This is an optimization exercise on Yosys and OpenROAD, whose aim is small area, not a production implementation.
Function was checked by simulation only, so behaviour that the tests miss may differ from the original.
Some runs may be left out. An edit can pass the tests and still lose a function that they never use.
Power is estimated from default activity; no workload was simulated.

===== flow/design.v =====
`timescale 1ns / 1ps
module home_automation (
    input clk, 
    input rst, 
    output trig,
    input echo,
    output scl,
    input sda_i,
    output sda_o,
    input [3:0] sw,
    output [2:0] led,
    output [7:0] temp
);
    parameter CLK_FREQ = 20_000;
    parameter DISTANCE_THRESHOLD = 50; 
    parameter TEMP_THRESHOLD = 25; 
    parameter CORRECT_CODE = 4'b1010; 
    parameter BME280_ADDR = 8'b11101110; 
    parameter TEMP_REG = 8'hFA; 
    parameter CALIB_00 = 8'h88; 
    parameter [2:0] IDLE       = 3'b000;
    parameter [2:0] START      = 3'b001;
    parameter [2:0] SEND_ADDR  = 3'b010;
    parameter [2:0] SEND_REG   = 3'b011;
    parameter [2:0] REPEAT_START = 3'b100;
    parameter [2:0] READ_ADDR  = 3'b101;
    parameter [2:0] READ_DATA  = 3'b110;
    parameter [2:0] STOP       = 3'b111;
    reg trigger_pulse;
    reg [31:0] echo_duration;
    reg [31:0] distance_cm;
    reg distance_valid;
    reg [7:0] temperature;
    reg [19:0] temperature_raw;
    reg [15:0] dig_T1;
    reg [16:0] dig_T2;
    reg [16:0] dig_T3;
    reg [7:0] calib_data [0:5];
    reg calib_read_done;
    reg [2:0] state;
    reg [3:0] bit_count;
    reg [7:0] i2c_data;
    reg scl_out;
    reg sda_out;
    reg [31:0] delay_counter;
    reg [2:0] read_phase;
    reg [7:0] temp_data [0:2]; 
    reg code_correct;
    reg [31:0] blink_counter;
    reg blink_led;
    reg light_on;
    reg fan_on;
    assign scl = scl_out;
    assign sda_o = sda_out;
    reg [31:0] trigger_counter;
    always @(posedge clk or posedge rst) begin
        if (rst) begin
            trigger_pulse <= 0;
            trigger_counter <= 0;
        end else begin
            if (trigger_counter < 1000) begin 
                trigger_pulse <= 1;
                trigger_counter <= trigger_counter + 1;
            end else if (trigger_counter < CLK_FREQ) begin
                trigger_pulse <= 0;
                trigger_counter <= trigger_counter + 1;
            end else begin
                trigger_counter <= 0;
            end
        end
    end
    assign trig = trigger_pulse;
    reg measuring;
    always @(posedge clk or posedge rst) begin
        if (rst) begin
            echo_duration <= 0;
            distance_cm <= 0;
            distance_valid <= 0;
            measuring <= 0;
        end else begin
            if (echo && !measuring) begin
                measuring <= 1;
                echo_duration <= 0;
            end else if (echo && measuring) begin
                echo_duration <= echo_duration + 1;
            end else if (!echo && measuring) begin
                measuring <= 0;
                distance_valid <= 1;
                distance_cm <= (echo_duration * 343) / (2 * (CLK_FREQ / 100));
            end
        end
    end
    wire [31:0] var_temp1 = (temperature_raw / 16) - (dig_T1 * 2);
    wire [31:0] var_temp2 = (var_temp1 * dig_T2) / 2048;
    wire [31:0] var_temp3 = (var_temp2 + (dig_T3 * var_temp2) / 4096) / 1024;
    wire signed [31:0] var_temp3_s = var_temp3;
    wire signed [31:0] temp_div = var_temp3_s / 100;
    always @(posedge clk or posedge rst) begin
        if (rst) begin
            state <= IDLE;
            scl_out <= 1;
            sda_out <= 1;
            bit_count <= 0;
            delay_counter <= 0;
            read_phase <= 0;
            calib_read_done <= 0;
            temperature <= 0;
            temperature_raw <= 0;
            dig_T1 <= 0;
            dig_T2 <= 0;
            dig_T3 <= 0;
        end else begin
            case (state)
                IDLE: begin
                    if (delay_counter < CLK_FREQ/10) begin 
                        delay_counter <= delay_counter + 1;
                    end else begin
                        delay_counter <= 0;
                        state <= START;
                        i2c_data <= {BME280_ADDR, 1'b0}; 
                    end
                end
                START: begin
                    if (delay_counter < CLK_FREQ/1000) begin 
                        delay_counter <= delay_counter + 1;
                    end else begin
                        delay_counter <= 0;
                        sda_out <= 0;
                        state <= SEND_ADDR;
                        bit_count <= 7;
                    end
                end
                SEND_ADDR: begin
                    if (delay_counter < CLK_FREQ/10000) begin 
                        delay_counter <= delay_counter + 1;
                    end else begin
                        delay_counter <= 0;
                        scl_out <= ~scl_out;
                        if (scl_out) begin
                            sda_out <= i2c_data[bit_count];
                        end else begin
                            if (bit_count == 0) begin
                                scl_out <= 1;
                                state <= SEND_REG;
                                if (!calib_read_done) begin
                                    i2c_data <= CALIB_00; 
                                end else begin
                                    i2c_data <= TEMP_REG; 
                                end
                                bit_count <= 7;
                            end else begin
                                bit_count <= bit_count - 1;
                            end
                        end
                    end
                end
                SEND_REG: begin
                    if (delay_counter < CLK_FREQ/10000) begin 
                        delay_counter <= delay_counter + 1;
                    end else begin
                        delay_counter <= 0;
                        scl_out <= ~scl_out;
                        if (scl_out) begin
                            sda_out <= i2c_data[bit_count];
                        end else begin
                            if (bit_count == 0) begin
                                scl_out <= 1;
                                state <= REPEAT_START;
                            end else begin
                                bit_count <= bit_count - 1;
                            end
                        end
                    end
                end
                REPEAT_START: begin
                    if (delay_counter < CLK_FREQ/1000) begin 
                        delay_counter <= delay_counter + 1;
                    end else begin
                        delay_counter <= 0;
                        sda_out <= 1;
                        scl_out <= 1;
                        state <= READ_ADDR;
                        i2c_data <= {BME280_ADDR, 1'b1}; 
                        bit_count <= 7;
                    end
                end
                READ_ADDR: begin
                    if (delay_counter < CLK_FREQ/10000) begin 
                        delay_counter <= delay_counter + 1;
                    end else begin
                        delay_counter <= 0;
                        scl_out <= ~scl_out;
                        if (!scl_out) begin
                            if (bit_count == 0) begin
                                scl_out <= 1;
                                state <= READ_DATA;
                                bit_count <= 7;
                                if (!calib_read_done) begin
                                    read_phase <= 0;
                                end else begin
                                    read_phase <= 3;
                                end
                            end else begin
                                bit_count <= bit_count - 1;
                            end
                        end
                    end
                end
                READ_DATA: begin
                    if (delay_counter < CLK_FREQ/10000) begin 
                        delay_counter <= delay_counter + 1;
                    end else begin
                        delay_counter <= 0;
                        scl_out <= ~scl_out;
                        if (scl_out) begin
                            if (!calib_read_done) begin
                                calib_data[read_phase][bit_count] <= sda_i;
                            end else if (read_phase > 0) begin
                                temp_data[read_phase-1][bit_count] <= sda_i;
                            end
                        end else begin
                            if (bit_count == 0) begin
                                if (!calib_read_done) begin
                                    if (read_phase < 5) begin
                                        read_phase <= read_phase + 1;
                                        bit_count <= 7;
                                    end else begin
                                        dig_T1 <= {calib_data[1], calib_data[0]};
                                        dig_T2 <= {calib_data[3], calib_data[2]};
                                        dig_T3 <= {calib_data[5], calib_data[4]};
                                        calib_read_done <= 1;
                                        state <= STOP;
                                    end
                                end else if (read_phase > 1) begin
                                    read_phase <= read_phase - 1;
                                    bit_count <= 7;
                                end else begin
                                    temperature_raw <= {temp_data[0], temp_data[1], temp_data[2][7:4]};
                                    state <= STOP;
                                end
                            end else begin
                                bit_count <= bit_count - 1;
                            end
                        end
                    end
                end
                STOP: begin
                    if (delay_counter < CLK_FREQ/1000) begin  
                        delay_counter <= delay_counter + 1;
                    end else begin
                        delay_counter <= 0;
                        sda_out <= 0;
                        scl_out <= 0;
                        state <= IDLE;
                        temperature <= temp_div[7:0];
                    end
                end
            endcase
        end
    end
    always @(posedge clk or posedge rst) begin
        if (rst) begin
            code_correct <= 0;
        end else begin
            code_correct <= (sw == CORRECT_CODE);
        end
    end
    always @(posedge clk or posedge rst) begin
        if (rst) begin
            blink_counter <= 0;
            blink_led <= 0;
        end else if (!code_correct) begin
            if (blink_counter < CLK_FREQ / 2) begin
                blink_counter <= blink_counter + 1;
                blink_led <= 1;
            end else if (blink_counter < CLK_FREQ) begin
                blink_counter <= blink_counter + 1;
                blink_led <= 0;
            end else begin
                blink_counter <= 0;
            end
        end else begin
            blink_led <= 0;
        end
    end
    always @(posedge clk or posedge rst) begin
        if (rst) begin
            light_on <= 0;
            fan_on <= 0;
        end else begin
            if (distance_valid && distance_cm < DISTANCE_THRESHOLD && code_correct) begin
                light_on <= 1;
                fan_on <= 1;
            end else begin
                light_on <= 0;
            end
            if (temperature > TEMP_THRESHOLD && code_correct) begin
                fan_on <= 1;
            end else if (distance_cm >= DISTANCE_THRESHOLD) begin
                fan_on <= 0;
            end
        end
    end
    assign led[0] = light_on; 
    assign led[1] = fan_on; 
    assign led[2] = blink_led; 
    assign temp = temperature;
endmodule

===== flow/run.sh =====
#!/bin/bash
# synth_recipe.tcl (not shown) runs the flow's synth.tcl, then flattens the netlist and writes it again
# the make line also repeats each setting of config.mk as NAME=value (left out here)
make -C /OpenROAD-flow-scripts/flow DESIGN_CONFIG=/design/flow/config.mk WORK_HOME=/design/flow/orfs CLKGATE_MAP_FILE= SYNTH_SCRIPT=/design/flow/synth_recipe.tcl finish

===== flow/config.mk =====
export PLATFORM = sky130hd
export DESIGN_NAME = home_automation
export DESIGN_NICKNAME = home_automation
export VERILOG_FILES = /design/flow/design.v
export SDC_FILE = /design/flow/constraint.sdc
export NUM_CORES = 4
export LEC_CHECK = 0
export CAP_MARGIN = 20
export CORE_MARGIN = 2
export CORE_UTILIZATION = 40
export SLEW_MARGIN = 20

===== flow/constraint.sdc =====
create_clock -name core_clock -period 30.0 [get_ports {clk}]
set_input_delay 6.0000 -clock core_clock [delete_from_list [all_inputs] [get_ports {clk}]]
set_output_delay 6.0000 -clock core_clock [all_outputs]
set_load 0.01 [all_outputs]

Run 1, selected gate families:
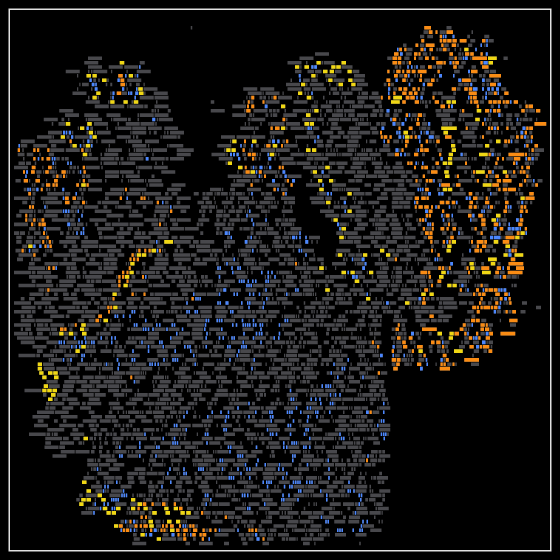
- yellow: XOR/XNOR gates (cells 198; most used xnor2_1; where widely spread)
- orange: inverting AOI/OAI gates (cells 545; most used a21oi_1)
- blue: NAND gates (cells 736; most used nand2_1; where widely spread)

Run 1, zoomed window:
Region (158, 225) to (178, 245) µm. Cells in gray, sequential cells in the stronger gray; small squares are vias.
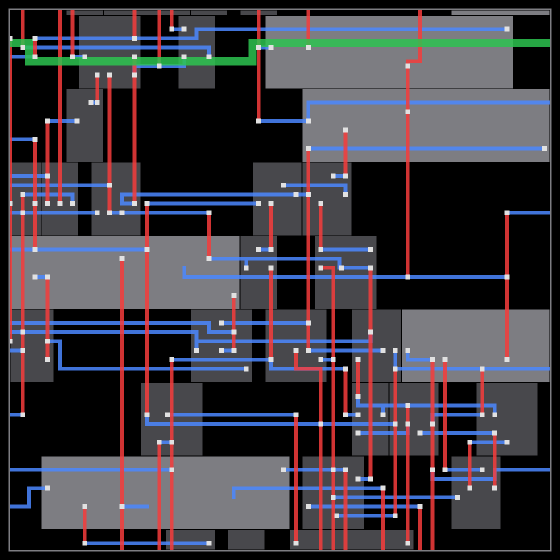
- green: met3
- blue: met1
- red: met2
- cells with their middle in the window: 25
- sequential cells in the window: 5
- netlist names of flops here include: blink_counter (5)
- most frequent: nor2_1 (5), o21ai_0 (5), dfrtp_1 (5)

==> flow_summary_export.csv, run 1 <==
group,metric,value,unit
status,outcome,"complete, no violations",
timing,worstMarginPinSlew,1.082,ns
synthesis,synth-simple-area-share,0.1567,
timing,fin_tns_setup,0,ns
timing,clock_skew,0.02490,ns
synthesis,synthTopCellsByCount,"inv_1, fa_1, nand2_1",
clock_tree,cts_root_buf,"clkbuf_16",
setup_path,path_buf_inv,14,
grt,use_met1,0.2688,
detailed_routing,drt-initial-drc-count,2152,
job,maxCapViolations,0,
synthesis,synth.most_common_cell,"inv_1",
setup_path,cp_common_cell,"o21a_1",
worst_hold_path,hp-start,"dig_T3[8]",
worst_hold_path,whs_endpoint,"dig_T3[8]",
synthesis,netlist_top_cells_area,"fa_1, dfrtp_1, ha_1, inv_1, nand2_1",
clock_tree,cts_max_path_buffers,3,
synthesis,synth.distinct_cells,132,
timing,fmax,0.04652,GHz
placed_design,dp_cells,6163,
cells_and_area,fin_util,0.4331,
synthesis,yosys.area.top_type,"fa_1",
power_and_ir_drop,switchingPower,451.8,µW
clock_tree,worstSkewPairLatency,0.59,ns
placed_design,port-buffer-count,19,
power_and_ir_drop,combPwrFrac,0.237,
setup_path,worstSetupStartpoint,"temperature_raw[7]",
synthesis,synth_edf_count,68,
grt,met2_usage,0.3096,
placed_design,placedInstanceArea,45990,µm²
power_and_ir_drop,p_clk_frac,0.349,
grt,gr-total-overflow,0,
cells_and_area,final_cell_mix,"inv_1, fa_1, nand2_1, ha_1, nor2_1",
setup_path,worst-r2r-cell-count,94,
detailed_routing,post_drt_wl_per_cell,16.70,µm
floorplanning,num_rows,121,
detailed_routing,vias,32920,
synthesis,yosysTopAreaCellShare,0.2864,
synthesis,synthMuxAreaShare,0.02794,
floorplanning,initial_core_util,0.4041,
power_and_ir_drop,leakage,0.02235,µW
floorplanning,core,109200,µm²
setup_path,r2r_end,"temperature[1]",
detailed_routing,wl_met1,48.44,mm
floorplanning,fp.dieW,336.1,µm
power_and_ir_drop,p_per_area,28.78,nW/µm²
setup_path,crit_end,"temperature[1]",
setup_path,path_depth,94,
setup_path,r2r-start,"temperature_raw[7]",
timing,setup_violations,0,
Run 1, signal wires by layer:
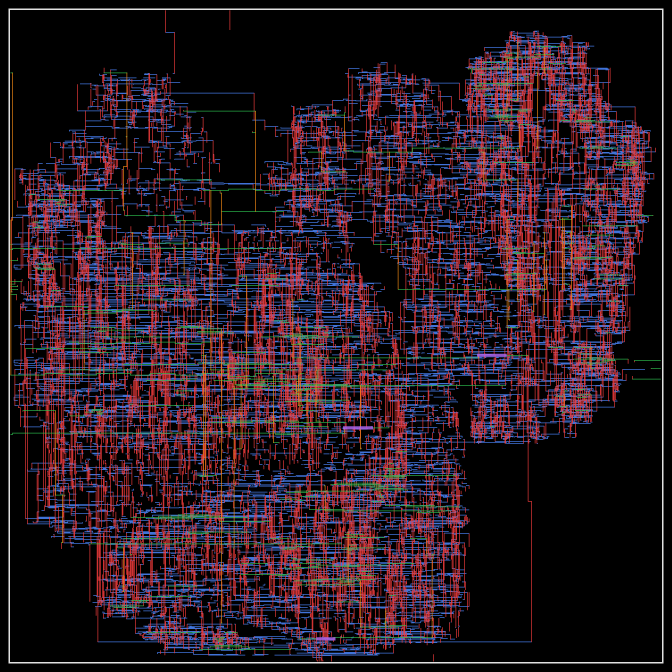
- blue: met1 (wire length 48.4 mm)
- purple: met5 (wire length 35.9 µm)
- orange: met4 (wire length 1920 µm)
- red: met2 (wire length 48.7 mm)
- green: met3 (wire length 5050 µm)

## run 1: layout make-up
| cell class | count | area (µm²) |
|---|---|---|
| timing repair buffer | 88 | 708.2 |
| sequential | 309 | 8075 |
| multi-input combinational | 3570 | 32660 |
| antenna | 1 | 2.502 |
| clock buffer | 46 | 1023 |
| inverter | 721 | 2714 |
| clock inverter | 24 | 246.5 |
| tap | 1476 | 1847 |
| fill | 10600 | 61880 |
## run 1: power groups by stage
| stage | clock network, µW | logic, µW | registers, µW |
|---|---|---|---|
| finish | 475 | 322 | 563 |
| floorplan | 0 | 244 | 550 |
| global placement | 0 | 318 | 569 |
| CTS | 492 | 325 | 563 |
| global route | 508 | 365 | 571 |
| detailed placement | 0 | 324 | 570 |
## run 1: worst register-to-register path: cells and delay by family (launching register included)
kind / cells / cell delay, ns
AOI/OAI and AO/OA: 49 / 9.94
adders and majority gates: 16 / 7.18
xor gates and xnor gates: 5 / 1.17
buffers and inverters: 14 / 1.16
DFF: 1 / 0.38
and+or+nand+nor: 10 / 1.51
==> run 2: a larger rewrite; changed files in full <==
==> flow/design.v <==
`timescale 1ns / 1ps
module home_automation (
    input clk,
    input rst,
    output trig,
    input echo,
    output scl,
    input sda_i,
    output sda_o,
    input [3:0] sw,
    output [2:0] led,
    output [7:0] temp
);
    localparam [2:0] IDLE = 3'd0, START = 3'd1, SEND_ADDR = 3'd2, SEND_REG = 3'd3,
                     REPEAT_START = 3'd4, READ_ADDR = 3'd5, READ_DATA = 3'd6, STOP = 3'd7;
    reg [14:0] tcnt;
    reg trig_r;
    always @(posedge clk or posedge rst) begin
        if (rst) begin
            tcnt <= 0;
            trig_r <= 0;
        end else begin
            if (tcnt < 15'd1000) begin
                trig_r <= 1;
                tcnt <= tcnt + 1'b1;
            end else if (tcnt < 15'd20000) begin
                trig_r <= 0;
                tcnt <= tcnt + 1'b1;
            end else begin
                tcnt <= 0;
            end
        end
    end
    assign trig = trig_r;
    reg meas;
    reg [5:0] dur;
    reg dvalid;
    reg near;
    always @(posedge clk or posedge rst) begin
        if (rst) begin
            meas <= 0;
            dur <= 0;
            dvalid <= 0;
            near <= 1;
        end else begin
            meas <= echo;
            if (echo && !meas) begin
                dur <= 0;
            end else if (echo && meas) begin
                if (dur != 6'd59) dur <= dur + 1'b1;
            end else if (!echo && meas) begin
                dvalid <= 1;
                near <= (dur != 6'd59);
            end
        end
    end
    reg [2:0] state;
    reg [10:0] dc;
    reg [2:0] bc;
    reg [2:0] rp;
    reg cal_done;
    reg scl_out, sda_out;
    reg [4:0] tempr;
    wire tick = (dc[1:0] == 2'd2);
    wire rd = (state == READ_DATA);
    wire sample = rd && tick && scl_out;
    wire adv = rd && tick && !scl_out;
    wire [7:0] sdata = (state == SEND_ADDR) ? 8'hDC : (cal_done ? 8'hFA : 8'h88);
    always @(posedge clk or posedge rst) begin
        if (rst) begin
            state <= IDLE;
            scl_out <= 1;
            sda_out <= 1;
            bc <= 0;
            dc <= 0;
            rp <= 0;
            cal_done <= 0;
        end else begin
            case (state)
                IDLE: begin
                    if (dc < 11'd2000) dc <= dc + 1'b1;
                    else begin
                        dc <= 0;
                        state <= START;
                    end
                end
                START, REPEAT_START: begin
                    if (dc < 11'd20) dc <= dc + 1'b1;
                    else begin
                        dc <= 0;
                        bc <= 7;
                        if (state == START) begin
                            sda_out <= 0;
                            state <= SEND_ADDR;
                        end else begin
                            sda_out <= 1;
                            scl_out <= 1;
                            state <= READ_ADDR;
                        end
                    end
                end
                SEND_ADDR, SEND_REG: begin
                    if (!tick) dc <= dc + 1'b1;
                    else begin
                        dc <= 0;
                        scl_out <= ~scl_out;
                        if (scl_out) sda_out <= sdata[bc];
                        else if (bc == 0) begin
                            bc <= 7;
                            state <= (state == SEND_ADDR) ? SEND_REG : REPEAT_START;
                        end else bc <= bc - 1'b1;
                    end
                end
                READ_ADDR: begin
                    if (!tick) dc <= dc + 1'b1;
                    else begin
                        dc <= 0;
                        scl_out <= ~scl_out;
                        if (!scl_out) begin
                            if (bc == 0) begin
                                state <= READ_DATA;
                                bc <= 7;
                                rp <= cal_done ? 3'd3 : 3'd0;
                            end else bc <= bc - 1'b1;
                        end
                    end
                end
                READ_DATA: begin
                    if (!tick) dc <= dc + 1'b1;
                    else begin
                        dc <= 0;
                        scl_out <= ~scl_out;
                        if (!scl_out) begin
                            if (bc == 0) begin
                                bc <= 7;
                                if (!cal_done) begin
                                    if (rp != 3'd5) rp <= rp + 1'b1;
                                    else begin
                                        cal_done <= 1;
                                        state <= STOP;
                                    end
                                end else if (rp != 3'd1) begin
                                    rp <= rp - 1'b1;
                                end else begin
                                    state <= STOP;
                                end
                            end else bc <= bc - 1'b1;
                        end
                    end
                end
                STOP: begin
                    if (dc < 11'd20) dc <= dc + 1'b1;
                    else begin
                        dc <= 0;
                        sda_out <= 0;
                        scl_out <= 0;
                        state <= IDLE;
                    end
                end
            endcase
        end
    end
    assign scl = scl_out;
    assign sda_o = sda_out;
    reg [15:0] t1r, t2r, t3r;
    reg [31:0] p;
    reg [20:0] x;
    wire [15:0] t2 = {t2r[7:0], t2r[15:8]};
    wire ph0 = rd && tick && (cal_done ? (rp == 3'd3) : (rp == 3'd4)) && (bc[2] || (bc == 3'd3 && scl_out));
    wire lo = sample && (cal_done ? (rp == 3'd2) : (rp == 3'd5));
    wire hi = sample && cal_done && (rp == 3'd1);
    wire shr8 = adv && cal_done && (rp == 3'd2) && (bc == 0);
    wire cap = sample && (bc == 0) && (cal_done ? (rp == 3'd1) : (rp == 3'd5));
    wire cph = (state == STOP) && !dc[4];
    wire last = (state == STOP) && (dc == 11'd20);
    wire t1bit = t1r[7] && !(lo && bc == 0);
    wire rbit = lo && cal_done && sda_i;
    wire dig_en = (ph0 || lo) && (t1bit ^ rbit);
    wire dig_neg = (ph0 || lo) && t1bit && !rbit;
    reg [34:0] yv;
    always @(*) begin
        yv = 35'd0;
        if (ph0 || lo) yv[31:0] = {{16{dig_neg}}, ({16{dig_en}} & t2) ^ {16{dig_neg}}};
        if (hi && sda_i) yv[23:8] = t2;
        if (cph && t3r[7]) yv[20:0] = x;
        if (last) yv[33:13] = x;
    end
    wire [34:0] s = {2'b00, p, 1'b0} + yv + {34'd0, dig_neg};
    wire step = ph0 || lo || hi || cph;
    always @(posedge clk) begin
        if (state == IDLE || cap) p <= 32'd0;
        else if (shr8) p <= {8'd0, p[31:8]};
        else if (step) p <= s[31:0];
        if (cap) x <= s[31:11];
        if (sample && !cal_done && rp[2:1] == 2'b00) t1r <= {t1r[14:0], sda_i};
        else if (ph0 || (lo && bc != 0)) t1r <= {t1r[14:0], t1r[15]};
        if (sample && !cal_done && rp[2:1] == 2'b01) t2r <= {t2r[14:0], sda_i};
        if (sample && !cal_done && rp[2:1] == 2'b10) t3r <= {t3r[14:0], sda_i};
        else if (cph) t3r <= {t3r[14:0], t3r[15]};
    end
    wire [9:0] u = s[34:25];
    wire [4:0] q = u / 5'd25;
    always @(posedge clk or posedge rst) begin
        if (rst) tempr <= 0;
        else if (last) tempr <= q;
    end
    assign temp = {3'b000, tempr};
    reg code_ok;
    reg [14:0] bcnt;
    reg blink_r;
    reg light_r, fan_r;
    always @(posedge clk or posedge rst) begin
        if (rst) code_ok <= 0;
        else code_ok <= (sw == 4'b1010);
    end
    always @(posedge clk or posedge rst) begin
        if (rst) begin
            bcnt <= 0;
            blink_r <= 0;
        end else if (!code_ok) begin
            if (bcnt < 15'd10000) begin
                bcnt <= bcnt + 1'b1;
                blink_r <= 1;
            end else if (bcnt < 15'd20000) begin
                bcnt <= bcnt + 1'b1;
                blink_r <= 0;
            end else begin
                bcnt <= 0;
            end
        end else begin
            blink_r <= 0;
        end
    end
    always @(posedge clk or posedge rst) begin
        if (rst) begin
            light_r <= 0;
            fan_r <= 0;
        end else begin
            if (dvalid && near && code_ok) begin
                light_r <= 1;
                fan_r <= 1;
            end else begin
                light_r <= 0;
            end
            if (tempr > 5'd25 && code_ok) fan_r <= 1;
            else if (!near) fan_r <= 0;
        end
    end
    assign led = {blink_r, fan_r, light_r};
endmodule
==> run 2 against run 1 <==
Core utilization is 1.4 points higher. Maximum frequency is 63% higher. Setup slack better by 8.3 ns. Critical path depth fell by 65. Critical path type is now in -> reg.
==> flow_summary_export.csv, run 2 <==
group,metric,value,unit
synthesis,synth.distinct_cells,95,
cells_and_area,fin_util,0.4472,
synthesis,synth-simple-area-share,0.2127,
grt,use_met1,0.2926,
detailed_routing,totalWireLength,28.64,mm
floorplanning,initial_core_util,0.4095,
timing,worstMarginPinSlew,0.8947,ns
setup_path,worstPathArrival,13.53,ns
setup_path,cp_common_cell,"a21oi_1",
floorplanning,fp.dieW,170.3,µm
detailed_routing,vias,9377,
synthesis,yosysTopAreaCellShare,0.1872,
cells_and_area,layout.cells.non_filler,1583,
detailed_routing,drt-initial-drc-count,682,
placed_design,dp_cells,1551,
timing,fmax,0.07597,GHz
status,outcome,"complete, no violations",
placed_design,port-buffer-count,18,
power_and_ir_drop,p_per_area,42.16,nW/µm²
synthesis,synth_warnings,1,
clock_tree,cts_root_buf,"clkbuf_16",
grt,met2_usage,0.3183,
cells_and_area,final_cell_mix,"nor2_1, nand2_1, a21oi_1, dfrtp_1, edfxtp_1",
detailed_routing,wl_met1,13.71,mm
clock_tree,worstSkewPairLatency,0.44,ns
power_and_ir_drop,leakage,0.004732,µW
setup_path,worstPathRequired,30.37,ns
floorplanning,num_rows,60,
synthesis,netlist_area,11070,µm²
synthesis,netlist_top_cells_area,"edfxtp_1, dfrtp_1, dfxtp_1, ha_1, nor2_1",
synthesis,seq_area_frac_synth,0.4083,
cells_and_area,n_antenna_cell,0,
synthesis,synthTopCellsByCount,"nor2_1, nand2_1, a21oi_1",
job,maxCapViolations,0,
synthesis,synth_edf_count,69,
timing,fin_tns_setup,0,ns
synthesis,synthMuxAreaShare,0.01232,
setup_path,path_buf_inv,3,
timing,setup_violations,0,
detailed_routing,post_drt_wl_per_cell,18.09,µm
synthesis,yosys.area.top_type,"edfxtp_1",
setup_path,worstSetupStartpointType,"input port",
placed_design,dp_hpwl,20.90,mm
==> run 2: cell type report <==
class                      count  area, µm²
fill                        2602      14940
clock inverter                15      181.4
multi-input combinational    978       6163
inverter                      31      116.4
timing repair buffer          28      255.2
sequential                   173       4518
clock buffer                  17      425.4
tap                          341      426.7
==> run 2: path summary, 6_finish.rpt <==
check	startpoint	to	slack, ns	cells past startpoint
hold reg to reg	t3r[1]	t3r[2]	0.42	0
setup / recovery	sda_i	tempr[0]	16.84	29
hold / removal	t3r[1]	t3r[2]	0.42	0
setup reg to reg	state[1]	tempr[0]	21.12	33
max in group asynchronous	rst	tempr[3]	23.07	3
min in group asynchronous	rst	tcnt[2]	5.91	2
==> run 2: where the power goes <==
| group | total, µW | switching, µW | internal (µW) |
|---|---|---|---|
| combinational | 21.8 | 11.0 | 10.8 |
| clock | 228 | 114 | 114 |
| sequential | 259 | 8.05 | 251 |
| total | 510 | 133 | 377 |
==> run 2: cell families after synthesis <==
logic type,count (synthesis)
buf+inv,93
xor+xnor,65
fa+ha+maj,50
flops,173
other cells,1
simple gates,489
mux,13
compound gates,358
Run 2, signal wires by layer:
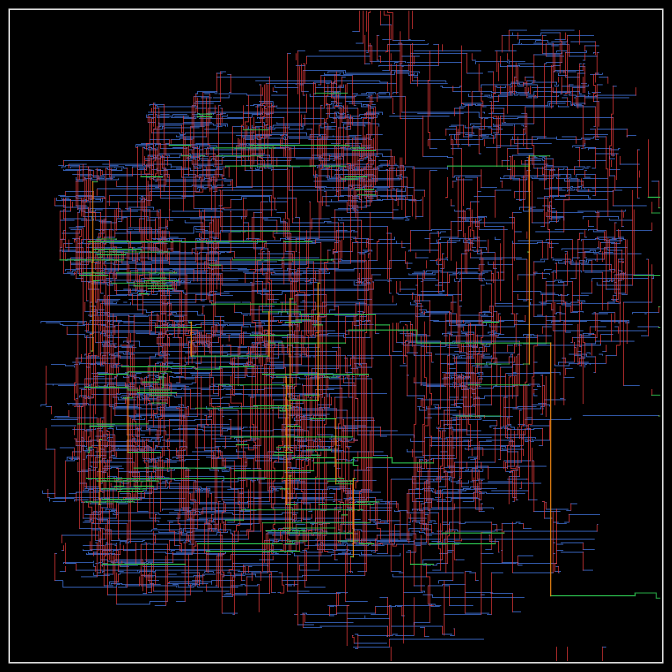
- blue: met1 (wire length 13700 µm)
- green: met3 (wire length 1480 µm)
- orange: met4 (wire length 371 µm)
- red: met2 (wire length 13100 µm)

Run 2, selected gate families:
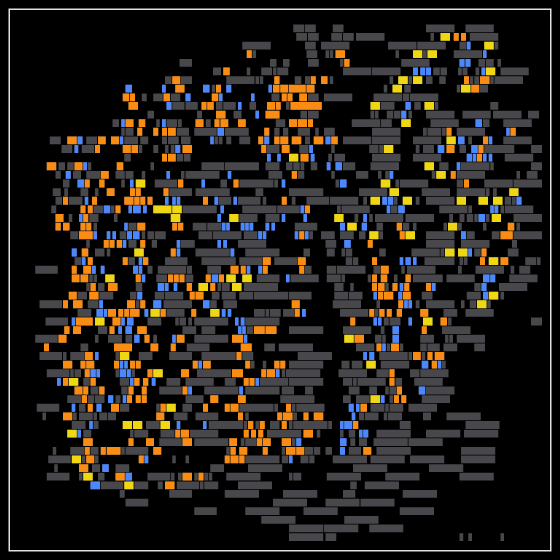
- orange: inverting AOI/OAI gates (cells 304; most used a21oi_1)
- blue: NAND gates (cells 211; most used nand2_1)
- yellow: XOR/XNOR gates (cells 65; where widely spread)

==> run 3, diff against run 2 <==
--- a/flow/design.v
+++ b/flow/design.v
@@ -171,25 +171,41 @@
     wire hi = sample && cal_done && (rp == 3'd1);
     wire shr8 = adv && cal_done && (rp == 3'd2) && (bc == 0);
     wire cap = sample && (bc == 0) && (cal_done ? (rp == 3'd1) : (rp == 3'd5));
-    wire cph = (state == STOP) && !dc[4];
-    wire last = (state == STOP) && (dc == 11'd20);
+    wire cph = (rd && !scl_out && bc == 0 && (cal_done ? (rp == 3'd1) : (rp == 3'd5))) ||
+               ((state == STOP) && (dc[4:0] < 5'd13));
+    wire dsum = (state == STOP) && (dc[4:0] == 5'd13);
+    wire dstep = (state == STOP) && (dc[4:0] >= 5'd14) && (dc[4:0] <= 5'd18);
+    wire last = (state == STOP) && (dc[4:0] == 5'd20);
     wire t1bit = t1r[7] && !(lo && bc == 0);
     wire rbit = lo && cal_done && sda_i;
     wire dig_en = (ph0 || lo) && (t1bit ^ rbit);
     wire dig_neg = (ph0 || lo) && t1bit && !rbit;
+    wire dq = (p[9:0] >= 10'd400);
     reg [34:0] yv;
     always @(*) begin
         yv = 35'd0;
         if (ph0 || lo) yv[31:0] = {{16{dig_neg}}, ({16{dig_en}} & t2) ^ {16{dig_neg}}};
         if (hi && sda_i) yv[23:8] = t2;
         if (cph && t3r[7]) yv[20:0] = x;
-        if (last) yv[33:13] = x;
-    end
-    wire [34:0] s = {2'b00, p, 1'b0} + yv + {34'd0, dig_neg};
-    wire step = ph0 || lo || hi || cph;
+        if (dsum) yv[33:13] = x;
+        if (dstep && dq) yv[9:0] = 10'd225;
+    end
+    wire [34:0] av = {2'b00, p, 1'b0};
+    wire [35:0] cy;
+    wire [34:0] s;
+    assign cy[0] = dig_neg;
+    genvar gi;
+    generate
+        for (gi = 0; gi < 35; gi = gi + 1) begin : rca
+            assign s[gi] = av[gi] ^ yv[gi] ^ cy[gi];
+            assign cy[gi + 1] = (av[gi] & yv[gi]) | (av[gi] & cy[gi]) | (yv[gi] & cy[gi]);
+        end
+    endgenerate
+    wire step = ph0 || lo || hi || cph || dstep;
     always @(posedge clk) begin
         if (state == IDLE || cap) p <= 32'd0;
         else if (shr8) p <= {8'd0, p[31:8]};
+        else if (dsum) p[9:0] <= s[34:25];
         else if (step) p <= s[31:0];
         if (cap) x <= s[31:11];
         if (sample && !cal_done && rp[2:1] == 2'b00) t1r <= {t1r[14:0], sda_i};
@@ -198,11 +214,9 @@
         if (sample && !cal_done && rp[2:1] == 2'b10) t3r <= {t3r[14:0], sda_i};
         else if (cph) t3r <= {t3r[14:0], t3r[15]};
     end
-    wire [9:0] u = s[34:25];
-    wire [4:0] q = u / 5'd25;
     always @(posedge clk or posedge rst) begin
         if (rst) tempr <= 0;
-        else if (last) tempr <= q;
+        else if (last) tempr <= p[4:0];
     end
     assign temp = {3'b000, tempr};
     reg code_ok;
==> run 3 against run 2 <==
Routed wire length down 30%. Via count shrank 32%. Setup slack worse by 5.7 ns. Clock skew is 0.0085 ns lower. Sequential power hardly changed. Critical path type unchanged. Total power is 3.5% lower. Synthesized area down 18%.
==> flow_summary_export.csv, run 3 <==
group,metric,value,unit
setup_path,cp_common_cell,"fa_1",
clock_tree,cts_max_path_buffers,2,
power_and_ir_drop,comb_cell_power,21.1,µW
timing,clock_skew,0.01053,ns
synthesis,yosys.area.top_type,"edfxtp_1",
floorplanning,initial_core_util,0.4047,
setup_path,crit_end,"p[8]",
setup_path,worstPathRequired,30.31,ns
synthesis,synth-simple-area-share,0.1543,
setup_path,worstSetupStartpointType,"input port",
timing,worstMarginPinSlew,0.9263,ns
floorplanning,num_rows,55,
floorplanning,fp.dieW,154.9,µm
power_and_ir_drop,p_per_area,48.87,nW/µm²
synthesis,yosysTopAreaCellShare,0.2275,
cells_and_area,layout.cells.non_filler,1159,
setup_path,path_buf_inv,6,
setup_path,worstPathArrival,19.18,ns
worst_hold_path,hp-start,"t3r[12]",
power_and_ir_drop,p_seq_frac,0.521,
synthesis,synth.distinct_cells,75,
status,outcome,"complete, no violations",
synthesis,synthMuxAreaShare,0.04190,
timing,fmax,0.05299,GHz
power_and_ir_drop,cell_internal_pwr,371.5,µW
setup_path,worstSetupStartpoint,"sda_i",
run 3: cell types whose count changed after synthesis, moves of 11 or more:
| cell | change |
|---|---|
| a21oi_1 | -54 |
| ha_1 | -32 |
| xor2_1 | -15 |
| nor3_1 | -21 |
| mux2i_1 | +20 |
| clkbuf_1 | -12 |
| xnor2_1 | -16 |
| nand2_1 | -67 |
| fa_1 | +31 |
| nor2_1 | -60 |
| a31oi_1 | -11 |
| a22oi_1 | -15 |
run 3: area by class of cell:
class / count / share of cell area
clock inverters: 14 / 0.01255
well taps: 285 / 0.03543
flip-flops and latches: 173 / 0.4489
repair buffers: 26 / 0.02387
inverters: 36 / 0.01342
clock buffers: 18 / 0.04363
multi-input cells: 607 / 0.4223
run 3: layer usage:
layer / global-route usage / share of wire
met4: 0.06614 / 0.025
met1: 0.2446 / 0.46
met2: 0.2756 / 0.47
met5: 0 / 0
met3: 0.03426 / 0.038
run 3: worst register-to-register path: cells and delay by family, from the launching register on:
| family | cells | cell delay, ns |
|---|---|---|
| compound gates | 4 | 1.18 |
| fa+ha+maj | 34 | 10.72 |
| buf+inv | 5 | 0.57 |
| flops | 1 | 0.78 |
| simple gates | 4 | 0.83 |
Run 3, where the registers sit:
The bar under the picture is 50 µm long. Other sequential cells in the stronger gray, the rest of the logic in the fainter gray.
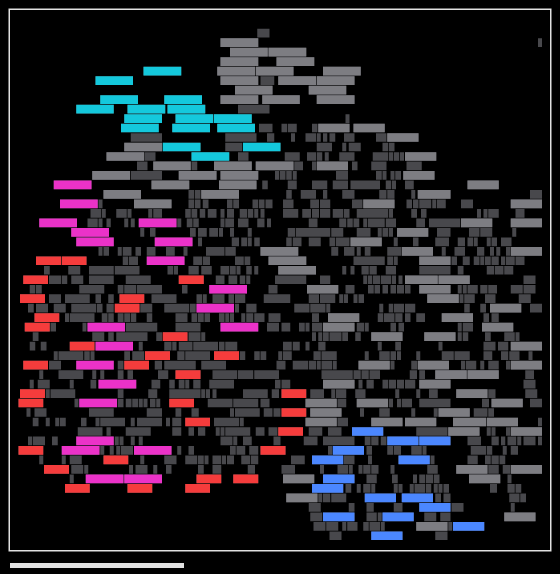
- cyan: t3r (placed flops 16)
- blue: tcnt (placed flops 15)
- magenta: x (placed flops 21)
- red: p (placed flops 32)

Run 3, signal wires by layer:
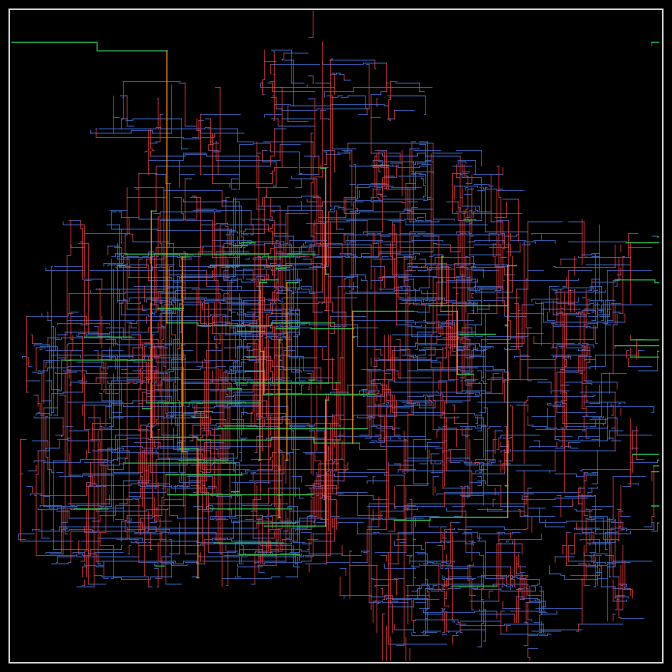
final WL: 19.93 mm
average wire per standard cell: 17.20 µm
gr usage total: 0.1763
vias: 6333

==> run 4: a larger rewrite; changed files in full <==
==> flow/design.v <==
`timescale 1ns / 1ps
module home_automation (
    input clk,
    input rst,
    output trig,
    input echo,
    output scl,
    input sda_i,
    output sda_o,
    input [3:0] sw,
    output [2:0] led,
    output [7:0] temp
);
    reg [14:0] tl;
    reg trig_r;
    wire tl_z = (tl == 15'h0000);
    wire tl_e = (tl == 15'h46c7);
    always @(posedge clk or posedge rst) begin
        if (rst) begin
            tl <= 0;
            trig_r <= 0;
        end else begin
            tl <= {tl[13] ^ tl_e, tl[12:0], ~(tl[14] ^ tl[9] ^ tl[6] ^ tl[4])};
            trig_r <= tl_z | (trig_r & !tl_e);
        end
    end
    assign trig = trig_r;
    reg meas;
    reg [5:0] dur;
    reg dvalid;
    reg near;
    always @(posedge clk or posedge rst) begin
        if (rst) begin
            meas <= 0;
            dvalid <= 0;
            near <= 1;
        end else begin
            meas <= echo;
            if (!echo && meas) begin
                dvalid <= 1;
                near <= (dur != 6'd59);
            end
        end
    end
    always @(posedge clk) begin
        if (echo && !meas) dur <= 0;
        else if (echo && dur != 6'd59) dur <= dur + 1'b1;
    end
    localparam [2:0] S_IDLE = 3'b000, S_START = 3'b001, S_RS = 3'b010, S_STOP = 3'b011,
                     S_SA = 3'b100, S_SR = 3'b101, S_RA = 3'b110, S_RD = 3'b111;
    reg [2:0] state;
    reg [10:0] dc;
    reg [2:0] bc;
    reg [2:0] bn;
    reg cal_done;
    reg scl_out, sda_out;
    reg [4:0] tempr;
    wire bus = state[2];
    wire tick = bus && dc[1];
    wire wdone = (state == S_IDLE) ? (dc[10] & dc[9] & dc[8] & dc[7] & dc[6] & dc[4]) : (dc[4] & dc[2]);
    wire rd = (state == S_RD);
    wire sample = rd && tick && scl_out;
    wire adv = rd && tick && !scl_out;
    wire bdec = tick && !scl_out;
    wire bend = bdec && (bc == 3'd0);
    wire [7:0] sdata = (state == S_SA) ? 8'hDC : (cal_done ? 8'hFA : 8'h88);
    always @(posedge clk or posedge rst) begin
        if (rst) begin
            state <= S_IDLE;
            scl_out <= 1;
            sda_out <= 1;
            dc <= 0;
            bc <= 3'd7;
            cal_done <= 0;
        end else begin
            dc <= (bus ? dc[1] : wdone) ? 11'd0 : dc + 1'b1;
            if (tick) scl_out <= ~scl_out;
            if (bdec) bc <= bc - 1'b1;
            if (tick && scl_out && !state[1]) sda_out <= sdata[bc];
            if (!bus && wdone) begin
                case (state)
                    S_IDLE: state <= S_START;
                    S_START: begin state <= S_SA; sda_out <= 0; end
                    S_RS: begin state <= S_RA; sda_out <= 1; end
                    default: begin state <= S_IDLE; sda_out <= 0; scl_out <= 0; end
                endcase
            end
            if (bend) begin
                case (state)
                    S_SA: state <= S_SR;
                    S_SR: state <= S_RS;
                    S_RA: state <= S_RD;
                    default: if (bn == 3'd5) begin
                        state <= S_STOP;
                        cal_done <= 1;
                    end
                endcase
            end
        end
    end
    always @(posedge clk) begin
        if (bend) bn <= (state == S_RA) ? {1'b0, cal_done, cal_done} : bn + 1'b1;
    end
    assign scl = scl_out;
    assign sda_o = sda_out;
    reg [15:0] t1r, t2r, t3r;
    reg [31:0] p;
    reg [20:0] x;
    wire [15:0] t2 = {t2r[7:0], t2r[15:8]};
    wire ph0 = rd && tick && (cal_done ? (bn == 3'd3) : (bn == 3'd4)) && (bc[2] || (bc == 3'd3 && scl_out));
    wire lo = sample && (cal_done ? (bn == 3'd4) : (bn == 3'd5));
    wire hi = sample && cal_done && (bn == 3'd5);
    wire shr8 = adv && cal_done && (bn == 3'd4) && (bc == 0);
    wire cap = sample && (bc == 0) && (bn == 3'd5);
    wire cph = (rd && !scl_out && bc == 0 && bn == 3'd5) ||
               ((state == S_STOP) && !dc[4] && !(dc[3] && dc[2] && (dc[1] || dc[0])));
    wire dsum = (state == S_STOP) && (dc[4:0] == 5'd13);
    wire dstep = (state == S_STOP) && (dc[4:0] >= 5'd14) && (dc[4:0] <= 5'd18);
    wire last = (state == S_STOP) && dc[4] && dc[2];
    wire t1bit = t1r[7] && !(lo && bc == 0);
    wire rbit = lo && cal_done && sda_i;
    wire dig_en = (ph0 || lo) && (t1bit ^ rbit);
    wire dig_neg = (ph0 || lo) && t1bit && !rbit;
    wire dq = (p[9:0] >= 10'd400);
    reg [34:0] yv;
    always @(*) begin
        yv = 35'd0;
        if (ph0 || lo) yv[31:0] = {{16{dig_neg}}, ({16{dig_en}} & t2) ^ {16{dig_neg}}};
        if (hi && sda_i) yv[23:8] = t2;
        if (cph && t3r[7]) yv[20:0] = x;
        if (dsum) yv[33:13] = x;
        if (dstep && dq) yv[9:0] = 10'd225;
    end
    wire [34:0] av = {2'b00, p, 1'b0};
    wire [35:0] cy;
    wire [34:0] s;
    assign cy[0] = dig_neg;
    genvar gi;
    generate
        for (gi = 0; gi < 35; gi = gi + 1) begin : rca
            assign s[gi] = av[gi] ^ yv[gi] ^ cy[gi];
            assign cy[gi + 1] = (av[gi] & yv[gi]) | (av[gi] & cy[gi]) | (yv[gi] & cy[gi]);
        end
    endgenerate
    wire step = ph0 || lo || hi || cph || dstep;
    wire pclr = (state == S_IDLE) || cap;
    wire pen = pclr || shr8 || dsum || step;
    wire [31:0] pd = ({32{shr8}} & {8'd0, p[31:8]}) | ({32{dsum}} & {p[31:10], s[34:25]}) |
                     ({32{step && !pclr}} & s[31:0]);
    always @(posedge clk) begin
        if (pen) p <= pd;
        if (cap) x <= s[31:11];
        if (sample && !cal_done && bn[2:1] == 2'b00) t1r <= {t1r[14:0], sda_i};
        else if (ph0 || (lo && bc != 0)) t1r <= {t1r[14:0], t1r[15]};
        if (sample && !cal_done && bn[2:1] == 2'b01) t2r <= {t2r[14:0], sda_i};
        if (sample && !cal_done && bn[2:1] == 2'b10) t3r <= {t3r[14:0], sda_i};
        else if (cph) t3r <= {t3r[14:0], t3r[15]};
    end
    always @(posedge clk or posedge rst) begin
        if (rst) tempr <= 0;
        else if (last) tempr <= p[4:0];
    end
    assign temp = {3'b000, tempr};
    reg code_ok;
    reg [14:0] bl;
    reg bh;
    reg blink_r;
    reg light_r, fan_r;
    always @(posedge clk or posedge rst) begin
        if (rst) code_ok <= 0;
        else code_ok <= (sw == 4'b1010);
    end
    wire bl_e = (bl == 15'h24f5);
    wire bl_h = (bl == 15'h495d);
    wire bl_w = (bl == 15'h4000);
    always @(posedge clk or posedge rst) begin
        if (rst) begin
            bl <= 0;
            bh <= 1;
            blink_r <= 0;
        end else begin
            blink_r <= !code_ok && bh;
            if (!code_ok) begin
                bl <= {bl[13:0], ~(bl[14] ^ bl[13]) ^ bl_e};
                if (bl_h) bh <= 0;
                else if (bl_w) bh <= 1;
            end
        end
    end
    always @(posedge clk or posedge rst) begin
        if (rst) begin
            light_r <= 0;
            fan_r <= 0;
        end else begin
            if (dvalid && near && code_ok) begin
                light_r <= 1;
                fan_r <= 1;
            end else begin
                light_r <= 0;
            end
            if (tempr > 5'd25 && code_ok) fan_r <= 1;
            else if (!near) fan_r <= 0;
        end
    end
    assign led = {blink_r, fan_r, light_r};
endmodule
==> flow/config.mk <==
export PLATFORM = sky130hd
export DESIGN_NAME = home_automation
export DESIGN_NICKNAME = home_automation
export VERILOG_FILES = /design/flow/design.v
export SDC_FILE = /design/flow/constraint.sdc
export NUM_CORES = 4
export LEC_CHECK = 0
export CAP_MARGIN = 20
export CORE_MARGIN = 2
export CORE_UTILIZATION = 40
export CTS_BUF_LIST = sky130_fd_sc_hd__clkbuf_8
export SLEW_MARGIN = 20
==> run 4 against run 3 <==
Total power decreased by 7.3%. Global-route usage fell by 0.29 points. Critical path depth stayed put. Sequential power is 6% higher. Count of clock-buffer cells in the layout is 1 lower. Synthesized area is 5.0% lower. Still clean. First-iteration DRC count shrank 19%. Clock power fell by 23%. Routed wire length fell by 6.3%. Sequential share of layout area grew 6.3 points. Maximum frequency down 6.4%. Via count decreased by 12%.
==> flow_summary_export.csv, run 4 <==
group,metric,value,unit
status,outcome,"complete, no violations",
synthesis,yosys.area.top_type,"edfxtp_1",
cells_and_area,n_antenna_cell,0,
synthesis,synth-simple-area-share,0.1068,
power_and_ir_drop,combPwrFrac,0.039,
synthesis,synthTopCellsByCount,"edfxtp_1, dfrtp_1, inv_1",
setup_path,path_buf_inv,7,
floorplanning,num_rows,53,
synthesis,synth_warnings,1,
timing,fmax,0.04963,GHz
worst_hold_path,whs_endpoint,"tl[9]",
setup_path,crit_end,"p[8]",
job,maxCapViolations,0,
placed_design,dp_hpwl,13.09,mm
synthesis,synthMuxAreaShare,0.03270,
power_and_ir_drop,p_clk,166,µW
power_and_ir_drop,powerSeq,272,µW
cells_and_area,final_cell_mix,"edfxtp_1, dfrtp_1, inv_1, o21ai_0, nor2_1",
clock_tree,cts_root_buf,"clkbuf_8",
synthesis,netlist_top_cells_area,"edfxtp_1, dfrtp_1, fa_1, mux2_2, o21ai_0",
timing,clock_skew,0.01454,ns
placed_design,dp_cells,962,
synthesis,synth_edf_count,104,
setup_path,worstPathRequired,30.22,ns
setup_path,worstPathArrival,20.37,ns
cells_and_area,fillCellCount,1921,
setup_path,worstSetupStartpointType,"input port",
worst_hold_path,hp-start,"tl[8]",
floorplanning,fp.dieW,151.0,µm
power_and_ir_drop,power_leader,"sequential cells",
power_and_ir_drop,comb_cell_power,18.0,µW
==> run 4: changes by cell type after synthesis, sizes merged, moves of 16 or more <==
cell    previous run  this run
a21oi             57        21
dfxtp             32         6
edfxtp            69       104
inv               35        51
mux2i             28         2
nand2             71        37
nor2              87        42
o21ai             69        43
==> run 4: per-layer routing <==
metal  part of all wire  global-route usage
met2               0.48              0.2716
met1               0.47              0.2433
met4              0.012             0.04673
met5                  0                   0
met3              0.048             0.04127
==> run 4: stage by stage <==
stage	area [µm²]	worst slack (ns)	power [µW]	utilization
2_1_floorplan	8656	10.84	289.3	-
3_3_place_gp	9059	9.651	294.2	0.4282
3_5_place_dp	9059	9.413	295.6	0.4282
4_1_cts	9469	9.920	462.4	0.4476
5_1_grt	9477	9.243	474.6	0.4480
6_report	9477	9.850	455.8	0.4480
==> run 4: cell type report <==
type                            instances  area share
Clock buffer                           17     0.02469
Clock inverter                         15     0.01862
Inverter                               51     0.02020
Multi-Input combinational cell        436      0.3619
Sequential cell                       174      0.5121
Tap cell                              275     0.03631
Timing Repair Buffer                   27     0.02614
Run 4, selected gate families:
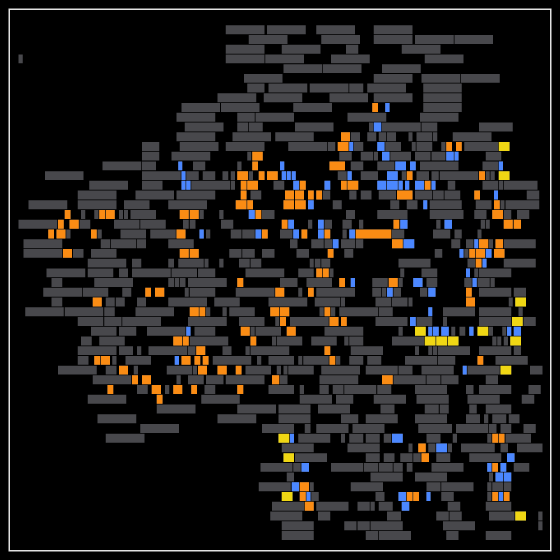
leading cell type in the layout, fill and taps excluded: edfxtp_1
Non-Filler Instances: 995
fraction of area in multi-input gates: 0.3619

Run 4, signal wires by layer:
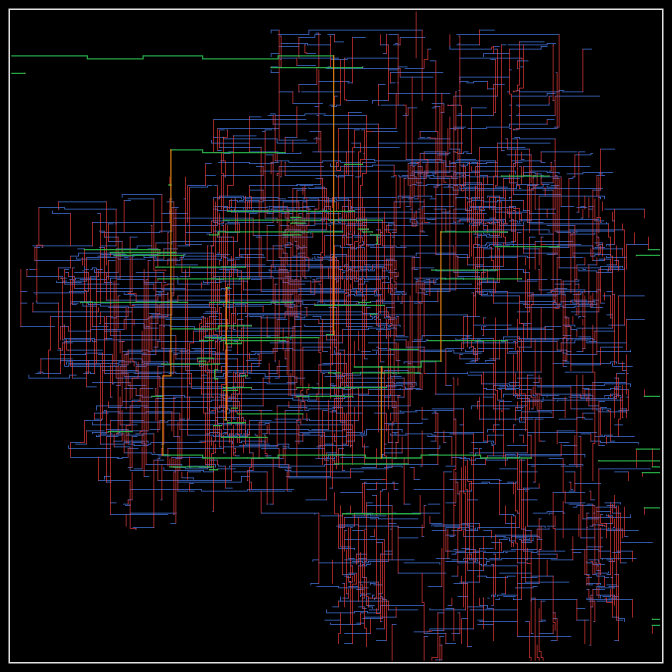
average wire per standard cell: 18.77 µm
vias: 5570
final WL: 18.68 mm
gr usage total: 0.1734

==> run 5, diff against run 4 <==
--- a/flow/config.mk
+++ b/flow/config.mk
@@ -8,5 +8,4 @@
 export CAP_MARGIN = 20
 export CORE_MARGIN = 2
 export CORE_UTILIZATION = 40
-export CTS_BUF_LIST = sky130_fd_sc_hd__clkbuf_8
 export SLEW_MARGIN = 20
==> run 5 against run 4 <==
Synthesized cell count unchanged. Sequential share of layout area decreased by 0.99 points. Largest cell class unchanged. Global-route usage increased by 0.078 points. Die area unchanged. Combinational power about the same. Core utilization increased by 0.88 points. Setup slack got worse by 0.049 ns. Largest power group unchanged.
==> flow_summary_export.csv, run 5 <==
group,metric,value,unit
power_and_ir_drop,cell_internal_pwr,389.4,µW
detailed_routing,post_drt_wl_per_cell,18.85,µm
power_and_ir_drop,combPwrFrac,0.035,
status,outcome,"complete, no violations",
synthesis,netlist_top_cells_area,"edfxtp_1, dfrtp_1, fa_1, mux2_2, o21ai_0",
detailed_routing,wl_met2,8.869,mm
synthesis,netlist_area,8648,µm²
cells_and_area,final_common_cell,"edfxtp_1",
power_and_ir_drop,switchingPower,120.3,µW
detailed_routing,totalWireLength,18.76,mm
cells_and_area,final_cell_mix,"edfxtp_1, dfrtp_1, inv_1, o21ai_0, nor2_1",
setup_path,worstSetupStartpointType,"input port",
synthesis,synth.distinct_cells,70,
floorplanning,fp.dieW,151.0,µm
floorplanning,initial_core_util,0.4088,
power_and_ir_drop,power_leader,"sequential cells",
synthesis,yosysTopAreaCellShare,0.3611,
detailed_routing,met3_wirelength,1.044,mm
grt,met3_usage,0.03825,
placed_design,port-buffer-count,18,
detailed_routing,routed.top_layer,"met4",
setup_path,worstPathRequired,30.18,ns
power_and_ir_drop,total_power,509.7,µW
power_and_ir_drop,comb_cell_power,18.0,µW
timing,setup_slack,9.801,ns
cells_and_area,final_area,9663,µm²
placed_design,dp_hpwl,13.09,mm
[run 5: cell counts after synthesis]
Identical to the previous run, type by type.
[run 5: cell type report]
| cell class | instances | area [µm²] |
|---|---|---|
| fillers | 1901 | 11490 |
| flip-flops and latches | 174 | 4853 |
| multi-input cells | 436 | 3430 |
| clock buffers | 19 | 454.2 |
| well taps | 275 | 344.1 |
| repair buffers | 27 | 247.7 |
| inverters | 51 | 191.4 |
| clock inverters | 13 | 142.6 |
[run 5: path summary, 6_finish.rpt]
path / start / endpoint
setup reg to reg: state[1] / p[8]
hold / removal: tl[8] / tl[9]
setup / recovery: sda_i / p[8]
max in group asynchronous: rst / tl[2]
hold reg to reg: tl[8] / tl[9]
min in group asynchronous: rst / bl[14]
[run 5: kinds of logic after synthesis]
group,Yosys count,synth area share
XOR/XNOR,15,0.01519
adder cells (fa/ha/maj),48,0.09722
AO/OA/AOI/OAI,170,0.1411
buffers and inverters,90,0.04543
flip-flops,174,0.5612
other,1,0.0004336
AND/OR/NAND/NOR,175,0.1068
multiplexers,25,0.03270
Run 5, zoomed window:
Region (66, 96) to (86, 116) µm. Cells in gray, sequential cells in the stronger gray; small squares are vias.
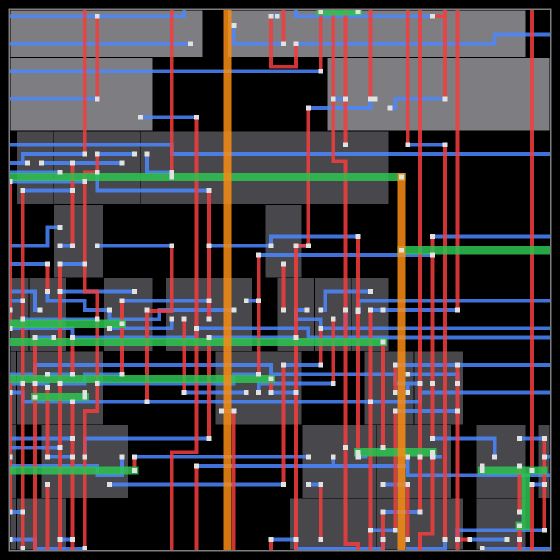
- orange: met4
- red: met2
- blue: met1
- green: met3
- netlist names of flops here include: t2r (3)
- cells with their middle in the window: 26
- sequential cells in the window: 3
- most frequent: nand2_1 (4)

Run 5, selected gate families:
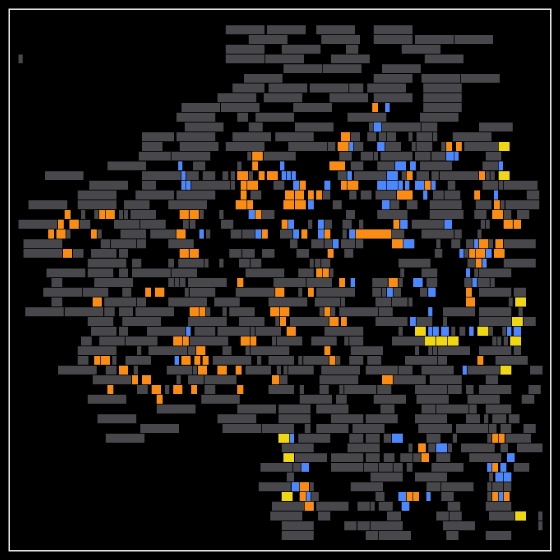
fraction of area in multi-input gates: 0.3549

==> run 6, diff against run 5 <==
--- a/flow/config.mk
+++ b/flow/config.mk
@@ -5,7 +5,8 @@
 export SDC_FILE = /design/flow/constraint.sdc
 export NUM_CORES = 4
 export LEC_CHECK = 0
-export CAP_MARGIN = 20
+export CAP_MARGIN = 0
 export CORE_MARGIN = 2
 export CORE_UTILIZATION = 40
-export SLEW_MARGIN = 20
+export CTS_BUF_LIST = sky130_fd_sc_hd__clkbuf_8
+export SLEW_MARGIN = 0
==> run 6 against run 5 <==
Final cell count is 0.10% lower. Largest cell class unchanged. Via count rose by 1.1%. Routed wire length is essentially flat. Highest routed layer unchanged. Sequential cell count unchanged.
==> flow_summary_export.csv, run 6 <==
group,metric,value,unit
status,outcome,"complete, no violations",
power_and_ir_drop,leakage,0.003598,µW
synthesis,synth_warnings,1,
detailed_routing,vias,5631,
synthesis,synth_top_family_by_area,"compound AO/OA/AOI/OAI gates",
detailed_routing,totalWireLength,18.75,mm
setup_path,worstPathRequired,30.18,ns
setup_path,reg2reg_slack,14.82,ns
setup_path,path_depth,47,
cells_and_area,final_area,9483,µm²
timing,fmax,0.04941,GHz
synthesis,netlist_top_cells_area,"edfxtp_1, dfrtp_1, fa_1, mux2_2, o21ai_0",
synthesis,synthAdderAreaFrac,0.09722,
clock_tree,cts_max_path_buffers,2,
synthesis,netlist_area,8648,µm²
floorplanning,core,21150,µm²
grt,grt_usage,0.1736,
detailed_routing,post_drt_wl_per_cell,18.86,µm
setup_path,r2r_end,"p[8]",
placed_design,dp_cells,962,
synthesis,yosys.area_share.xor_xnor,0.01519,
synthesis,synth.most_common_cell,"edfxtp_1",
power_and_ir_drop,p_per_area,48.91,nW/µm²
clock_tree,cts_root_buf,"clkbuf_8",
power_and_ir_drop,total_power,463.8,µW
-- run 6: cell type report --
| class | count | area [µm²] | area share |
|---|---|---|---|
| clock buffers | 17 | 234.0 | 0.02467 |
| clock inverters | 15 | 190.2 | 0.02006 |
| inverters | 51 | 191.4 | 0.02019 |
| multi-input cells | 436 | 3430 | 0.3617 |
| flip-flops and latches | 174 | 4853 | 0.5118 |
| well taps | 275 | 344.1 | 0.03628 |
| repair buffers | 26 | 240.2 | 0.02533 |
-- run 6: worst register-to-register path, delay by kind of cell, from the launching register on --
kind	cells	cell delay [ns]
buffers and inverters	6	0.39
DFF	1	0.69
and+or+nand+nor	2	0.57
adders and majority gates	34	11.84
AOI/OAI and AO/OA	5	1.44
-- run 6: through the flow --
stage / setup WS, ns / utilization
4_1_cts: 9.913 / 0.4483
2_1_floorplan: 10.84 / -
6_report: 9.760 / 0.4483
5_1_grt: 9.189 / 0.4483
3_5_place_dp: 9.380 / 0.4282
3_3_place_gp: 9.651 / 0.4282
-- run 6: routing by layer --
metal  global-route usage  vias to the layer above  wire length, µm
met1               0.2483                     2868             8693
met5                    0                        -                0
met3              0.03524                       16              855
met2               0.2677                      159             8952
met4              0.05374                        0              248
li1                     -                     2588                -
Run 6, where the registers sit:
The bar under the picture is 50 µm long. Other sequential cells in the stronger gray, the rest of the logic in the fainter gray.
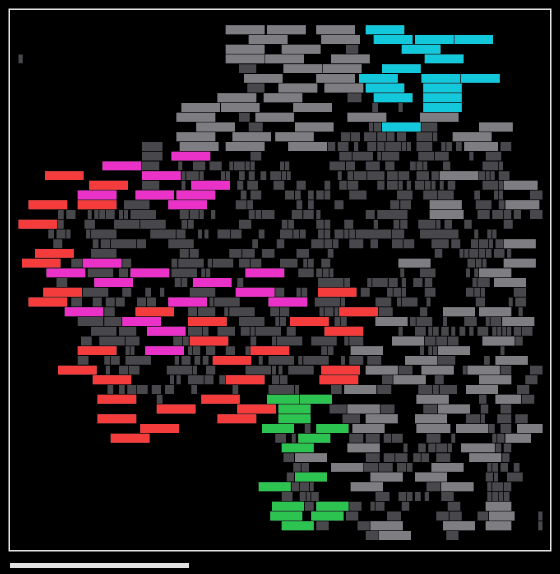
post-layout util: 0.4483
register area: 4853 µm²
seq pwr: 272 µW
fraction of area in registers: 0.5118

Run 6, selected gate families:
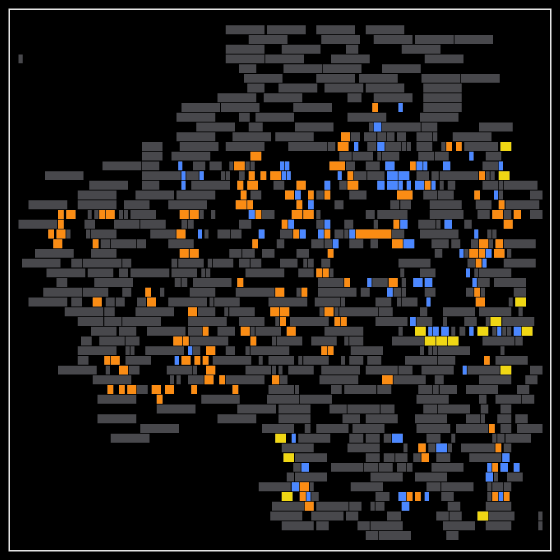
- orange: inverting AOI/OAI gates (cells 123; most used o21ai_0)
- yellow: XOR/XNOR gates (cells 15; most used xnor2_1)
- blue: NAND gates (cells 79; most used nand2_1)

==> run 7, diff against run 6 <==
--- a/flow/config.mk
+++ b/flow/config.mk
@@ -5,8 +5,8 @@
 export SDC_FILE = /design/flow/constraint.sdc
 export NUM_CORES = 4
 export LEC_CHECK = 0
-export CAP_MARGIN = 0
+export CAP_MARGIN = 20
 export CORE_MARGIN = 2
-export CORE_UTILIZATION = 40
+export CORE_UTILIZATION = 80
 export CTS_BUF_LIST = sky130_fd_sc_hd__clkbuf_8
-export SLEW_MARGIN = 0
+export SLEW_MARGIN = 20
==> run 7 against run 6 <==
Critical endpoint unchanged. Clock power decreased by 3%. Synthesized area unchanged. Core utilization is 45 points higher. Die area decreased by 49%. Sequential share of layout area up 0.96 points. Routed wire length rose by 12%.
==> flow_summary_export.csv, run 7 <==
group,metric,value,unit
cells_and_area,final_common_cell,"edfxtp_1",
setup_path,worstPathRequired,30.22,ns
cells_and_area,nNonClkBuffers,28,
timing,clock_skew,0.008905,ns
power_and_ir_drop,p_clk_frac,0.365,
timing,setup_slack,9.387,ns
setup_path,worstPathArrival,20.83,ns
synthesis,synth.most_common_cell,"edfxtp_1",
cells_and_area,layout.cells.non_filler,857,
placed_design,dp_cells,824,
detailed_routing,drt-initial-drc-count,812,
timing,setup_violations,0,
setup_path,cp_common_cell,"fa_1",
synthesis,seq_area_frac_synth,0.5612,
timing,fin_tns_setup,0,ns
cells_and_area,multi_input_area,3430,µm²
worst_hold_path,hp-start,"tl[8]",
placed_design,dp_slack,9.285,ns
placed_design,dp_hpwl,13.44,mm
timing,fmax,0.04851,GHz
synthesis,synthTopCellsByCount,"edfxtp_1, dfrtp_1, inv_1",
cells_and_area,fillCellCount,423,
clock_tree,cts_root_buf,"clkbuf_8",
grt,gr-total-overflow,0,
placed_design,placedInstanceArea,8892,µm²
cells_and_area,flops_and_latches,174,
status,outcome,"complete, no violations",
run 7: cell counts after synthesis:
No cell type changed its count.
run 7: layer usage:
layer  track usage  vias to the layer above  wire [µm]
met3        0.1284                      118       2242
met5             0                        -          0
li1              -                     2588          -
met4        0.2042                        0       1178
met2        0.6222                      472      10060
met1        0.4835                     2979       7569
run 7: kinds of logic after synthesis:
logic type      Yosys count  synth area share
compound gates          170            0.1411
simple gates            175            0.1068
other cells               1         0.0004336
xor+xnor                 15           0.01519
fa+ha+maj                48           0.09722
buf+inv                  90           0.04543
mux                      25           0.03270
flops                   174            0.5612
run 7: worst reg2reg max path: cells and delay by family, from the launching register on:
family	cells	cell delay [ns]
flip-flops	1	0.72
AO/OA/AOI/OAI	5	1.37
buffers and inverters	6	0.39
adder cells (fa/ha/maj)	34	12.26
AND/OR/NAND/NOR	2	0.54
run 7: worst max path at each step:
stage | from | end | slack (ns) | cells after the start
6_report | sda_i | p[8] | 9.39 | 47
5_1_grt | sda_i | p[8] | 9.04 | 47
4_1_cts | sda_i | p[8] | 9.59 | 47
3_5_place_dp | sda_i | p[8] | 9.29 | 47
3_3_place_gp | sda_i | p[8] | 9.73 | 47
2_1_floorplan | sda_i | p[8] | 10.84 | 47
Run 7, where the registers sit:
The bar under the picture is 20 µm long. Other sequential cells in the stronger gray, the rest of the logic in the fainter gray.
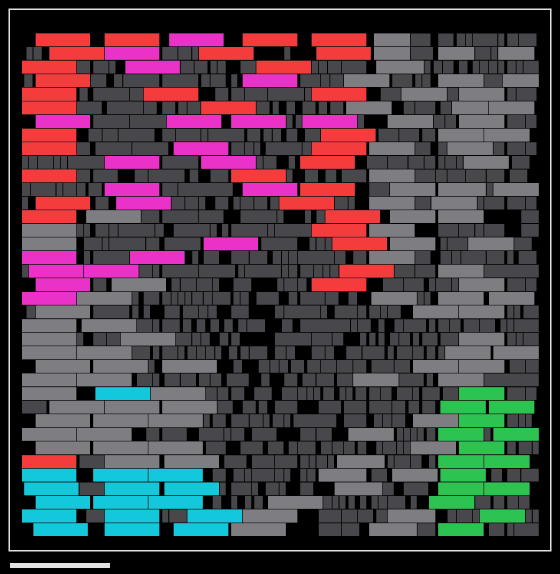
seq pwr: 274 µW
post-layout util: 0.8937

Run 7, final layout:
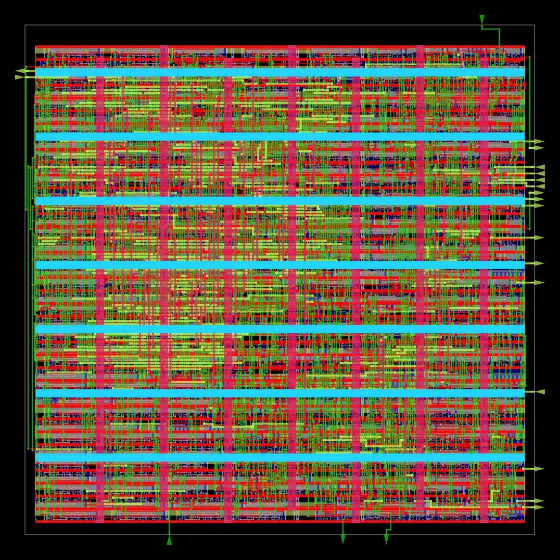
final WL: 21.05 mm
Final Cell Area: 9309 µm²
DIE AREA: 11660 µm²
I/O pins: 22
Die X: 108.0 µm

==> run 8, diff against run 7 <==
--- a/flow/config.mk
+++ b/flow/config.mk
@@ -7,6 +7,6 @@
 export LEC_CHECK = 0
 export CAP_MARGIN = 20
 export CORE_MARGIN = 2
-export CORE_UTILIZATION = 80
+export CORE_UTILIZATION = 65
 export CTS_BUF_LIST = sky130_fd_sc_hd__clkbuf_8
 export SLEW_MARGIN = 20
==> run 8 against run 7 <==
Clock skew increased by 0.0028 ns. Maximum frequency increased by 1.5%. Die area increased by 22%. Setup slack improved by 0.31 ns. Non-clock buffer count decreased by 1. Combinational power decreased by 8%. Sequential power about the same. First-iteration DRC count decreased by 27%. Core utilization decreased by 18 points. Synthesized area unchanged. Final cell count increased by 4.7%. Critical endpoint unchanged. Largest cell class unchanged.
==> flow_summary_export.csv, run 8 <==
group,metric,value,unit
timing,setup_slack,9.695,ns
setup_path,worstPathRequired,30.20,ns
cells_and_area,multi_input_area,3430,µm²
clock_tree,worstSkewPairLatency,0.45,ns
placed_design,dp_hpwl,12.61,mm
cells_and_area,n_antenna_cell,1,
cells_and_area,final_cell_mix,"edfxtp_1, dfrtp_1, inv_1, o21ai_0, nor2_1",
timing,worstMarginPinSlew,0.9293,ns
timing,fin_tns_setup,0,ns
power_and_ir_drop,total_power,444.6,µW
power_and_ir_drop,leakage,0.003574,µW
cells_and_area,multi_input_area_share,0.3681,
detailed_routing,drt-initial-drc-count,592,
status,outcome,"complete, no violations",
detailed_routing,totalWireLength,17.93,mm
timing,setup_violations,0,
floorplanning,num_rows,42,
detailed_routing,routed.top_layer,"met4",
detailed_routing,wl_met2,8.401,mm
cells_and_area,ff_latch_area,4853,µm²
timing,clock_skew,0.01175,ns
synthesis,synth_edf_count,104,
synthesis,seq_area_frac_synth,0.5612,
cells_and_area,nNonClkBuffers,27,
cells_and_area,fillCellCount,945,
cells_and_area,final_area,9318,µm²
detailed_routing,vias,5657,
detailed_routing,wl_met1,7.665,mm
cells_and_area,nClkBuffers,17,
power_and_ir_drop,cell_internal_pwr,340.3,µW
setup_path,reg2reg_slack,14.81,ns
grt,gr-total-overflow,0,
placed_design,dp_cells,863,
cells_and_area,num-multi-input-gates,436,
==> run 8: cell counts after synthesis <==
Identical to the previous run, type by type.
==> run 8: per-layer routing <==
metal	GRT usage	up-vias
met3	0.06753	43
met5	0	-
met2	0.4055	212
met1	0.3653	2810
met4	0.1228	0
li1	-	2592
==> run 8: logic make-up after synthesis <==
group	Yosys count	share of synthesized area
AOI/OAI and AO/OA	170	0.1411
buffers and inverters	90	0.04543
DFF	174	0.5612
muxes	25	0.03270
other	1	0.0004336
xor gates and xnor gates	15	0.01519
adders and majority gates	48	0.09722
and+or+nand+nor	175	0.1068
==> run 8: power groups by stage <==
stage          Clock (µW)  Combinational [µW]  Sequential [µW]
2_1_floorplan           0                15.5              274
3_3_place_gp            0                17.7              276
3_5_place_dp            0                18.6              277
4_1_cts               157                18.9              272
5_1_grt               166                20.5              275
6_report              153                18.6              273
==> run 8: final timing paths <==
check,from,cells past startpoint,end
worst max-delay path,sda_i,47,p[8]
worst min-delay path,tl[3],0,tl[4]
worst max register to register,state[1],47,p[8]
worst min register to register,tl[3],0,tl[4]
max in group asynchronous,rst,3,tempr[4]
min in group asynchronous,rst,3,state[1]
Run 8, selected gate families:
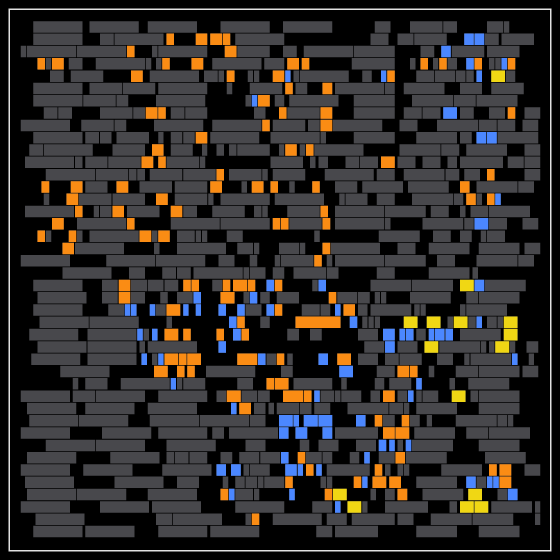
- yellow: XOR/XNOR gates (cells 15; most used xnor2_1)
- orange: inverting AOI/OAI gates (cells 123; most used o21ai_0)
- blue: NAND gates (cells 79; most used nand2_1)

Run 8, where the registers sit:
The bar under the picture is 20 µm long. Other sequential cells in the stronger gray, the rest of the logic in the fainter gray.
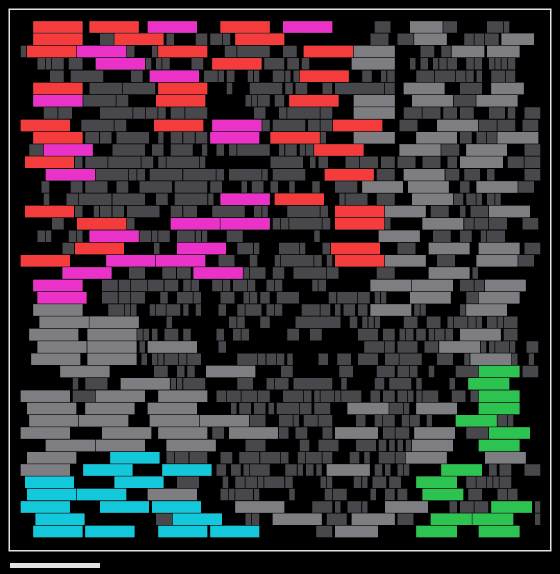
- red: p (placed flops 32)
- cyan: t3r (placed flops 16; where south-west)
- magenta: x (placed flops 21)
- green: tl (placed flops 15; where south-east)

==> run 9, diff against run 8 <==
==> flow/flow/run.sh (new file) <==
#!/bin/bash
export BUFFER_PORTS_ARGS="-buffer_cell sky130_fd_sc_hd__buf_1"
bash standard.sh > standard_flow.log 2>&1
==> flow/standard.sh (new file) <==
#!/bin/bash
# synth_recipe.tcl (not shown) runs the flow's synth.tcl, then flattens the netlist and writes it again
# the make line also repeats each setting of config.mk as NAME=value (left out here)
make -C /OpenROAD-flow-scripts/flow DESIGN_CONFIG=/design/flow/config.mk WORK_HOME=/design/flow/orfs CLKGATE_MAP_FILE= SYNTH_SCRIPT=/design/flow/synth_recipe.tcl "${@:-finish}"
removed: flow/run.sh
==> run 9 against run 8 <==
Still clean on timing, DRC and antenna. Register-to-register slack lost 0.06 ns. Worst hold slack gained 0.0028 ns. Setup slack gained 0.39 ns. Clock skew grew 0.0021 ns.
==> flow_summary_export.csv, run 9 <==
group,metric,value,unit
cells_and_area,fillCellCount,950,
floorplanning,tap_cells,176,
status,outcome,"complete, no violations",
placed_design,dp_cells,863,
synthesis,yosys.area.top_type,"edfxtp_1",
cells_and_area,clk_share,0.04037,
placed_design,port-buffer-count,18,
grt,gr-total-overflow,0,
power_and_ir_drop,p_per_area,47.97,nW/µm²
setup_path,r2r_end,"p[8]",
setup_path,worstPathRequired,30.21,ns
synthesis,synth.distinct_cells,70,
floorplanning,dieArea,14240,µm²
job,maxCapViolations,0,
floorplanning,fp.dieW,119.3,µm
power_and_ir_drop,total_power,441.5,µW
synthesis,synth_compound_area_frac,0.1411,
synthesis,synthAdderAreaFrac,0.09722,
timing,fmax,0.05022,GHz
floorplanning,core,13140,µm²
cells_and_area,layout.cells.non_filler,896,
synthesis,synth-simple-area-share,0.1068,
timing,fin_tns_setup,0,ns
power_and_ir_drop,leakage,0.003526,µW
clock_tree,cts_max_path_buffers,2,
timing,clock_skew,0.01381,ns
synthesis,synth_edf_count,104,
floorplanning,num_rows,42,
cells_and_area,final_area,9205,µm²
grt,grt_usage,0.2707,
placed_design,placedInstanceArea,8822,µm²
cells_and_area,nonClkBufAreaFrac,0.01509,
setup_path,cp_common_cell,"fa_1",
setup_path,worstSetupStartpointType,"input port",
synthesis,synth_warnings,1,
floorplanning,initial_core_util,0.6583,
detailed_routing,post_drt_wl_per_cell,20.02,µm
timing,setup_violations,0,
cells_and_area,inverters_excl_clock,51,
worst_hold_path,whs_path_depth,0,
synthesis,netlist_area,8648,µm²
cells_and_area,flops_and_latches,174,
cells_and_area,num-multi-input-gates,436,
synthesis,synth_top_family_by_area,"compound AO/OA/AOI/OAI gates",
cells_and_area,biggestCellCategory,"sequential cells",
clock_tree,worstSkewPairLatency,0.46,ns
setup_path,path_buf_inv,7,
synthesis,netlist_top_cells_area,"edfxtp_1, dfrtp_1, fa_1, mux2_2, o21ai_0",
detailed_routing,drt-initial-drc-count,570,
cells_and_area,multi_input_area_share,0.3726,
setup_path,worst-r2r-cell-count,47,
synthesis,synth.most_common_cell,"edfxtp_1",
[run 9: worst max-delay path by stage]
stage,startpoint,end,slack [ns],cells after the start
final,sda_i,p[8],10.09,47
after global routing,sda_i,p[8],9.54,47
after CTS,sda_i,p[8],10.21,47
after detailed placement,sda_i,p[8],9.73,47
after global placement,sda_i,p[8],10.08,47
after floorplan,sda_i,p[8],10.84,47
[run 9: worst register-to-register path: cells and delay by family (launching register included)]
family | cells | cell delay [ns]
AOI/OAI and AO/OA | 5 | 1.40
and+or+nand+nor | 2 | 0.57
adders and majority gates | 34 | 11.94
buffers and inverters | 6 | 0.39
DFF | 1 | 0.69
[run 9: routing by layer]
| layer | GRT usage | part of all wire | routed length [µm] |
|---|---|---|---|
| met1 | 0.3878 | 0.44 | 7839 |
| met2 | 0.4138 | 0.47 | 8448 |
| met5 | 0 | 0 | 0 |
| met3 | 0.05412 | 0.064 | 1148 |
| met4 | 0.1066 | 0.028 | 502 |
[run 9: report_power, final]
group	internal, µW	switching, µW	total [µW]
combinational	10.7	6.89	17.6
clock	66.6	85.0	152
sequential	262	10.3	272
total	339	102	442
Run 9, zoomed window:
Region (50, 74) to (70, 94) µm. Cells in gray, sequential cells in the stronger gray; small squares are vias.
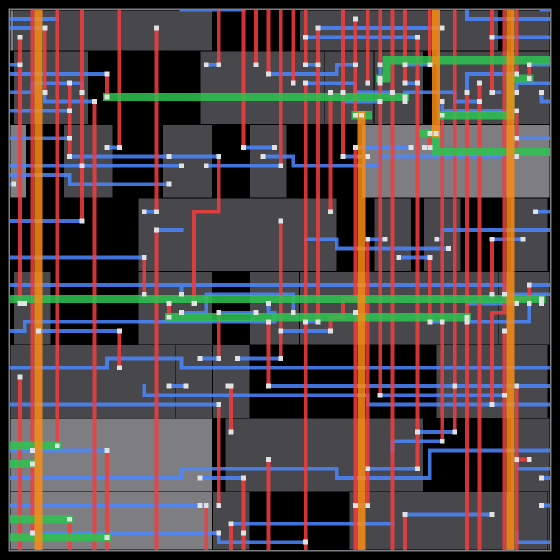
- blue: met1
- red: met2
- orange: met4
- green: met3
- cells with their middle in the window: 31
- most frequent: inv_1 (7), fa_1 (7), o21ai_0 (4)
- sequential cells in the window: 3
- netlist names of flops here include: x (2), p (1)

Run 9, where the registers sit:
The bar under the picture is 20 µm long. Other sequential cells in the stronger gray, the rest of the logic in the fainter gray.
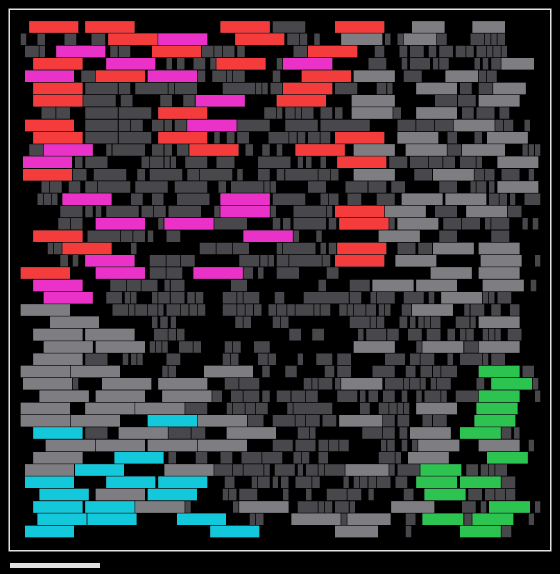
seq pwr: 272 µW
fraction of area in registers: 0.5273

==> run 10, diff against run 9 <==
--- a/flow/design.v
+++ b/flow/design.v
@@ -49,7 +49,7 @@
     localparam [2:0] S_IDLE = 3'b000, S_START = 3'b001, S_RS = 3'b010, S_STOP = 3'b011,
                      S_SA = 3'b100, S_SR = 3'b101, S_RA = 3'b110, S_RD = 3'b111;
     reg [2:0] state;
-    reg [10:0] dc;
+    reg [4:0] dc;
     reg [2:0] bc;
     reg [2:0] bn;
     reg cal_done;
@@ -57,7 +57,9 @@
     reg [4:0] tempr;
     wire bus = state[2];
     wire tick = bus && dc[1];
-    wire wdone = (state == S_IDLE) ? (dc[10] & dc[9] & dc[8] & dc[7] & dc[6] & dc[4]) : (dc[4] & dc[2]);
+    wire idle = (state == S_IDLE);
+    wire iblk = idle && (dc == 5'd31);
+    wire wdone = idle ? (bn == 3'd5 && bc == 3'd1 && dc == 5'd16) : (dc[4] & dc[2]);
     wire rd = (state == S_RD);
     wire sample = rd && tick && scl_out;
     wire adv = rd && tick && !scl_out;
@@ -71,11 +73,13 @@
             sda_out <= 1;
             dc <= 0;
             bc <= 3'd7;
+            bn <= 3'd6;
             cal_done <= 0;
         end else begin
-            dc <= (bus ? dc[1] : wdone) ? 11'd0 : dc + 1'b1;
+            dc <= (bus ? dc[1] : wdone) ? 5'd0 : dc + 1'b1;
             if (tick) scl_out <= ~scl_out;
-            if (bdec) bc <= bc - 1'b1;
+            if (bdec || iblk) bc <= bc - 1'b1;
+            else if (state == S_START && wdone) bc <= 3'd7;
             if (tick && scl_out && !state[1]) sda_out <= sdata[bc];
             if (!bus && wdone) begin
                 case (state)
@@ -85,6 +89,8 @@
                     default: begin state <= S_IDLE; sda_out <= 0; scl_out <= 0; end
                 endcase
             end
+            if (bend) bn <= (state == S_RA) ? {1'b0, cal_done, cal_done} : bn + 1'b1;
+            else if (iblk && bc == 3'd0) bn <= bn + 1'b1;
             if (bend) begin
                 case (state)
                     S_SA: state <= S_SR;
@@ -97,9 +103,6 @@
                 endcase
             end
         end
-    end
-    always @(posedge clk) begin
-        if (bend) bn <= (state == S_RA) ? {1'b0, cal_done, cal_done} : bn + 1'b1;
     end
     assign scl = scl_out;
     assign sda_o = sda_out;
==> flow/run.sh (new file) <==
#!/bin/bash
# synth_recipe.tcl (not shown) runs the flow's synth.tcl, then flattens the netlist and writes it again
# the make line also repeats each setting of config.mk as NAME=value (left out here)
make -C /OpenROAD-flow-scripts/flow DESIGN_CONFIG=/design/flow/config.mk WORK_HOME=/design/flow/orfs CLKGATE_MAP_FILE= SYNTH_SCRIPT=/design/flow/synth_recipe.tcl finish
removed: flow/flow/run.sh
removed: flow/standard.sh
==> run 10 against run 9 <==
Still clean on timing, DRC and antenna. Register-to-register slack improved by 0.05 ns. Sequential cell count shrank 6. Routed wire length fell by 0.95%. Non-clock buffer count is 1 lower. Global-route usage is 0.14 points higher. Design area decreased by 0.71%. Largest cell class unchanged.
==> flow_summary_export.csv, run 10 <==
group,metric,value,unit
detailed_routing,vias,5436,
cells_and_area,final_common_cell,"edfxtp_1",
power_and_ir_drop,p_clk,150,µW
synthesis,synth_warnings,1,
power_and_ir_drop,cell_internal_pwr,330.2,µW
status,outcome,"complete, no violations",
synthesis,synth.most_common_cell,"edfxtp_1",
grt,gr-total-overflow,0,
setup_path,r2r-start,"bc[1]",
power_and_ir_drop,powerSeq,263,µW
floorplanning,ioPinCount,22,
cells_and_area,final_cell_mix,"edfxtp_1, dfrtp_1, nand2_1, a22o_1, a21o_1",
power_and_ir_drop,power_leader,"sequential cells",
clock_tree,cts_root_buf,"clkbuf_8",
floorplanning,num_rows,41,
timing,worstMarginPinSlew,1.159,ns
synthesis,seq_area_frac_synth,0.5504,
setup_path,worstPathRequired,30.24,ns
synthesis,synth.distinct_cells,69,
grt,met3_usage,0.06612,
power_and_ir_drop,p_clk_frac,0.347,
placed_design,dp_hpwl,12.41,mm
detailed_routing,totalWireLength,17.77,mm
grt,use_met1,0.3924,
clock_tree,worstSkewPairLatency,0.48,ns
timing,setup_slack,9.858,ns
detailed_routing,routed.top_layer,"met4",
cells_and_area,ff_latch_area,4691,µm²
setup_path,cp_common_cell,"fa_1",
setup_path,r2r_end,"p[8]",
detailed_routing,wl_met2,8.138,mm
power_and_ir_drop,leakage,0.003802,µW
worst_hold_path,hp-start,"tl[3]",
timing,fin_tns_setup,0,ns
setup_path,worstPathArrival,20.39,ns
floorplanning,initial_core_util,0.6699,
worst_hold_path,whs_endpoint,"tl[4]",
grt,met2_usage,0.4072,
setup_path,crit_end,"p[8]",
-- run 10: changes by cell type after synthesis, moves of 7 or more --
| cell | change |
|---|---|
| inv_1 | -21 |
| clkbuf_1 | -8 |
| a22oi_1 | -23 |
| o21ai_0 | -21 |
| nor2_1 | -17 |
| a22o_1 | +28 |
| a21o_1 | +25 |
| nand2_1 | +11 |
| nor2b_1 | +7 |
-- run 10: logic make-up after synthesis --
logic type               after synthesis  synth area share
XOR/XNOR                               6          0.006166
AO/OA/AOI/OAI                        172            0.1559
AND/OR/NAND/NOR                      169            0.1083
buffers and inverters                 70           0.03949
other                                  1         0.0004400
multiplexers                          29           0.03773
adder cells (fa/ha/maj)               50            0.1016
flip-flops                           168            0.5504
-- run 10: critical path: cells and delay by family --
kind,cells,cell delay [ns]
buf+inv,7,0.97
fa+ha+maj,34,11.92
compound gates,5,1.00
simple gates,2,0.48
-- run 10: area by class of cell --
type | count | area share
flip-flops and latches | 168 | 0.5132
inverters | 30 | 0.01232
multi-input cells | 429 | 0.3847
well taps | 172 | 0.02355
clock inverters | 15 | 0.01437
repair buffers | 26 | 0.02628
clock buffers | 17 | 0.02560
Run 10, signal wires by layer:
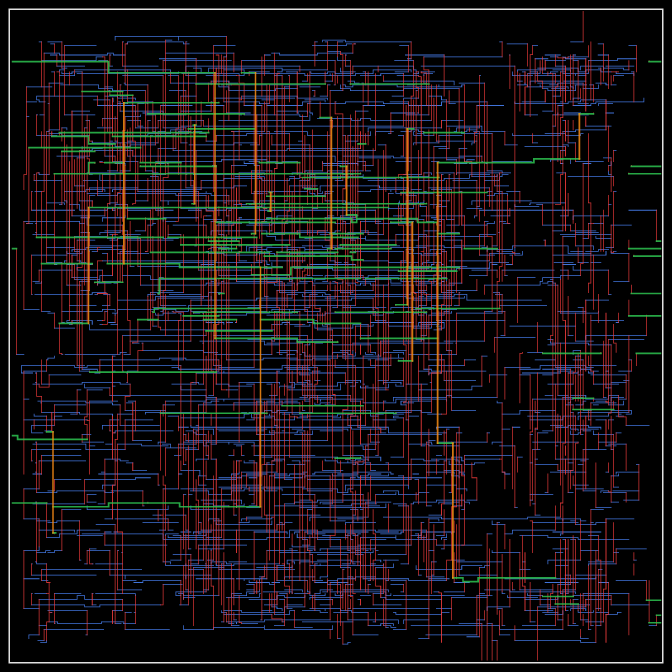
- orange: met4 (wire length 381 µm)
- blue: met1 (wire length 7960 µm)
- green: met3 (wire length 1290 µm)
- red: met2 (wire length 8140 µm)

Run 10, selected gate families:
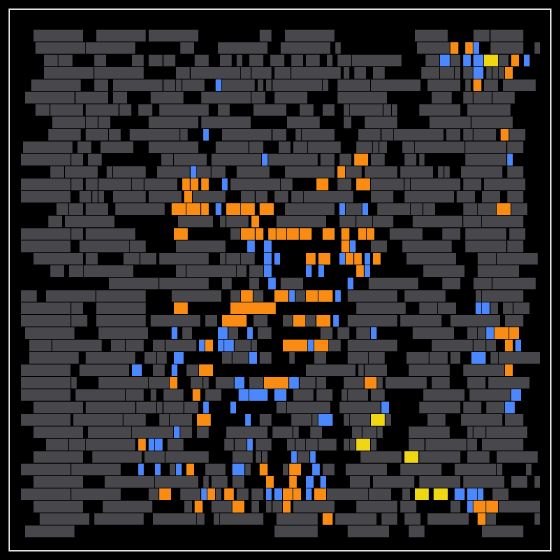
- blue: NAND gates (cells 81; most used nand2_1)
- orange: inverting AOI/OAI gates (cells 81; most used o21ai_0)
- yellow: XOR/XNOR gates (cells 6; most used xnor2_1)

==> run 11, diff against run 10 <==
--- a/flow/design.v
+++ b/flow/design.v
@@ -124,11 +124,12 @@
     wire rbit = lo && cal_done && sda_i;
     wire dig_en = (ph0 || lo) && (t1bit ^ rbit);
     wire dig_neg = (ph0 || lo) && t1bit && !rbit;
+    wire dig_pos = (ph0 || lo) && !t1bit && rbit;
     wire dq = (p[9:0] >= 10'd400);
     reg [34:0] yv;
     always @(*) begin
         yv = 35'd0;
-        if (ph0 || lo) yv[31:0] = {{16{dig_neg}}, ({16{dig_en}} & t2) ^ {16{dig_neg}}};
+        if (ph0 || lo) yv[31:0] = {{16{dig_neg}}, (t2 & {16{dig_pos}}) | (~t2 & {16{dig_neg}})};
         if (hi && sda_i) yv[23:8] = t2;
         if (cph && t3r[7]) yv[20:0] = x;
         if (dsum) yv[33:13] = x;
==> flow/flow/run.sh (new file) <==
#!/bin/bash
export BUFFER_PORTS_ARGS="-buffer_cell sky130_fd_sc_hd__buf_1"
bash standard.sh > standard_flow.log 2>&1
==> flow/standard.sh (new file) <==
#!/bin/bash
# synth_recipe.tcl (not shown) runs the flow's synth.tcl, then flattens the netlist and writes it again
# the make line also repeats each setting of config.mk as NAME=value (left out here)
make -C /OpenROAD-flow-scripts/flow DESIGN_CONFIG=/design/flow/config.mk WORK_HOME=/design/flow/orfs CLKGATE_MAP_FILE= SYNTH_SCRIPT=/design/flow/synth_recipe.tcl "${@:-finish}"
--- a/flow/config.mk
+++ b/flow/config.mk
@@ -9,4 +9,6 @@
 export CORE_MARGIN = 2
 export CORE_UTILIZATION = 65
 export CTS_BUF_LIST = sky130_fd_sc_hd__clkbuf_8
+export CTS_CLUSTER_DIAMETER = 300
+export CTS_CLUSTER_SIZE = 40
 export SLEW_MARGIN = 20
removed: flow/run.sh
==> run 11 against run 10 <==
Design area decreased by 0.93%. Critical path depth is the same. Clock power increased by 13%. Non-clock buffer count up 1. Core utilization decreased by 0.38 points. Synthesized area is 0.94% lower. Combinational power decreased by 5%. Sequential cell count is the same. Final cell count unchanged. Critical endpoint unchanged. Largest power group unchanged.
==> flow_summary_export.csv, run 11 <==
group,metric,value,unit
status,outcome,"complete, no violations",
synthesis,synthTopCellsByCount,"edfxtp_1, nand2_1, dfrtp_1",
setup_path,reg2reg_slack,14.86,ns
cells_and_area,seq_share,0.5180,
floorplanning,initial_core_util,0.6663,
synthesis,synth.distinct_cells,65,
setup_path,worstPathRequired,30.22,ns
cells_and_area,final_cell_mix,"edfxtp_1, nand2_1, dfrtp_1, a22o_1",
synthesis,synth_warnings,1,
detailed_routing,totalWireLength,17.02,mm
setup_path,r2r-start,"bn[1]",
cells_and_area,nNonClkBuffers,27,
setup_path,crit_end,"p[8]",
setup_path,worst-r2r-cell-count,48,
placed_design,placedInstanceArea,8633,µm²
synthesis,netlist_top_cells_area,"edfxtp_1, dfrtp_1, fa_1, a22o_1, mux2_2",
setup_path,r2r_end,"p[8]",
timing,setup_violations,0,
cells_and_area,final_area,9055,µm²
cells_and_area,num-multi-input-gates,425,
placed_design,dp_slack,9.943,ns
grt,gr-total-overflow,0,
cells_and_area,flops_and_latches,168,
floorplanning,ioPinCount,22,
cells_and_area,ff_latch_area,4691,µm²
[run 11: changes by cell type after synthesis, sizes merged, moves of 7 or more]
cell | before | now
buf | 31 | 21
o21ai | 23 | 14
nand3 | 14 | 7
a21oi | 17 | 24
a21o | 37 | 25
nand2 | 48 | 57
a211o | 1 | 12
[run 11: worst max-delay path, delay by kind of cell]
kind	cells	cell delay [ns]
fa+ha+maj	34	11.83
compound gates	4	0.70
simple gates	2	0.60
buf+inv	7	0.54
mux	1	0.18
[run 11: cell families (layout without fill, tap and decap cells)]
family / count (synthesis) / count (layout) / synth area share
xor gates and xnor gates: 7 / 7 / 0.007262
other: 1 / 3 / 0.0004441
adders and majority gates: 50 / 50 / 0.1025
muxes: 33 / 33 / 0.04268
and+or+nand+nor: 172 / 172 / 0.1065
AOI/OAI and AO/OA: 160 / 160 / 0.1485
DFF: 168 / 168 / 0.5556
buffers and inverters: 69 / 92 / 0.03645
[run 11: routing by layer]
layer	track usage	part of all wire
met5	0	0
met4	0.07154	0.016
met3	0.05814	0.062
met2	0.4077	0.48
met1	0.3773	0.44
[run 11: where the power goes]
part	internal (µW)	total, µW	switching (µW)
combinational	10.6	18.0	7.37
sequential	253	263	9.94
clock	84.2	170	86.2
total	348	452	104
Run 11, signal wires by layer:
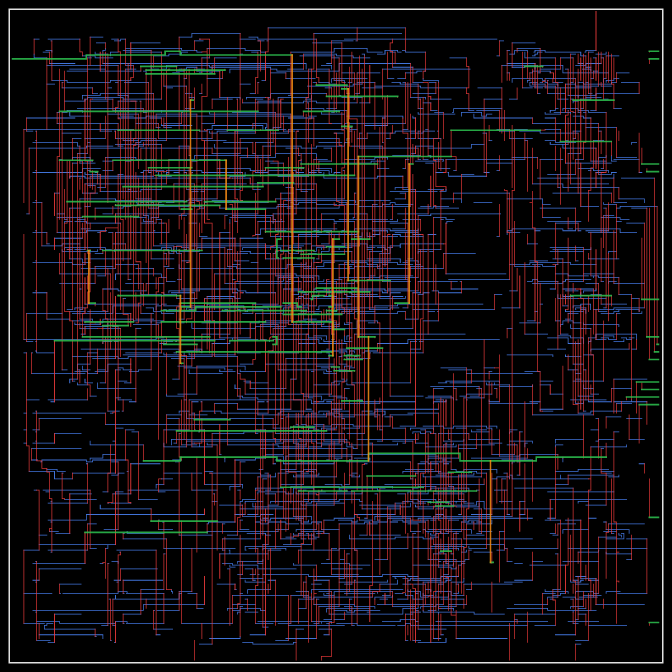
- blue: met1 (wire length 7570 µm)
- green: met3 (wire length 1050 µm)
- red: met2 (wire length 8130 µm)
- orange: met4 (wire length 271 µm)

Run 11, where the registers sit:
The bar under the picture is 20 µm long. Other sequential cells in the stronger gray, the rest of the logic in the fainter gray.
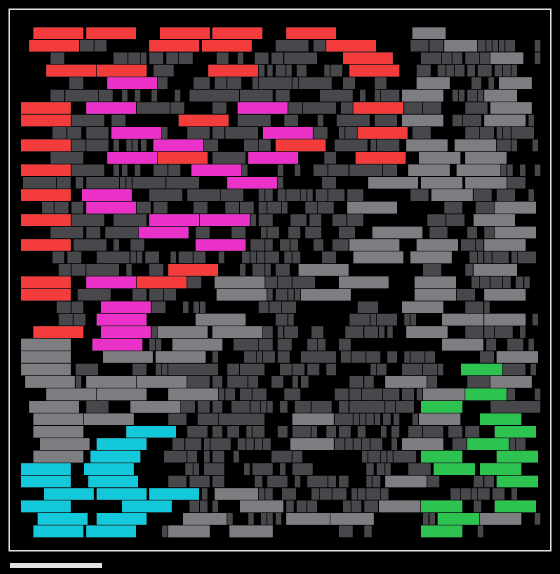
- cyan: t3r (placed flops 16; where south-west)
- red: p (placed flops 32)
- green: tl (placed flops 15; where south-east)
- magenta: x (placed flops 21)

==> run 12, diff against run 11 <==
==> flow/flow/run.sh (replaced) <==
#!/bin/bash
export BUFFER_PORTS_ARGS="-buffer_cell sky130_fd_sc_hd__buf_1"
export CTS_ARGS="-sink_clustering_enable -sink_clustering_size 40 -sink_clustering_max_diameter 300 -sink_buffer_max_cap_derate 1.0 -buf_list sky130_fd_sc_hd__clkbuf_8 -repair_clock_nets"
bash standard.sh > standard_flow.log 2>&1
==> run 12 against run 11 <==
Critical endpoint unchanged. Setup slack did not move. Critical path type unchanged. Non-clock buffer count did not move. First-iteration DRC count did not move. Still clean on timing, DRC and antenna. Count of clock-buffer cells in the layout did not move.
==> flow_summary_export.csv, run 12 <==
group,metric,value,unit
synthesis,netlist_top_cells_area,"edfxtp_1, dfrtp_1, fa_1, a22o_1, mux2_2",
setup_path,crit_end,"p[8]",
setup_path,worstSetupStartpoint,"sda_i",
floorplanning,fp.dieW,118.0,µm
power_and_ir_drop,p_clk,170,µW
synthesis,yosys.area_share.xor_xnor,0.007261,
power_and_ir_drop,power_leader,"sequential cells",
floorplanning,core,12670,µm²
detailed_routing,wl_met1,7.573,mm
cells_and_area,biggestCellCategory,"sequential cells",
timing,fin_tns_setup,0,ns
placed_design,dp_hpwl,11.99,mm
setup_path,worstSetupStartpointType,"input port",
synthesis,seq_area_frac_synth,0.5556,
clock_tree,cts_root_buf,"clkbuf_8",
timing,fmax,0.05087,GHz
cells_and_area,fillCellCount,873,
detailed_routing,vias,5433,
detailed_routing,wl_met2,8.126,mm
cells_and_area,final_common_cell,"edfxtp_1",
cells_and_area,ff_latch_area,4691,µm²
power_and_ir_drop,switchingPower,103.6,µW
synthesis,synth-simple-area-share,0.1066,
detailed_routing,met3_wirelength,1.053,mm
floorplanning,ioPinCount,22,
synthesis,yosys.area.top_type,"edfxtp_1",
setup_path,worstPathArrival,19.88,ns
cells_and_area,n_antenna_cell,0,
synthesis,synthTopCellsByCount,"edfxtp_1, nand2_1, dfrtp_1",
power_and_ir_drop,p_clk_frac,0.377,
status,outcome,"complete, no violations",
setup_path,r2r_end,"p[8]",
job,maxCapViolations,0,
cells_and_area,multi_input_area_share,0.3830,
setup_path,cp_common_cell,"fa_1",
grt,busiest_layer,"met2",
cells_and_area,seq_share,0.5180,
detailed_routing,post_drt_wl_per_cell,19.86,µm
power_and_ir_drop,p_seq_frac,0.583,
power_and_ir_drop,total_power,451.8,µW
placed_design,dp_slack,9.943,ns
cells_and_area,nNonClkBuffers,27,
cells_and_area,layout.cells.non_filler,857,
floorplanning,initial_core_util,0.6663,
run 12: logic make-up after synthesis:
| logic type | count (synthesis) |
|---|---|
| AOI/OAI and AO/OA | 160 |
| DFF | 168 |
| buffers and inverters | 69 |
| muxes | 33 |
| adders and majority gates | 50 |
| xor gates and xnor gates | 7 |
| and+or+nand+nor | 172 |
| other | 1 |
run 12: worst max-delay path, delay by kind of cell:
family	cells	cell delay [ns]
buf+inv	7	0.54
mux	1	0.18
compound gates	4	0.70
simple gates	2	0.60
fa+ha+maj	34	11.83
run 12: metrics by stage:
step             util  area, µm²  hold slack, ns
2_1_floorplan       -       8451          0.3540
4_1_cts        0.7146       9055          0.3856
6_report       0.7146       9055          0.3847
5_1_grt        0.7146       9055          0.3990
3_5_place_dp   0.6813       8633          0.3602
3_3_place_gp   0.6813       8633          0.3610
run 12: worst min path at each step:
stage                      start  slack (ns)      to  cells past startpoint
after floorplan            tl[8]        0.35   tl[9]                      0
after global placement    tl[11]        0.36  tl[12]                      0
after detailed placement   tl[3]        0.36   tl[4]                      0
after CTS                 tl[11]        0.39  tl[12]                      0
after global routing       tl[5]        0.40   tl[6]                      0
final                     tl[11]        0.38  tl[12]                      0
Run 12, final layout:
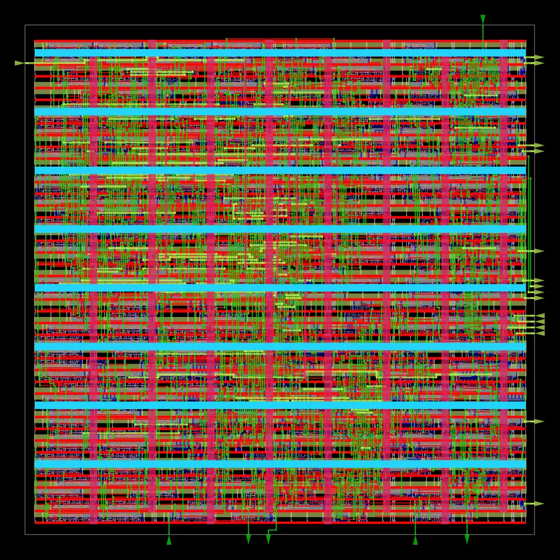
Die Height: 118.0 µm
Final Cell Area: 9055 µm²
Rows: 41

Run 12, zoomed window:
Region (49, 73) to (69, 93) µm. Cells in gray, sequential cells in the stronger gray; small squares are vias.
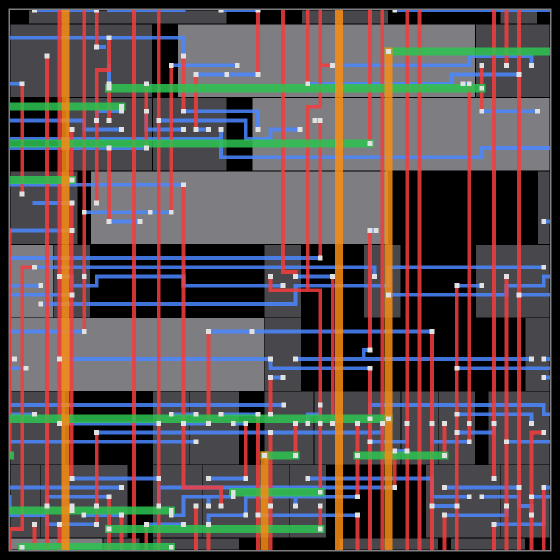
- orange: met4
- blue: met1
- red: met2
- green: met3
- cells with their middle in the window: 25
- netlist names of flops here include: x (3), p (1)
- most frequent: nand2_1 (4), edfxtp_1 (4)
- sequential cells in the window: 4

==> run 13, diff against run 12 <==
==> flow/flow/run.sh (replaced) <==
#!/bin/bash
export BUFFER_PORTS_ARGS="-buffer_cell sky130_fd_sc_hd__buf_1"
export CTS_ARGS="-sink_clustering_enable -dont_use_dummy_load -root_buf sky130_fd_sc_hd__clkbuf_8 -buf_list \"sky130_fd_sc_hd__clkbuf_4 sky130_fd_sc_hd__clkbuf_8\" -repair_clock_nets"
bash standard.sh > standard_flow.log 2>&1
==> run 13 against run 12 <==
Still clean. Clock skew grew 0.0099 ns. Routed wire length shrank 0.31%. Critical path depth is the same. Global-route usage shrank 0.18 points. Via count shrank 1.3%. Design area shrank 2.1%. Core utilization shrank 1.5 points. Maximum frequency shrank 0.20%. Setup slack lost 0.039 ns. Non-clock buffer count is the same. Critical path type unchanged.
==> flow_summary_export.csv, run 13 <==
group,metric,value,unit
status,outcome,"complete, no violations",
synthesis,synthAdderAreaFrac,0.1025,
placed_design,dp_hpwl,11.99,mm
grt,use_met1,0.3745,
synthesis,yosys.area_share.xor_xnor,0.007261,
placed_design,dp_slack,9.943,ns
cells_and_area,seq_share,0.5290,
cells_and_area,nNonClkBuffers,27,
synthesis,synth.distinct_cells,65,
cells_and_area,final_cell_mix,"edfxtp_1, nand2_1, dfrtp_1, a22o_1",
cells_and_area,flops_and_latches,168,
cells_and_area,num-multi-input-gates,425,
synthesis,synth_top_family_by_area,"compound AO/OA/AOI/OAI gates",
setup_path,cp_common_cell,"fa_1",
floorplanning,ioPinCount,22,
setup_path,worstPathArrival,19.90,ns
grt,busiest_layer,"met2",
floorplanning,initial_core_util,0.6663,
synthesis,netlist_area,8443,µm²
timing,fin_hold_ws,0.3695,ns
cells_and_area,nClkBuffers,17,
grt,gr-total-overflow,0,
detailed_routing,post_drt_wl_per_cell,20.16,µm
synthesis,synth_edf_count,101,
cells_and_area,multi_input_area_share,0.3911,
synthesis,synth.most_common_cell,"edfxtp_1",
synthesis,synthTopCellsByCount,"edfxtp_1, nand2_1, dfrtp_1",
setup_path,path_buf_inv,7,
synthesis,yosysTopAreaCellShare,0.3592,
synthesis,synth-simple-area-share,0.1066,
synthesis,synth_compound_area_frac,0.1485,
synthesis,synth_warnings,1,
cells_and_area,ff_latch_area,4691,µm²
floorplanning,tap_cells,172,
timing,clock_skew,0.02281,ns
==> run 13: cell count changes in the layout (fill, tap and decap cells not counted), sizes merged <==
| cell | delta |
|---|---|
| inv | -7 |
| clkinv | -4 |
| bufinv | -3 |
| clkinvlp | -1 |
==> run 13: final timing paths <==
check	from	endpoint	depth (start not counted)
max in group asynchronous	rst	bh	3
worst min register to register	tl[3]	tl[4]	0
worst min-delay path	tl[3]	tl[4]	0
worst max-delay path	sda_i	p[8]	48
min in group asynchronous	rst	bn[0]	2
worst max register to register	bn[1]	p[8]	48
==> run 13: cells by family (layout without fill, tap and decap cells) <==
kind of cell / Yosys count / count (layout)
muxes: 33 / 33
other: 1 / 3
AOI/OAI and AO/OA: 160 / 160
DFF: 168 / 168
and+or+nand+nor: 172 / 172
xor gates and xnor gates: 7 / 7
buffers and inverters: 69 / 77
adders and majority gates: 50 / 50
==> run 13: power breakdown <==
group | internal (µW) | leakage (µW) | switching [µW]
logic | 10.6 | 0.00185 | 7.33
clock network | 50.0 | 0.000122 | 67.6
registers | 254 | 0.00182 | 9.95
==> run 13: per-layer routing <==
metal	part of all wire	vias to the layer above
met4	0.012	0
met3	0.057	19
met2	0.48	183
li1	-	2453
met5	0	-
met1	0.45	2710
Run 13, selected gate families:
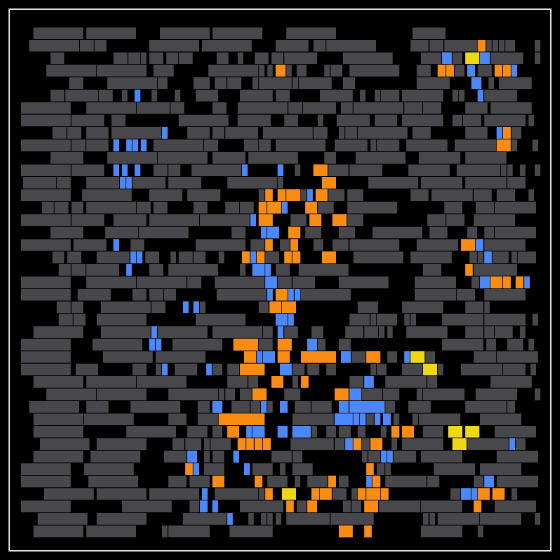
- blue: NAND gates (cells 88; most used nand2_1; where widely spread)
- orange: inverting AOI/OAI gates (cells 77; most used a21oi_1)
- yellow: XOR/XNOR gates (cells 7; most used xnor2_1)

Run 13, final layout:
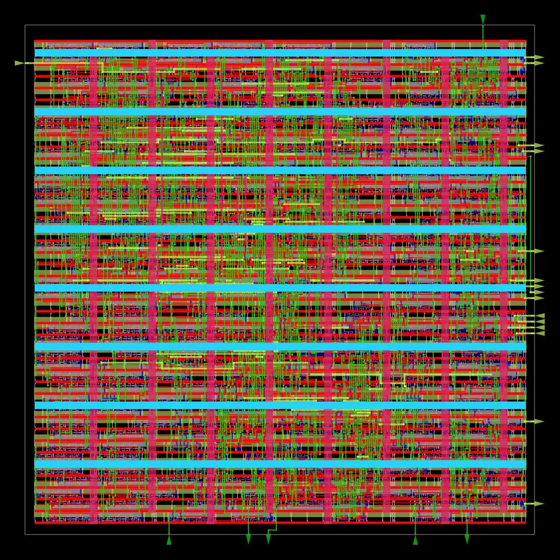
post-layout util: 0.6998
Die X: 118.0 µm
Final Cell Area: 8867 µm²
Non-Filler Instances: 842
final WL: 16.97 mm

==> run 14, diff against run 13 <==
==> flow/flow/run.sh (replaced) <==
#!/bin/bash
export BUFFER_PORTS_ARGS="-buffer_cell sky130_fd_sc_hd__buf_1"
export CTS_ARGS="-sink_clustering_enable -sink_clustering_size 30 -sink_clustering_max_diameter 200 -sink_buffer_max_cap_derate 0.5 -dont_use_dummy_load -buf_list sky130_fd_sc_hd__clkbuf_8 -repair_clock_nets"
bash standard.sh > standard_flow.log 2>&1
==> run 14 against run 13 <==
Routed wire length stayed put. Via count is the same. Synthesized area unchanged. Setup slack stayed put. Final cell count is the same. Synthesized cell count is the same. Combinational power is essentially flat. Count of clock-buffer cells in the layout stayed put. Die area is the same. Sequential cell count is the same. Critical path type unchanged. Highest routed layer unchanged.
==> flow_summary_export.csv, run 14 <==
group,metric,value,unit
setup_path,r2r-start,"bn[1]",
power_and_ir_drop,cell_internal_pwr,314.2,µW
clock_tree,worstSkewPairLatency,0.44,ns
worst_hold_path,whs_endpoint,"tl[4]",
power_and_ir_drop,switchingPower,84.92,µW
timing,fin_tns_setup,0,ns
timing,setup_slack,10.30,ns
setup_path,r2r_end,"p[8]",
setup_path,reg2reg_slack,14.86,ns
cells_and_area,final_area,8867,µm²
synthesis,netlist_top_cells_area,"edfxtp_1, dfrtp_1, fa_1, a22o_1, mux2_2",
power_and_ir_drop,p_clk_frac,0.295,
cells_and_area,final_common_cell,"edfxtp_1",
cells_and_area,n_antenna_cell,0,
placed_design,dp_hpwl,11.99,mm
power_and_ir_drop,leakage,0.003794,µW
setup_path,path_depth,48,
worst_hold_path,hp-start,"tl[3]",
setup_path,path_buf_inv,7,
placed_design,dp_cells,825,
setup_path,worstPathArrival,19.90,ns
power_and_ir_drop,total_power,399.2,µW
floorplanning,fp.dieW,118.0,µm
detailed_routing,totalWireLength,16.97,mm
setup_path,crit_end,"p[8]",
status,outcome,"complete, no violations",
==> run 14: cell counts after synthesis <==
No cell type changed its count.
==> run 14: power groups by stage <==
stage	sequential (µW)	combinational, µW	clock, µW
floorplan	265	15.9	0
global placement	268	17.3	0
detailed placement	268	18.1	0
CTS	264	18.3	121
global route	266	20.7	131
finish	264	17.9	118
==> run 14: cell families after synthesis <==
group | synth area share
multiplexers | 0.04268
adder cells (fa/ha/maj) | 0.1025
flip-flops | 0.5556
other | 0.0004441
XOR/XNOR | 0.007262
buffers and inverters | 0.03645
AO/OA/AOI/OAI | 0.1485
AND/OR/NAND/NOR | 0.1065
==> run 14: cell type report <==
cell class                      instances  area [µm²]  area share
Timing Repair Buffer                   27       135.1     0.01524
Multi-Input combinational cell        425        3468      0.3911
Tap cell                              172       215.2     0.02427
Inverter                               33       123.9     0.01397
Clock buffer                           17       234.0     0.02639
Sequential cell                       168        4691      0.5290
==> run 14: metal layers <==
metal  routed length (µm)  global-route usage
met3                  959             0.05378
met1                 7614              0.3745
met4                  199             0.07380
met5                    0                   0
met2                 8198              0.4070
Run 14, signal wires by layer:
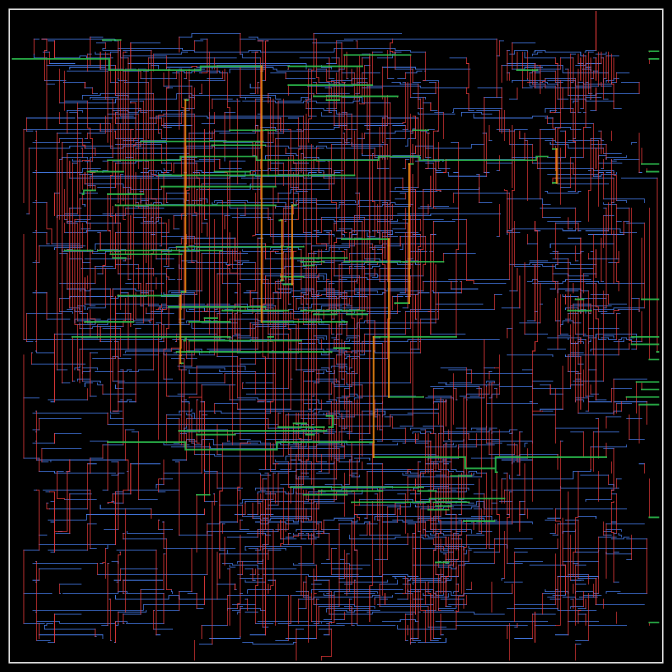
average wire per standard cell: 20.16 µm
vias: 5365
gr usage total: 0.2601

Run 14, zoomed window:
Region (49, 73) to (69, 93) µm. Cells in gray, sequential cells in the stronger gray; small squares are vias.
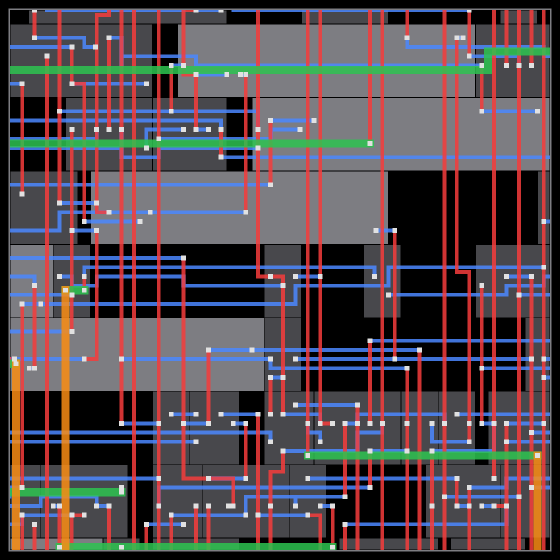
- orange: met4
- green: met3
- red: met2
- blue: met1
- netlist names of flops here include: x (3), p (1)
- sequential cells in the window: 4
- most frequent: nand2_1 (4), edfxtp_1 (4)
- cells with their middle in the window: 25

==> run 15, diff against run 14 <==
--- a/flow/design.v
+++ b/flow/design.v
@@ -149,8 +149,7 @@
     wire step = ph0 || lo || hi || cph || dstep;
     wire pclr = (state == S_IDLE) || cap;
     wire pen = pclr || shr8 || dsum || step;
-    wire [31:0] pd = ({32{shr8}} & {8'd0, p[31:8]}) | ({32{dsum}} & {p[31:10], s[34:25]}) |
-                     ({32{step && !pclr}} & s[31:0]);
+    wire [31:0] pd = shr8 ? {8'd0, p[31:8]} : ({32{!pclr}} & (dsum ? {s[31:10], s[34:25]} : s[31:0]));
     always @(posedge clk) begin
         if (pen) p <= pd;
         if (cap) x <= s[31:11];
--- a/flow/config.mk
+++ b/flow/config.mk
@@ -5,10 +5,9 @@
 export SDC_FILE = /design/flow/constraint.sdc
 export NUM_CORES = 4
 export LEC_CHECK = 0
+export ABC_AREA = 1
 export CAP_MARGIN = 20
 export CORE_MARGIN = 2
 export CORE_UTILIZATION = 65
 export CTS_BUF_LIST = sky130_fd_sc_hd__clkbuf_8
-export CTS_CLUSTER_DIAMETER = 300
-export CTS_CLUSTER_SIZE = 40
 export SLEW_MARGIN = 20
==> run 15 against run 14 <==
Still clean on timing, DRC and antenna. Synthesized area decreased by 1.0%. Maximum frequency grew 1.4%. Final cell count rose by 19%. Setup slack better by 0.27 ns. Via count grew 6.4%. Sequential share of layout area rose by 0.35 points. Register-to-register slack got worse by 0.22 ns. Critical path depth increased by 3. Sequential cell count unchanged. Largest cell class unchanged. Highest routed layer unchanged.
==> flow_summary_export.csv, run 15 <==
group,metric,value,unit
setup_path,crit_family,"adder cells",
cells_and_area,nClkBuffers,17,
cells_and_area,multi_input_area,3148,µm²
clock_tree,cts_max_path_buffers,2,
floorplanning,die_h,117.4,µm
setup_path,worstSetupStartpointType,"input port",
grt,grt_usage,0.2688,
setup_path,r2r_end,"p[8]",
power_and_ir_drop,powerSeq,262,µW
synthesis,synthTopCellsByCount,"nand2_1, inv_1, edfxtp_1",
timing,clock_skew,0.03038,ns
detailed_routing,drt-initial-drc-count,547,
setup_path,crit_end,"p[8]",
power_and_ir_drop,power_leader,"sequential cells",
setup_path,r2r-start,"bn[1]",
floorplanning,fp.dieW,117.4,µm
synthesis,synth.distinct_cells,43,
power_and_ir_drop,p_clk_frac,0.291,
synthesis,seq_area_frac_synth,0.5612,
cells_and_area,seq_share,0.5325,
cells_and_area,n_antenna_cell,0,
synthesis,synth_top_family_by_area,"simple AND/OR/NAND/NOR gates",
cells_and_area,biggestCellCategory,"sequential cells",
power_and_ir_drop,leakage,0.003668,µW
detailed_routing,totalWireLength,17.15,mm
power_and_ir_drop,switchingPower,88.42,µW
floorplanning,dieArea,13780,µm²
power_and_ir_drop,comb_cell_power,20.5,µW
synthesis,synth-simple-area-share,0.1632,
power_and_ir_drop,p_seq_frac,0.657,
clock_tree,worstSkewPairLatency,0.45,ns
synthesis,yosysTopAreaCellShare,0.3629,
synthesis,synth_compound_area_frac,0.1009,
detailed_routing,vias,5710,
setup_path,reg2reg_slack,14.64,ns
detailed_routing,wl_met1,7.729,mm
timing,worstMarginPinSlew,0.8890,ns
setup_path,path_buf_inv,8,
cells_and_area,inverters_excl_clock,105,
power_and_ir_drop,p_clk,116,µW
placed_design,dp_hpwl,12.60,mm
power_and_ir_drop,cell_internal_pwr,310.6,µW
floorplanning,initial_core_util,0.6650,
detailed_routing,met3_wirelength,999,µm
clock_tree,cts_root_buf,"clkbuf_8",
status,outcome,"complete, no violations",
cells_and_area,layout.cells.non_filler,1004,
timing,fmax,0.05147,GHz
setup_path,worstPathArrival,19.61,ns
synthesis,synth.most_common_cell,"nand2_1",
cells_and_area,clk_share,0.02656,
synthesis,synthMuxAreaShare,0,
setup_path,worstPathRequired,30.18,ns
synthesis,netlist_area,8358,µm²
power_and_ir_drop,combPwrFrac,0.051,
floorplanning,num_rows,41,
## run 15: changes by cell type after synthesis, moves of 11 or more
cell | before | now
a211o_1 | 12 | 1
a21o_1 | 25 | 0
a22o_1 | 39 | 18
inv_1 | 33 | 103
mux2_2 | 24 | 0
nand2_1 | 57 | 149
nand3_1 | 7 | 36
nor2_1 | 29 | 68
o21ai_0 | 13 | 79
## run 15: per-stage QoR
step / power (µW) / instance area (µm²) / worst slack [ns] / hold slack (ns)
floorplan: 281.0 / 8366 / 11.09 / 0.3545
global placement: 285.4 / 8576 / 10.53 / 0.3595
detailed placement: 287.5 / 8576 / 10.15 / 0.3719
CTS: 402.8 / 8810 / 10.65 / 0.3640
global route: 417.0 / 8810 / 10.01 / 0.3750
finish: 399.1 / 8810 / 10.57 / 0.3618
## run 15: worst min path at each step
stage               startpoint      to  cells past startpoint
finish                  tl[12]  tl[13]                      0
global route            tl[12]  tl[13]                      0
CTS                     tl[12]  tl[13]                      0
detailed placement      tl[12]  tl[13]                      0
global placement        tl[12]  tl[13]                      0
floorplan                tl[5]   tl[6]                      0
## run 15: routing by layer
layer  up-vias  GRT usage
met4         0    0.09036
met3        26    0.05204
met5         -          0
met1      2729     0.3918
li1       2750          -
met2       205     0.4130
Run 15, zoomed window:
Region (49, 72) to (69, 92) µm. Cells in gray, sequential cells in the stronger gray; small squares are vias.
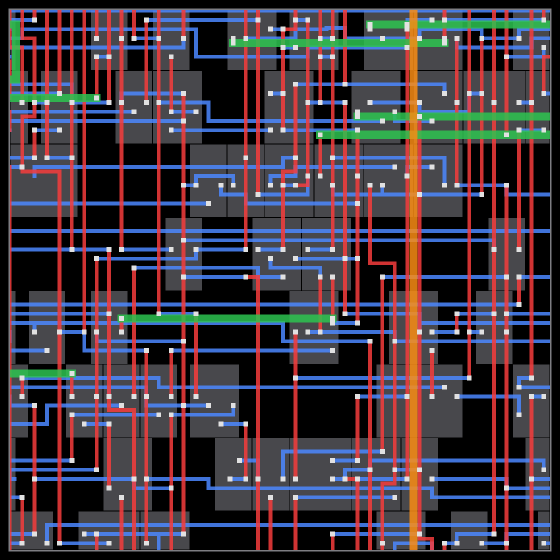
- green: met3
- orange: met4
- red: met2
- blue: met1
- most frequent: nand2_1 (14), o21ai_0 (9), nand3_1 (7)
- cells with their middle in the window: 46
- sequential cells in the window: 0

Run 15, selected gate families:
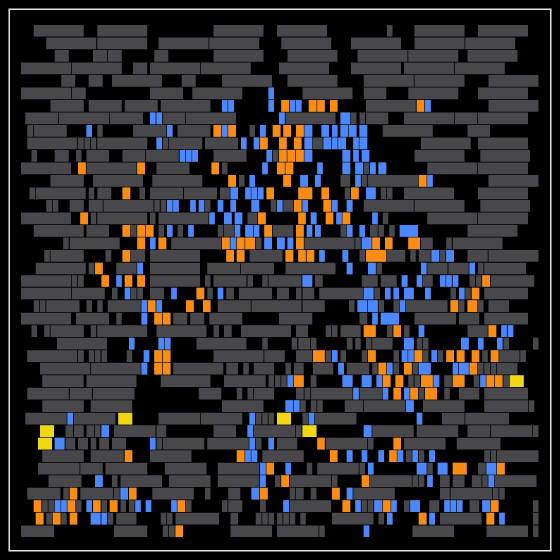
leading cell type in the layout, fill and taps excluded: nand2_1
fraction of area in multi-input gates: 0.3573

==> run 16, diff against run 15 <==
==> flow/flow/run.sh (replaced) <==
#!/bin/bash
export BUFFER_PORTS_ARGS="-buffer_cell sky130_fd_sc_hd__buf_1"
export CTS_ARGS="-dont_use_dummy_load -buf_list sky130_fd_sc_hd__clkbuf_8 -repair_clock_nets"
bash standard.sh > standard_flow.log 2>&1
--- a/flow/config.mk
+++ b/flow/config.mk
@@ -5,9 +5,10 @@
 export SDC_FILE = /design/flow/constraint.sdc
 export NUM_CORES = 4
 export LEC_CHECK = 0
-export ABC_AREA = 1
 export CAP_MARGIN = 20
 export CORE_MARGIN = 2
 export CORE_UTILIZATION = 65
 export CTS_BUF_LIST = sky130_fd_sc_hd__clkbuf_8
+export CTS_CLUSTER_DIAMETER = 300
+export CTS_CLUSTER_SIZE = 40
 export SLEW_MARGIN = 20
==> run 16 against run 15 <==
Clock skew fell by 0.0070 ns. Largest cell class unchanged. Die area fell by 2.3%. Non-clock buffer count rose by 1. Routed wire length fell by 4.2%. Still clean on timing, DRC and antenna. Total power fell by 0.66%. Final cell count fell by 17%.
==> flow_summary_export.csv, run 16 <==
group,metric,value,unit
status,outcome,"complete, no violations",
cells_and_area,fin_util,0.7104,
floorplanning,num_rows,40,
synthesis,synth_edf_count,101,
setup_path,cp_common_cell,"fa_1",
synthesis,synthAdderAreaFrac,0.1061,
detailed_routing,drt-initial-drc-count,570,
setup_path,r2r_end,"p[8]",
timing,setup_violations,0,
placed_design,dp_cells,821,
grt,met3_usage,0.06747,
synthesis,synth_warnings,1,
placed_design,dp_hpwl,11.67,mm
detailed_routing,vias,5256,
grt,gr-total-overflow,0,
setup_path,worstSetupStartpointType,"input port",
power_and_ir_drop,leakage,0.003355,µW
clock_tree,cts_root_buf,"clkbuf_8",
synthesis,seq_area_frac_synth,0.5747,
synthesis,netlist_top_cells_area,"edfxtp_1, dfrtp_1, fa_1, nand2_1, mux2_2",
grt,busiest_layer,"met2",
job,maxCapViolations,0,
worst_hold_path,whs_path_depth,0,
setup_path,worstPathArrival,20.01,ns
timing,setup_slack,10.17,ns
setup_path,worstPathRequired,30.18,ns
synthesis,synth-simple-area-share,0.1266,
timing,fin_hold_ws,0.3652,ns
floorplanning,initial_core_util,0.6739,
floorplanning,core,12110,µm²
placed_design,dp_slack,9.861,ns
power_and_ir_drop,p_per_area,46.07,nW/µm²
clock_tree,worstSkewPairLatency,0.45,ns
synthesis,yosysTopAreaCellShare,0.3716,
synthesis,synth_compound_area_frac,0.1133,
synthesis,synth.most_common_cell,"edfxtp_1",
timing,fin_tns_setup,0,ns
clock_tree,cts_max_path_buffers,2,
synthesis,yosys.area_share.xor_xnor,0.006439,
detailed_routing,post_drt_wl_per_cell,19.61,µm
cells_and_area,n_antenna_cell,0,
setup_path,reg2reg_slack,14.78,ns
setup_path,r2r-start,"state[2]",
power_and_ir_drop,total_power,396.4,µW
grt,met2_usage,0.4129,
-- run 16: cell count changes after synthesis, sizes merged, moves of 6 or more --
cell   delta
nand3    -24
nand2    -76
a22o      +9
a22oi    +10
or3       +6
mux2     +26
nor3     +12
and2     +16
o21ai    -52
nand4     -6
nor2     -47
a221o     +7
inv      -75
-- run 16: per-layer routing --
layer | part of all wire | vias up | routed length [µm]
met5 | 0 | - | 0
met4 | 0.021 | 0 | 351
met3 | 0.071 | 26 | 1175
met2 | 0.48 | 211 | 7808
met1 | 0.43 | 2605 | 7098
li1 | - | 2414 | -
-- run 16: layout make-up --
class                           instances  area [µm²]
Timing Repair Buffer                   27       135.1
Multi-Input combinational cell        429        3226
Tap cell                              168       210.2
Fill cell                             866        3507
Sequential cell                       168        4691
Clock buffer                           17       234.0
Inverter                               29       108.9
-- run 16: worst max-delay path, delay by kind of cell --
kind / cells / cell delay, ns
and+or+nand+nor: 3 / 0.61
buffers and inverters: 8 / 0.62
adders and majority gates: 34 / 11.91
AOI/OAI and AO/OA: 4 / 0.86
-- run 16: power by group --
part	internal, µW	total, µW	switching (µW)
Sequential	254	263	9.46
Clock	50.0	116	66.3
Combinational	10.0	17.0	6.97
Total	314	396	82.8
Run 16, final layout:
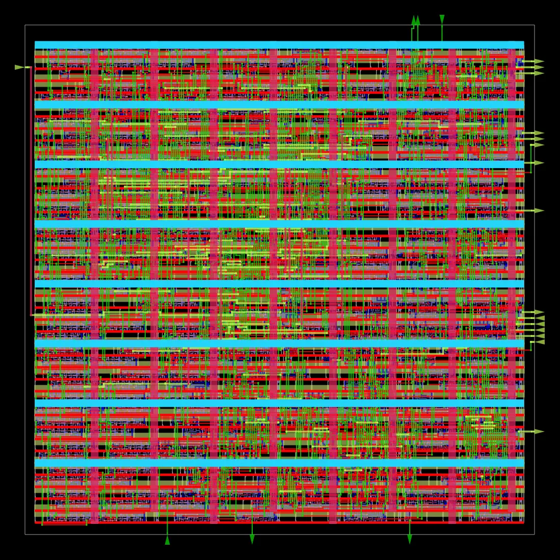
Die X: 116.1 µm
DIE AREA: 13470 µm²
final WL: 16.43 mm
Final Cell Area: 8605 µm²

Run 16, where the registers sit:
The bar under the picture is 20 µm long. Other sequential cells in the stronger gray, the rest of the logic in the fainter gray.
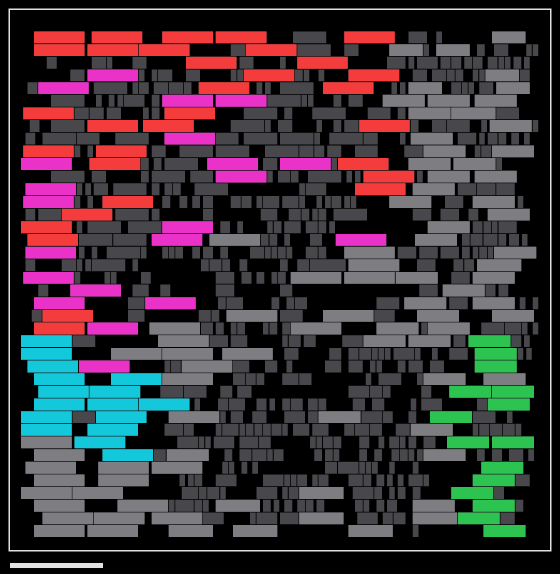
- magenta: x (placed flops 21)
- red: p (placed flops 32)
- green: tl (placed flops 15; where south-east)
- cyan: t3r (placed flops 16; where south-west)
- not colored: 84


==> notes/layouts.md <==
Pictures saved along the way, in no particular order.

Selected gate families.
panel A
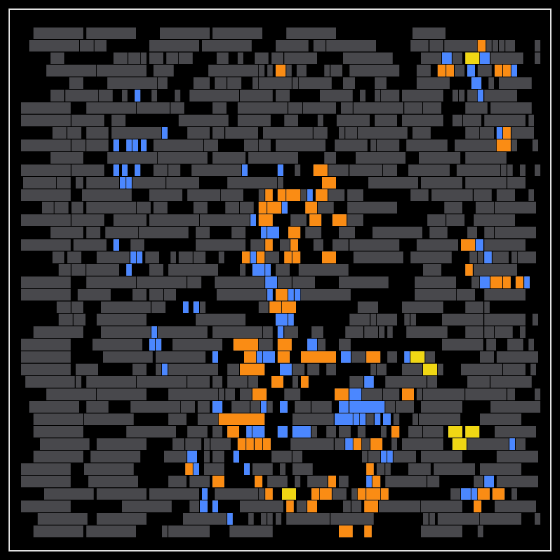
panel B
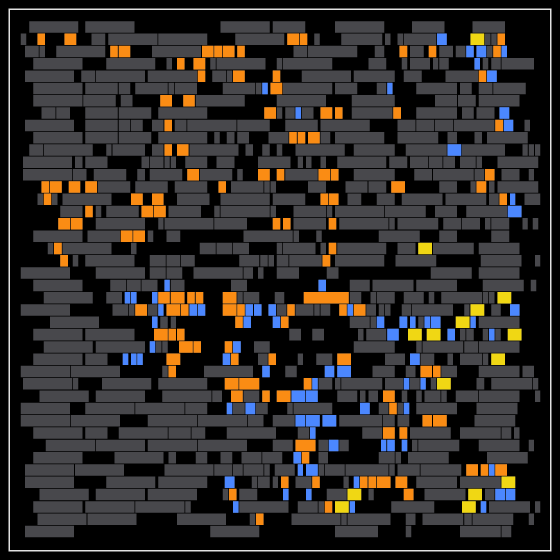
panel C
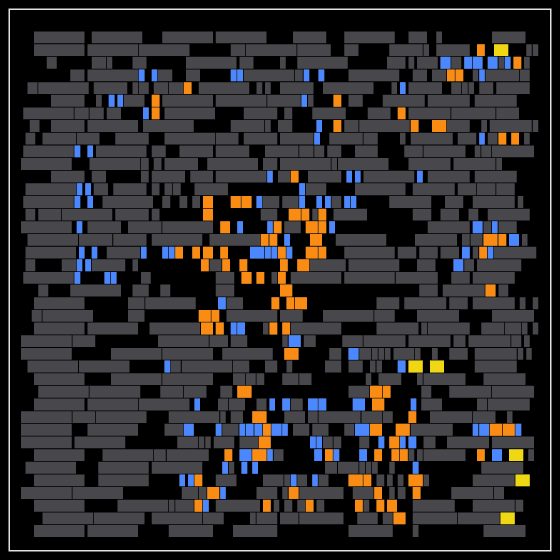
panel D
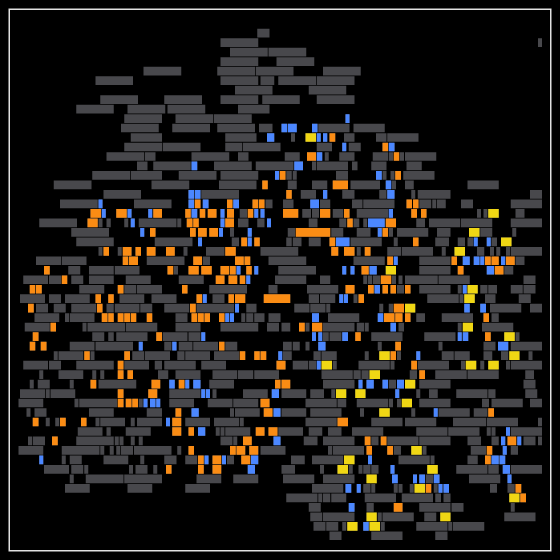
run 9 -> panel B
run 11 -> panel A
run 3 -> panel D
run 16 -> panel C

Key to panel D:
- orange: inverting AOI/OAI gates (cells 181; most used o21ai_0)
- blue: NAND gates (cells 128; most used nand2_1)
- yellow: XOR/XNOR gates (cells 33; most used xor2_1)

re-timing with driven ports:
How much do the figures lean on ideal ports? The routed layouts below were timed once more, with nothing changed but the port constraints. Step 1: set_driving_cell puts a clkbuf_16 on clk and a buf_2 on each other input, an assumption about the parent block. Step 2 times the ports against the registers' clock, not the clock port: input delays grow and output delays shrink by t, the midpoint of the rising clock arrivals with the driver on. Three values: ideal, step 1, step 2; two values: the first two.
run | shift t [ns] | slack for setup (ns) | worst setup path after step 2 | latest minus earliest clock arrival (ns)
run 1 | 0.641 | 8.504 / 8.504 / 8.504 | register to register | 0.027 / 0.027
run 2 | 0.483 | 16.837 / 16.865 / 16.382 | input to register | 0.025 / 0.024
run 3 | 0.475 | 11.130 / 11.153 / 10.678 | input to register | 0.011 / 0.011
run 4 | 0.508 | 9.850 / 9.867 / 9.359 | input to register | 0.018 / 0.018
run 5 | 0.478 | 9.801 / 9.821 / 9.343 | input to register | 0.014 / 0.014
run 6 | 0.509 | 9.760 / 9.776 / 9.267 | input to register | 0.019 / 0.018
run 7 | 0.518 | 9.387 / 9.404 / 8.886 | input to register | 0.010 / 0.011
run 8 | 0.489 | 9.695 / 9.709 / 9.220 | input to register | 0.013 / 0.013
run 9 | 0.499 | 10.086 / 10.102 / 9.603 | input to register | 0.015 / 0.014
run 10 | 0.512 | 9.858 / 9.868 / 9.357 | input to register | 0.011 / 0.011
run 11 | 0.492 | 10.341 / 10.361 / 9.869 | input to register | 0.013 / 0.013
run 12 | 0.492 | 10.341 / 10.361 / 9.869 | input to register | 0.013 / 0.013
run 13 | 0.475 | 10.302 / 10.324 / 9.849 | input to register | 0.024 / 0.024
run 14 | 0.475 | 10.302 / 10.324 / 9.849 | input to register | 0.024 / 0.024
run 15 | 0.479 | 10.570 / 10.590 / 10.111 | input to register | 0.031 / 0.031
run 16 | 0.472 | 10.175 / 10.183 / 9.711 | input to register | 0.023 / 0.023
After both steps every run listed still meets setup and hold.
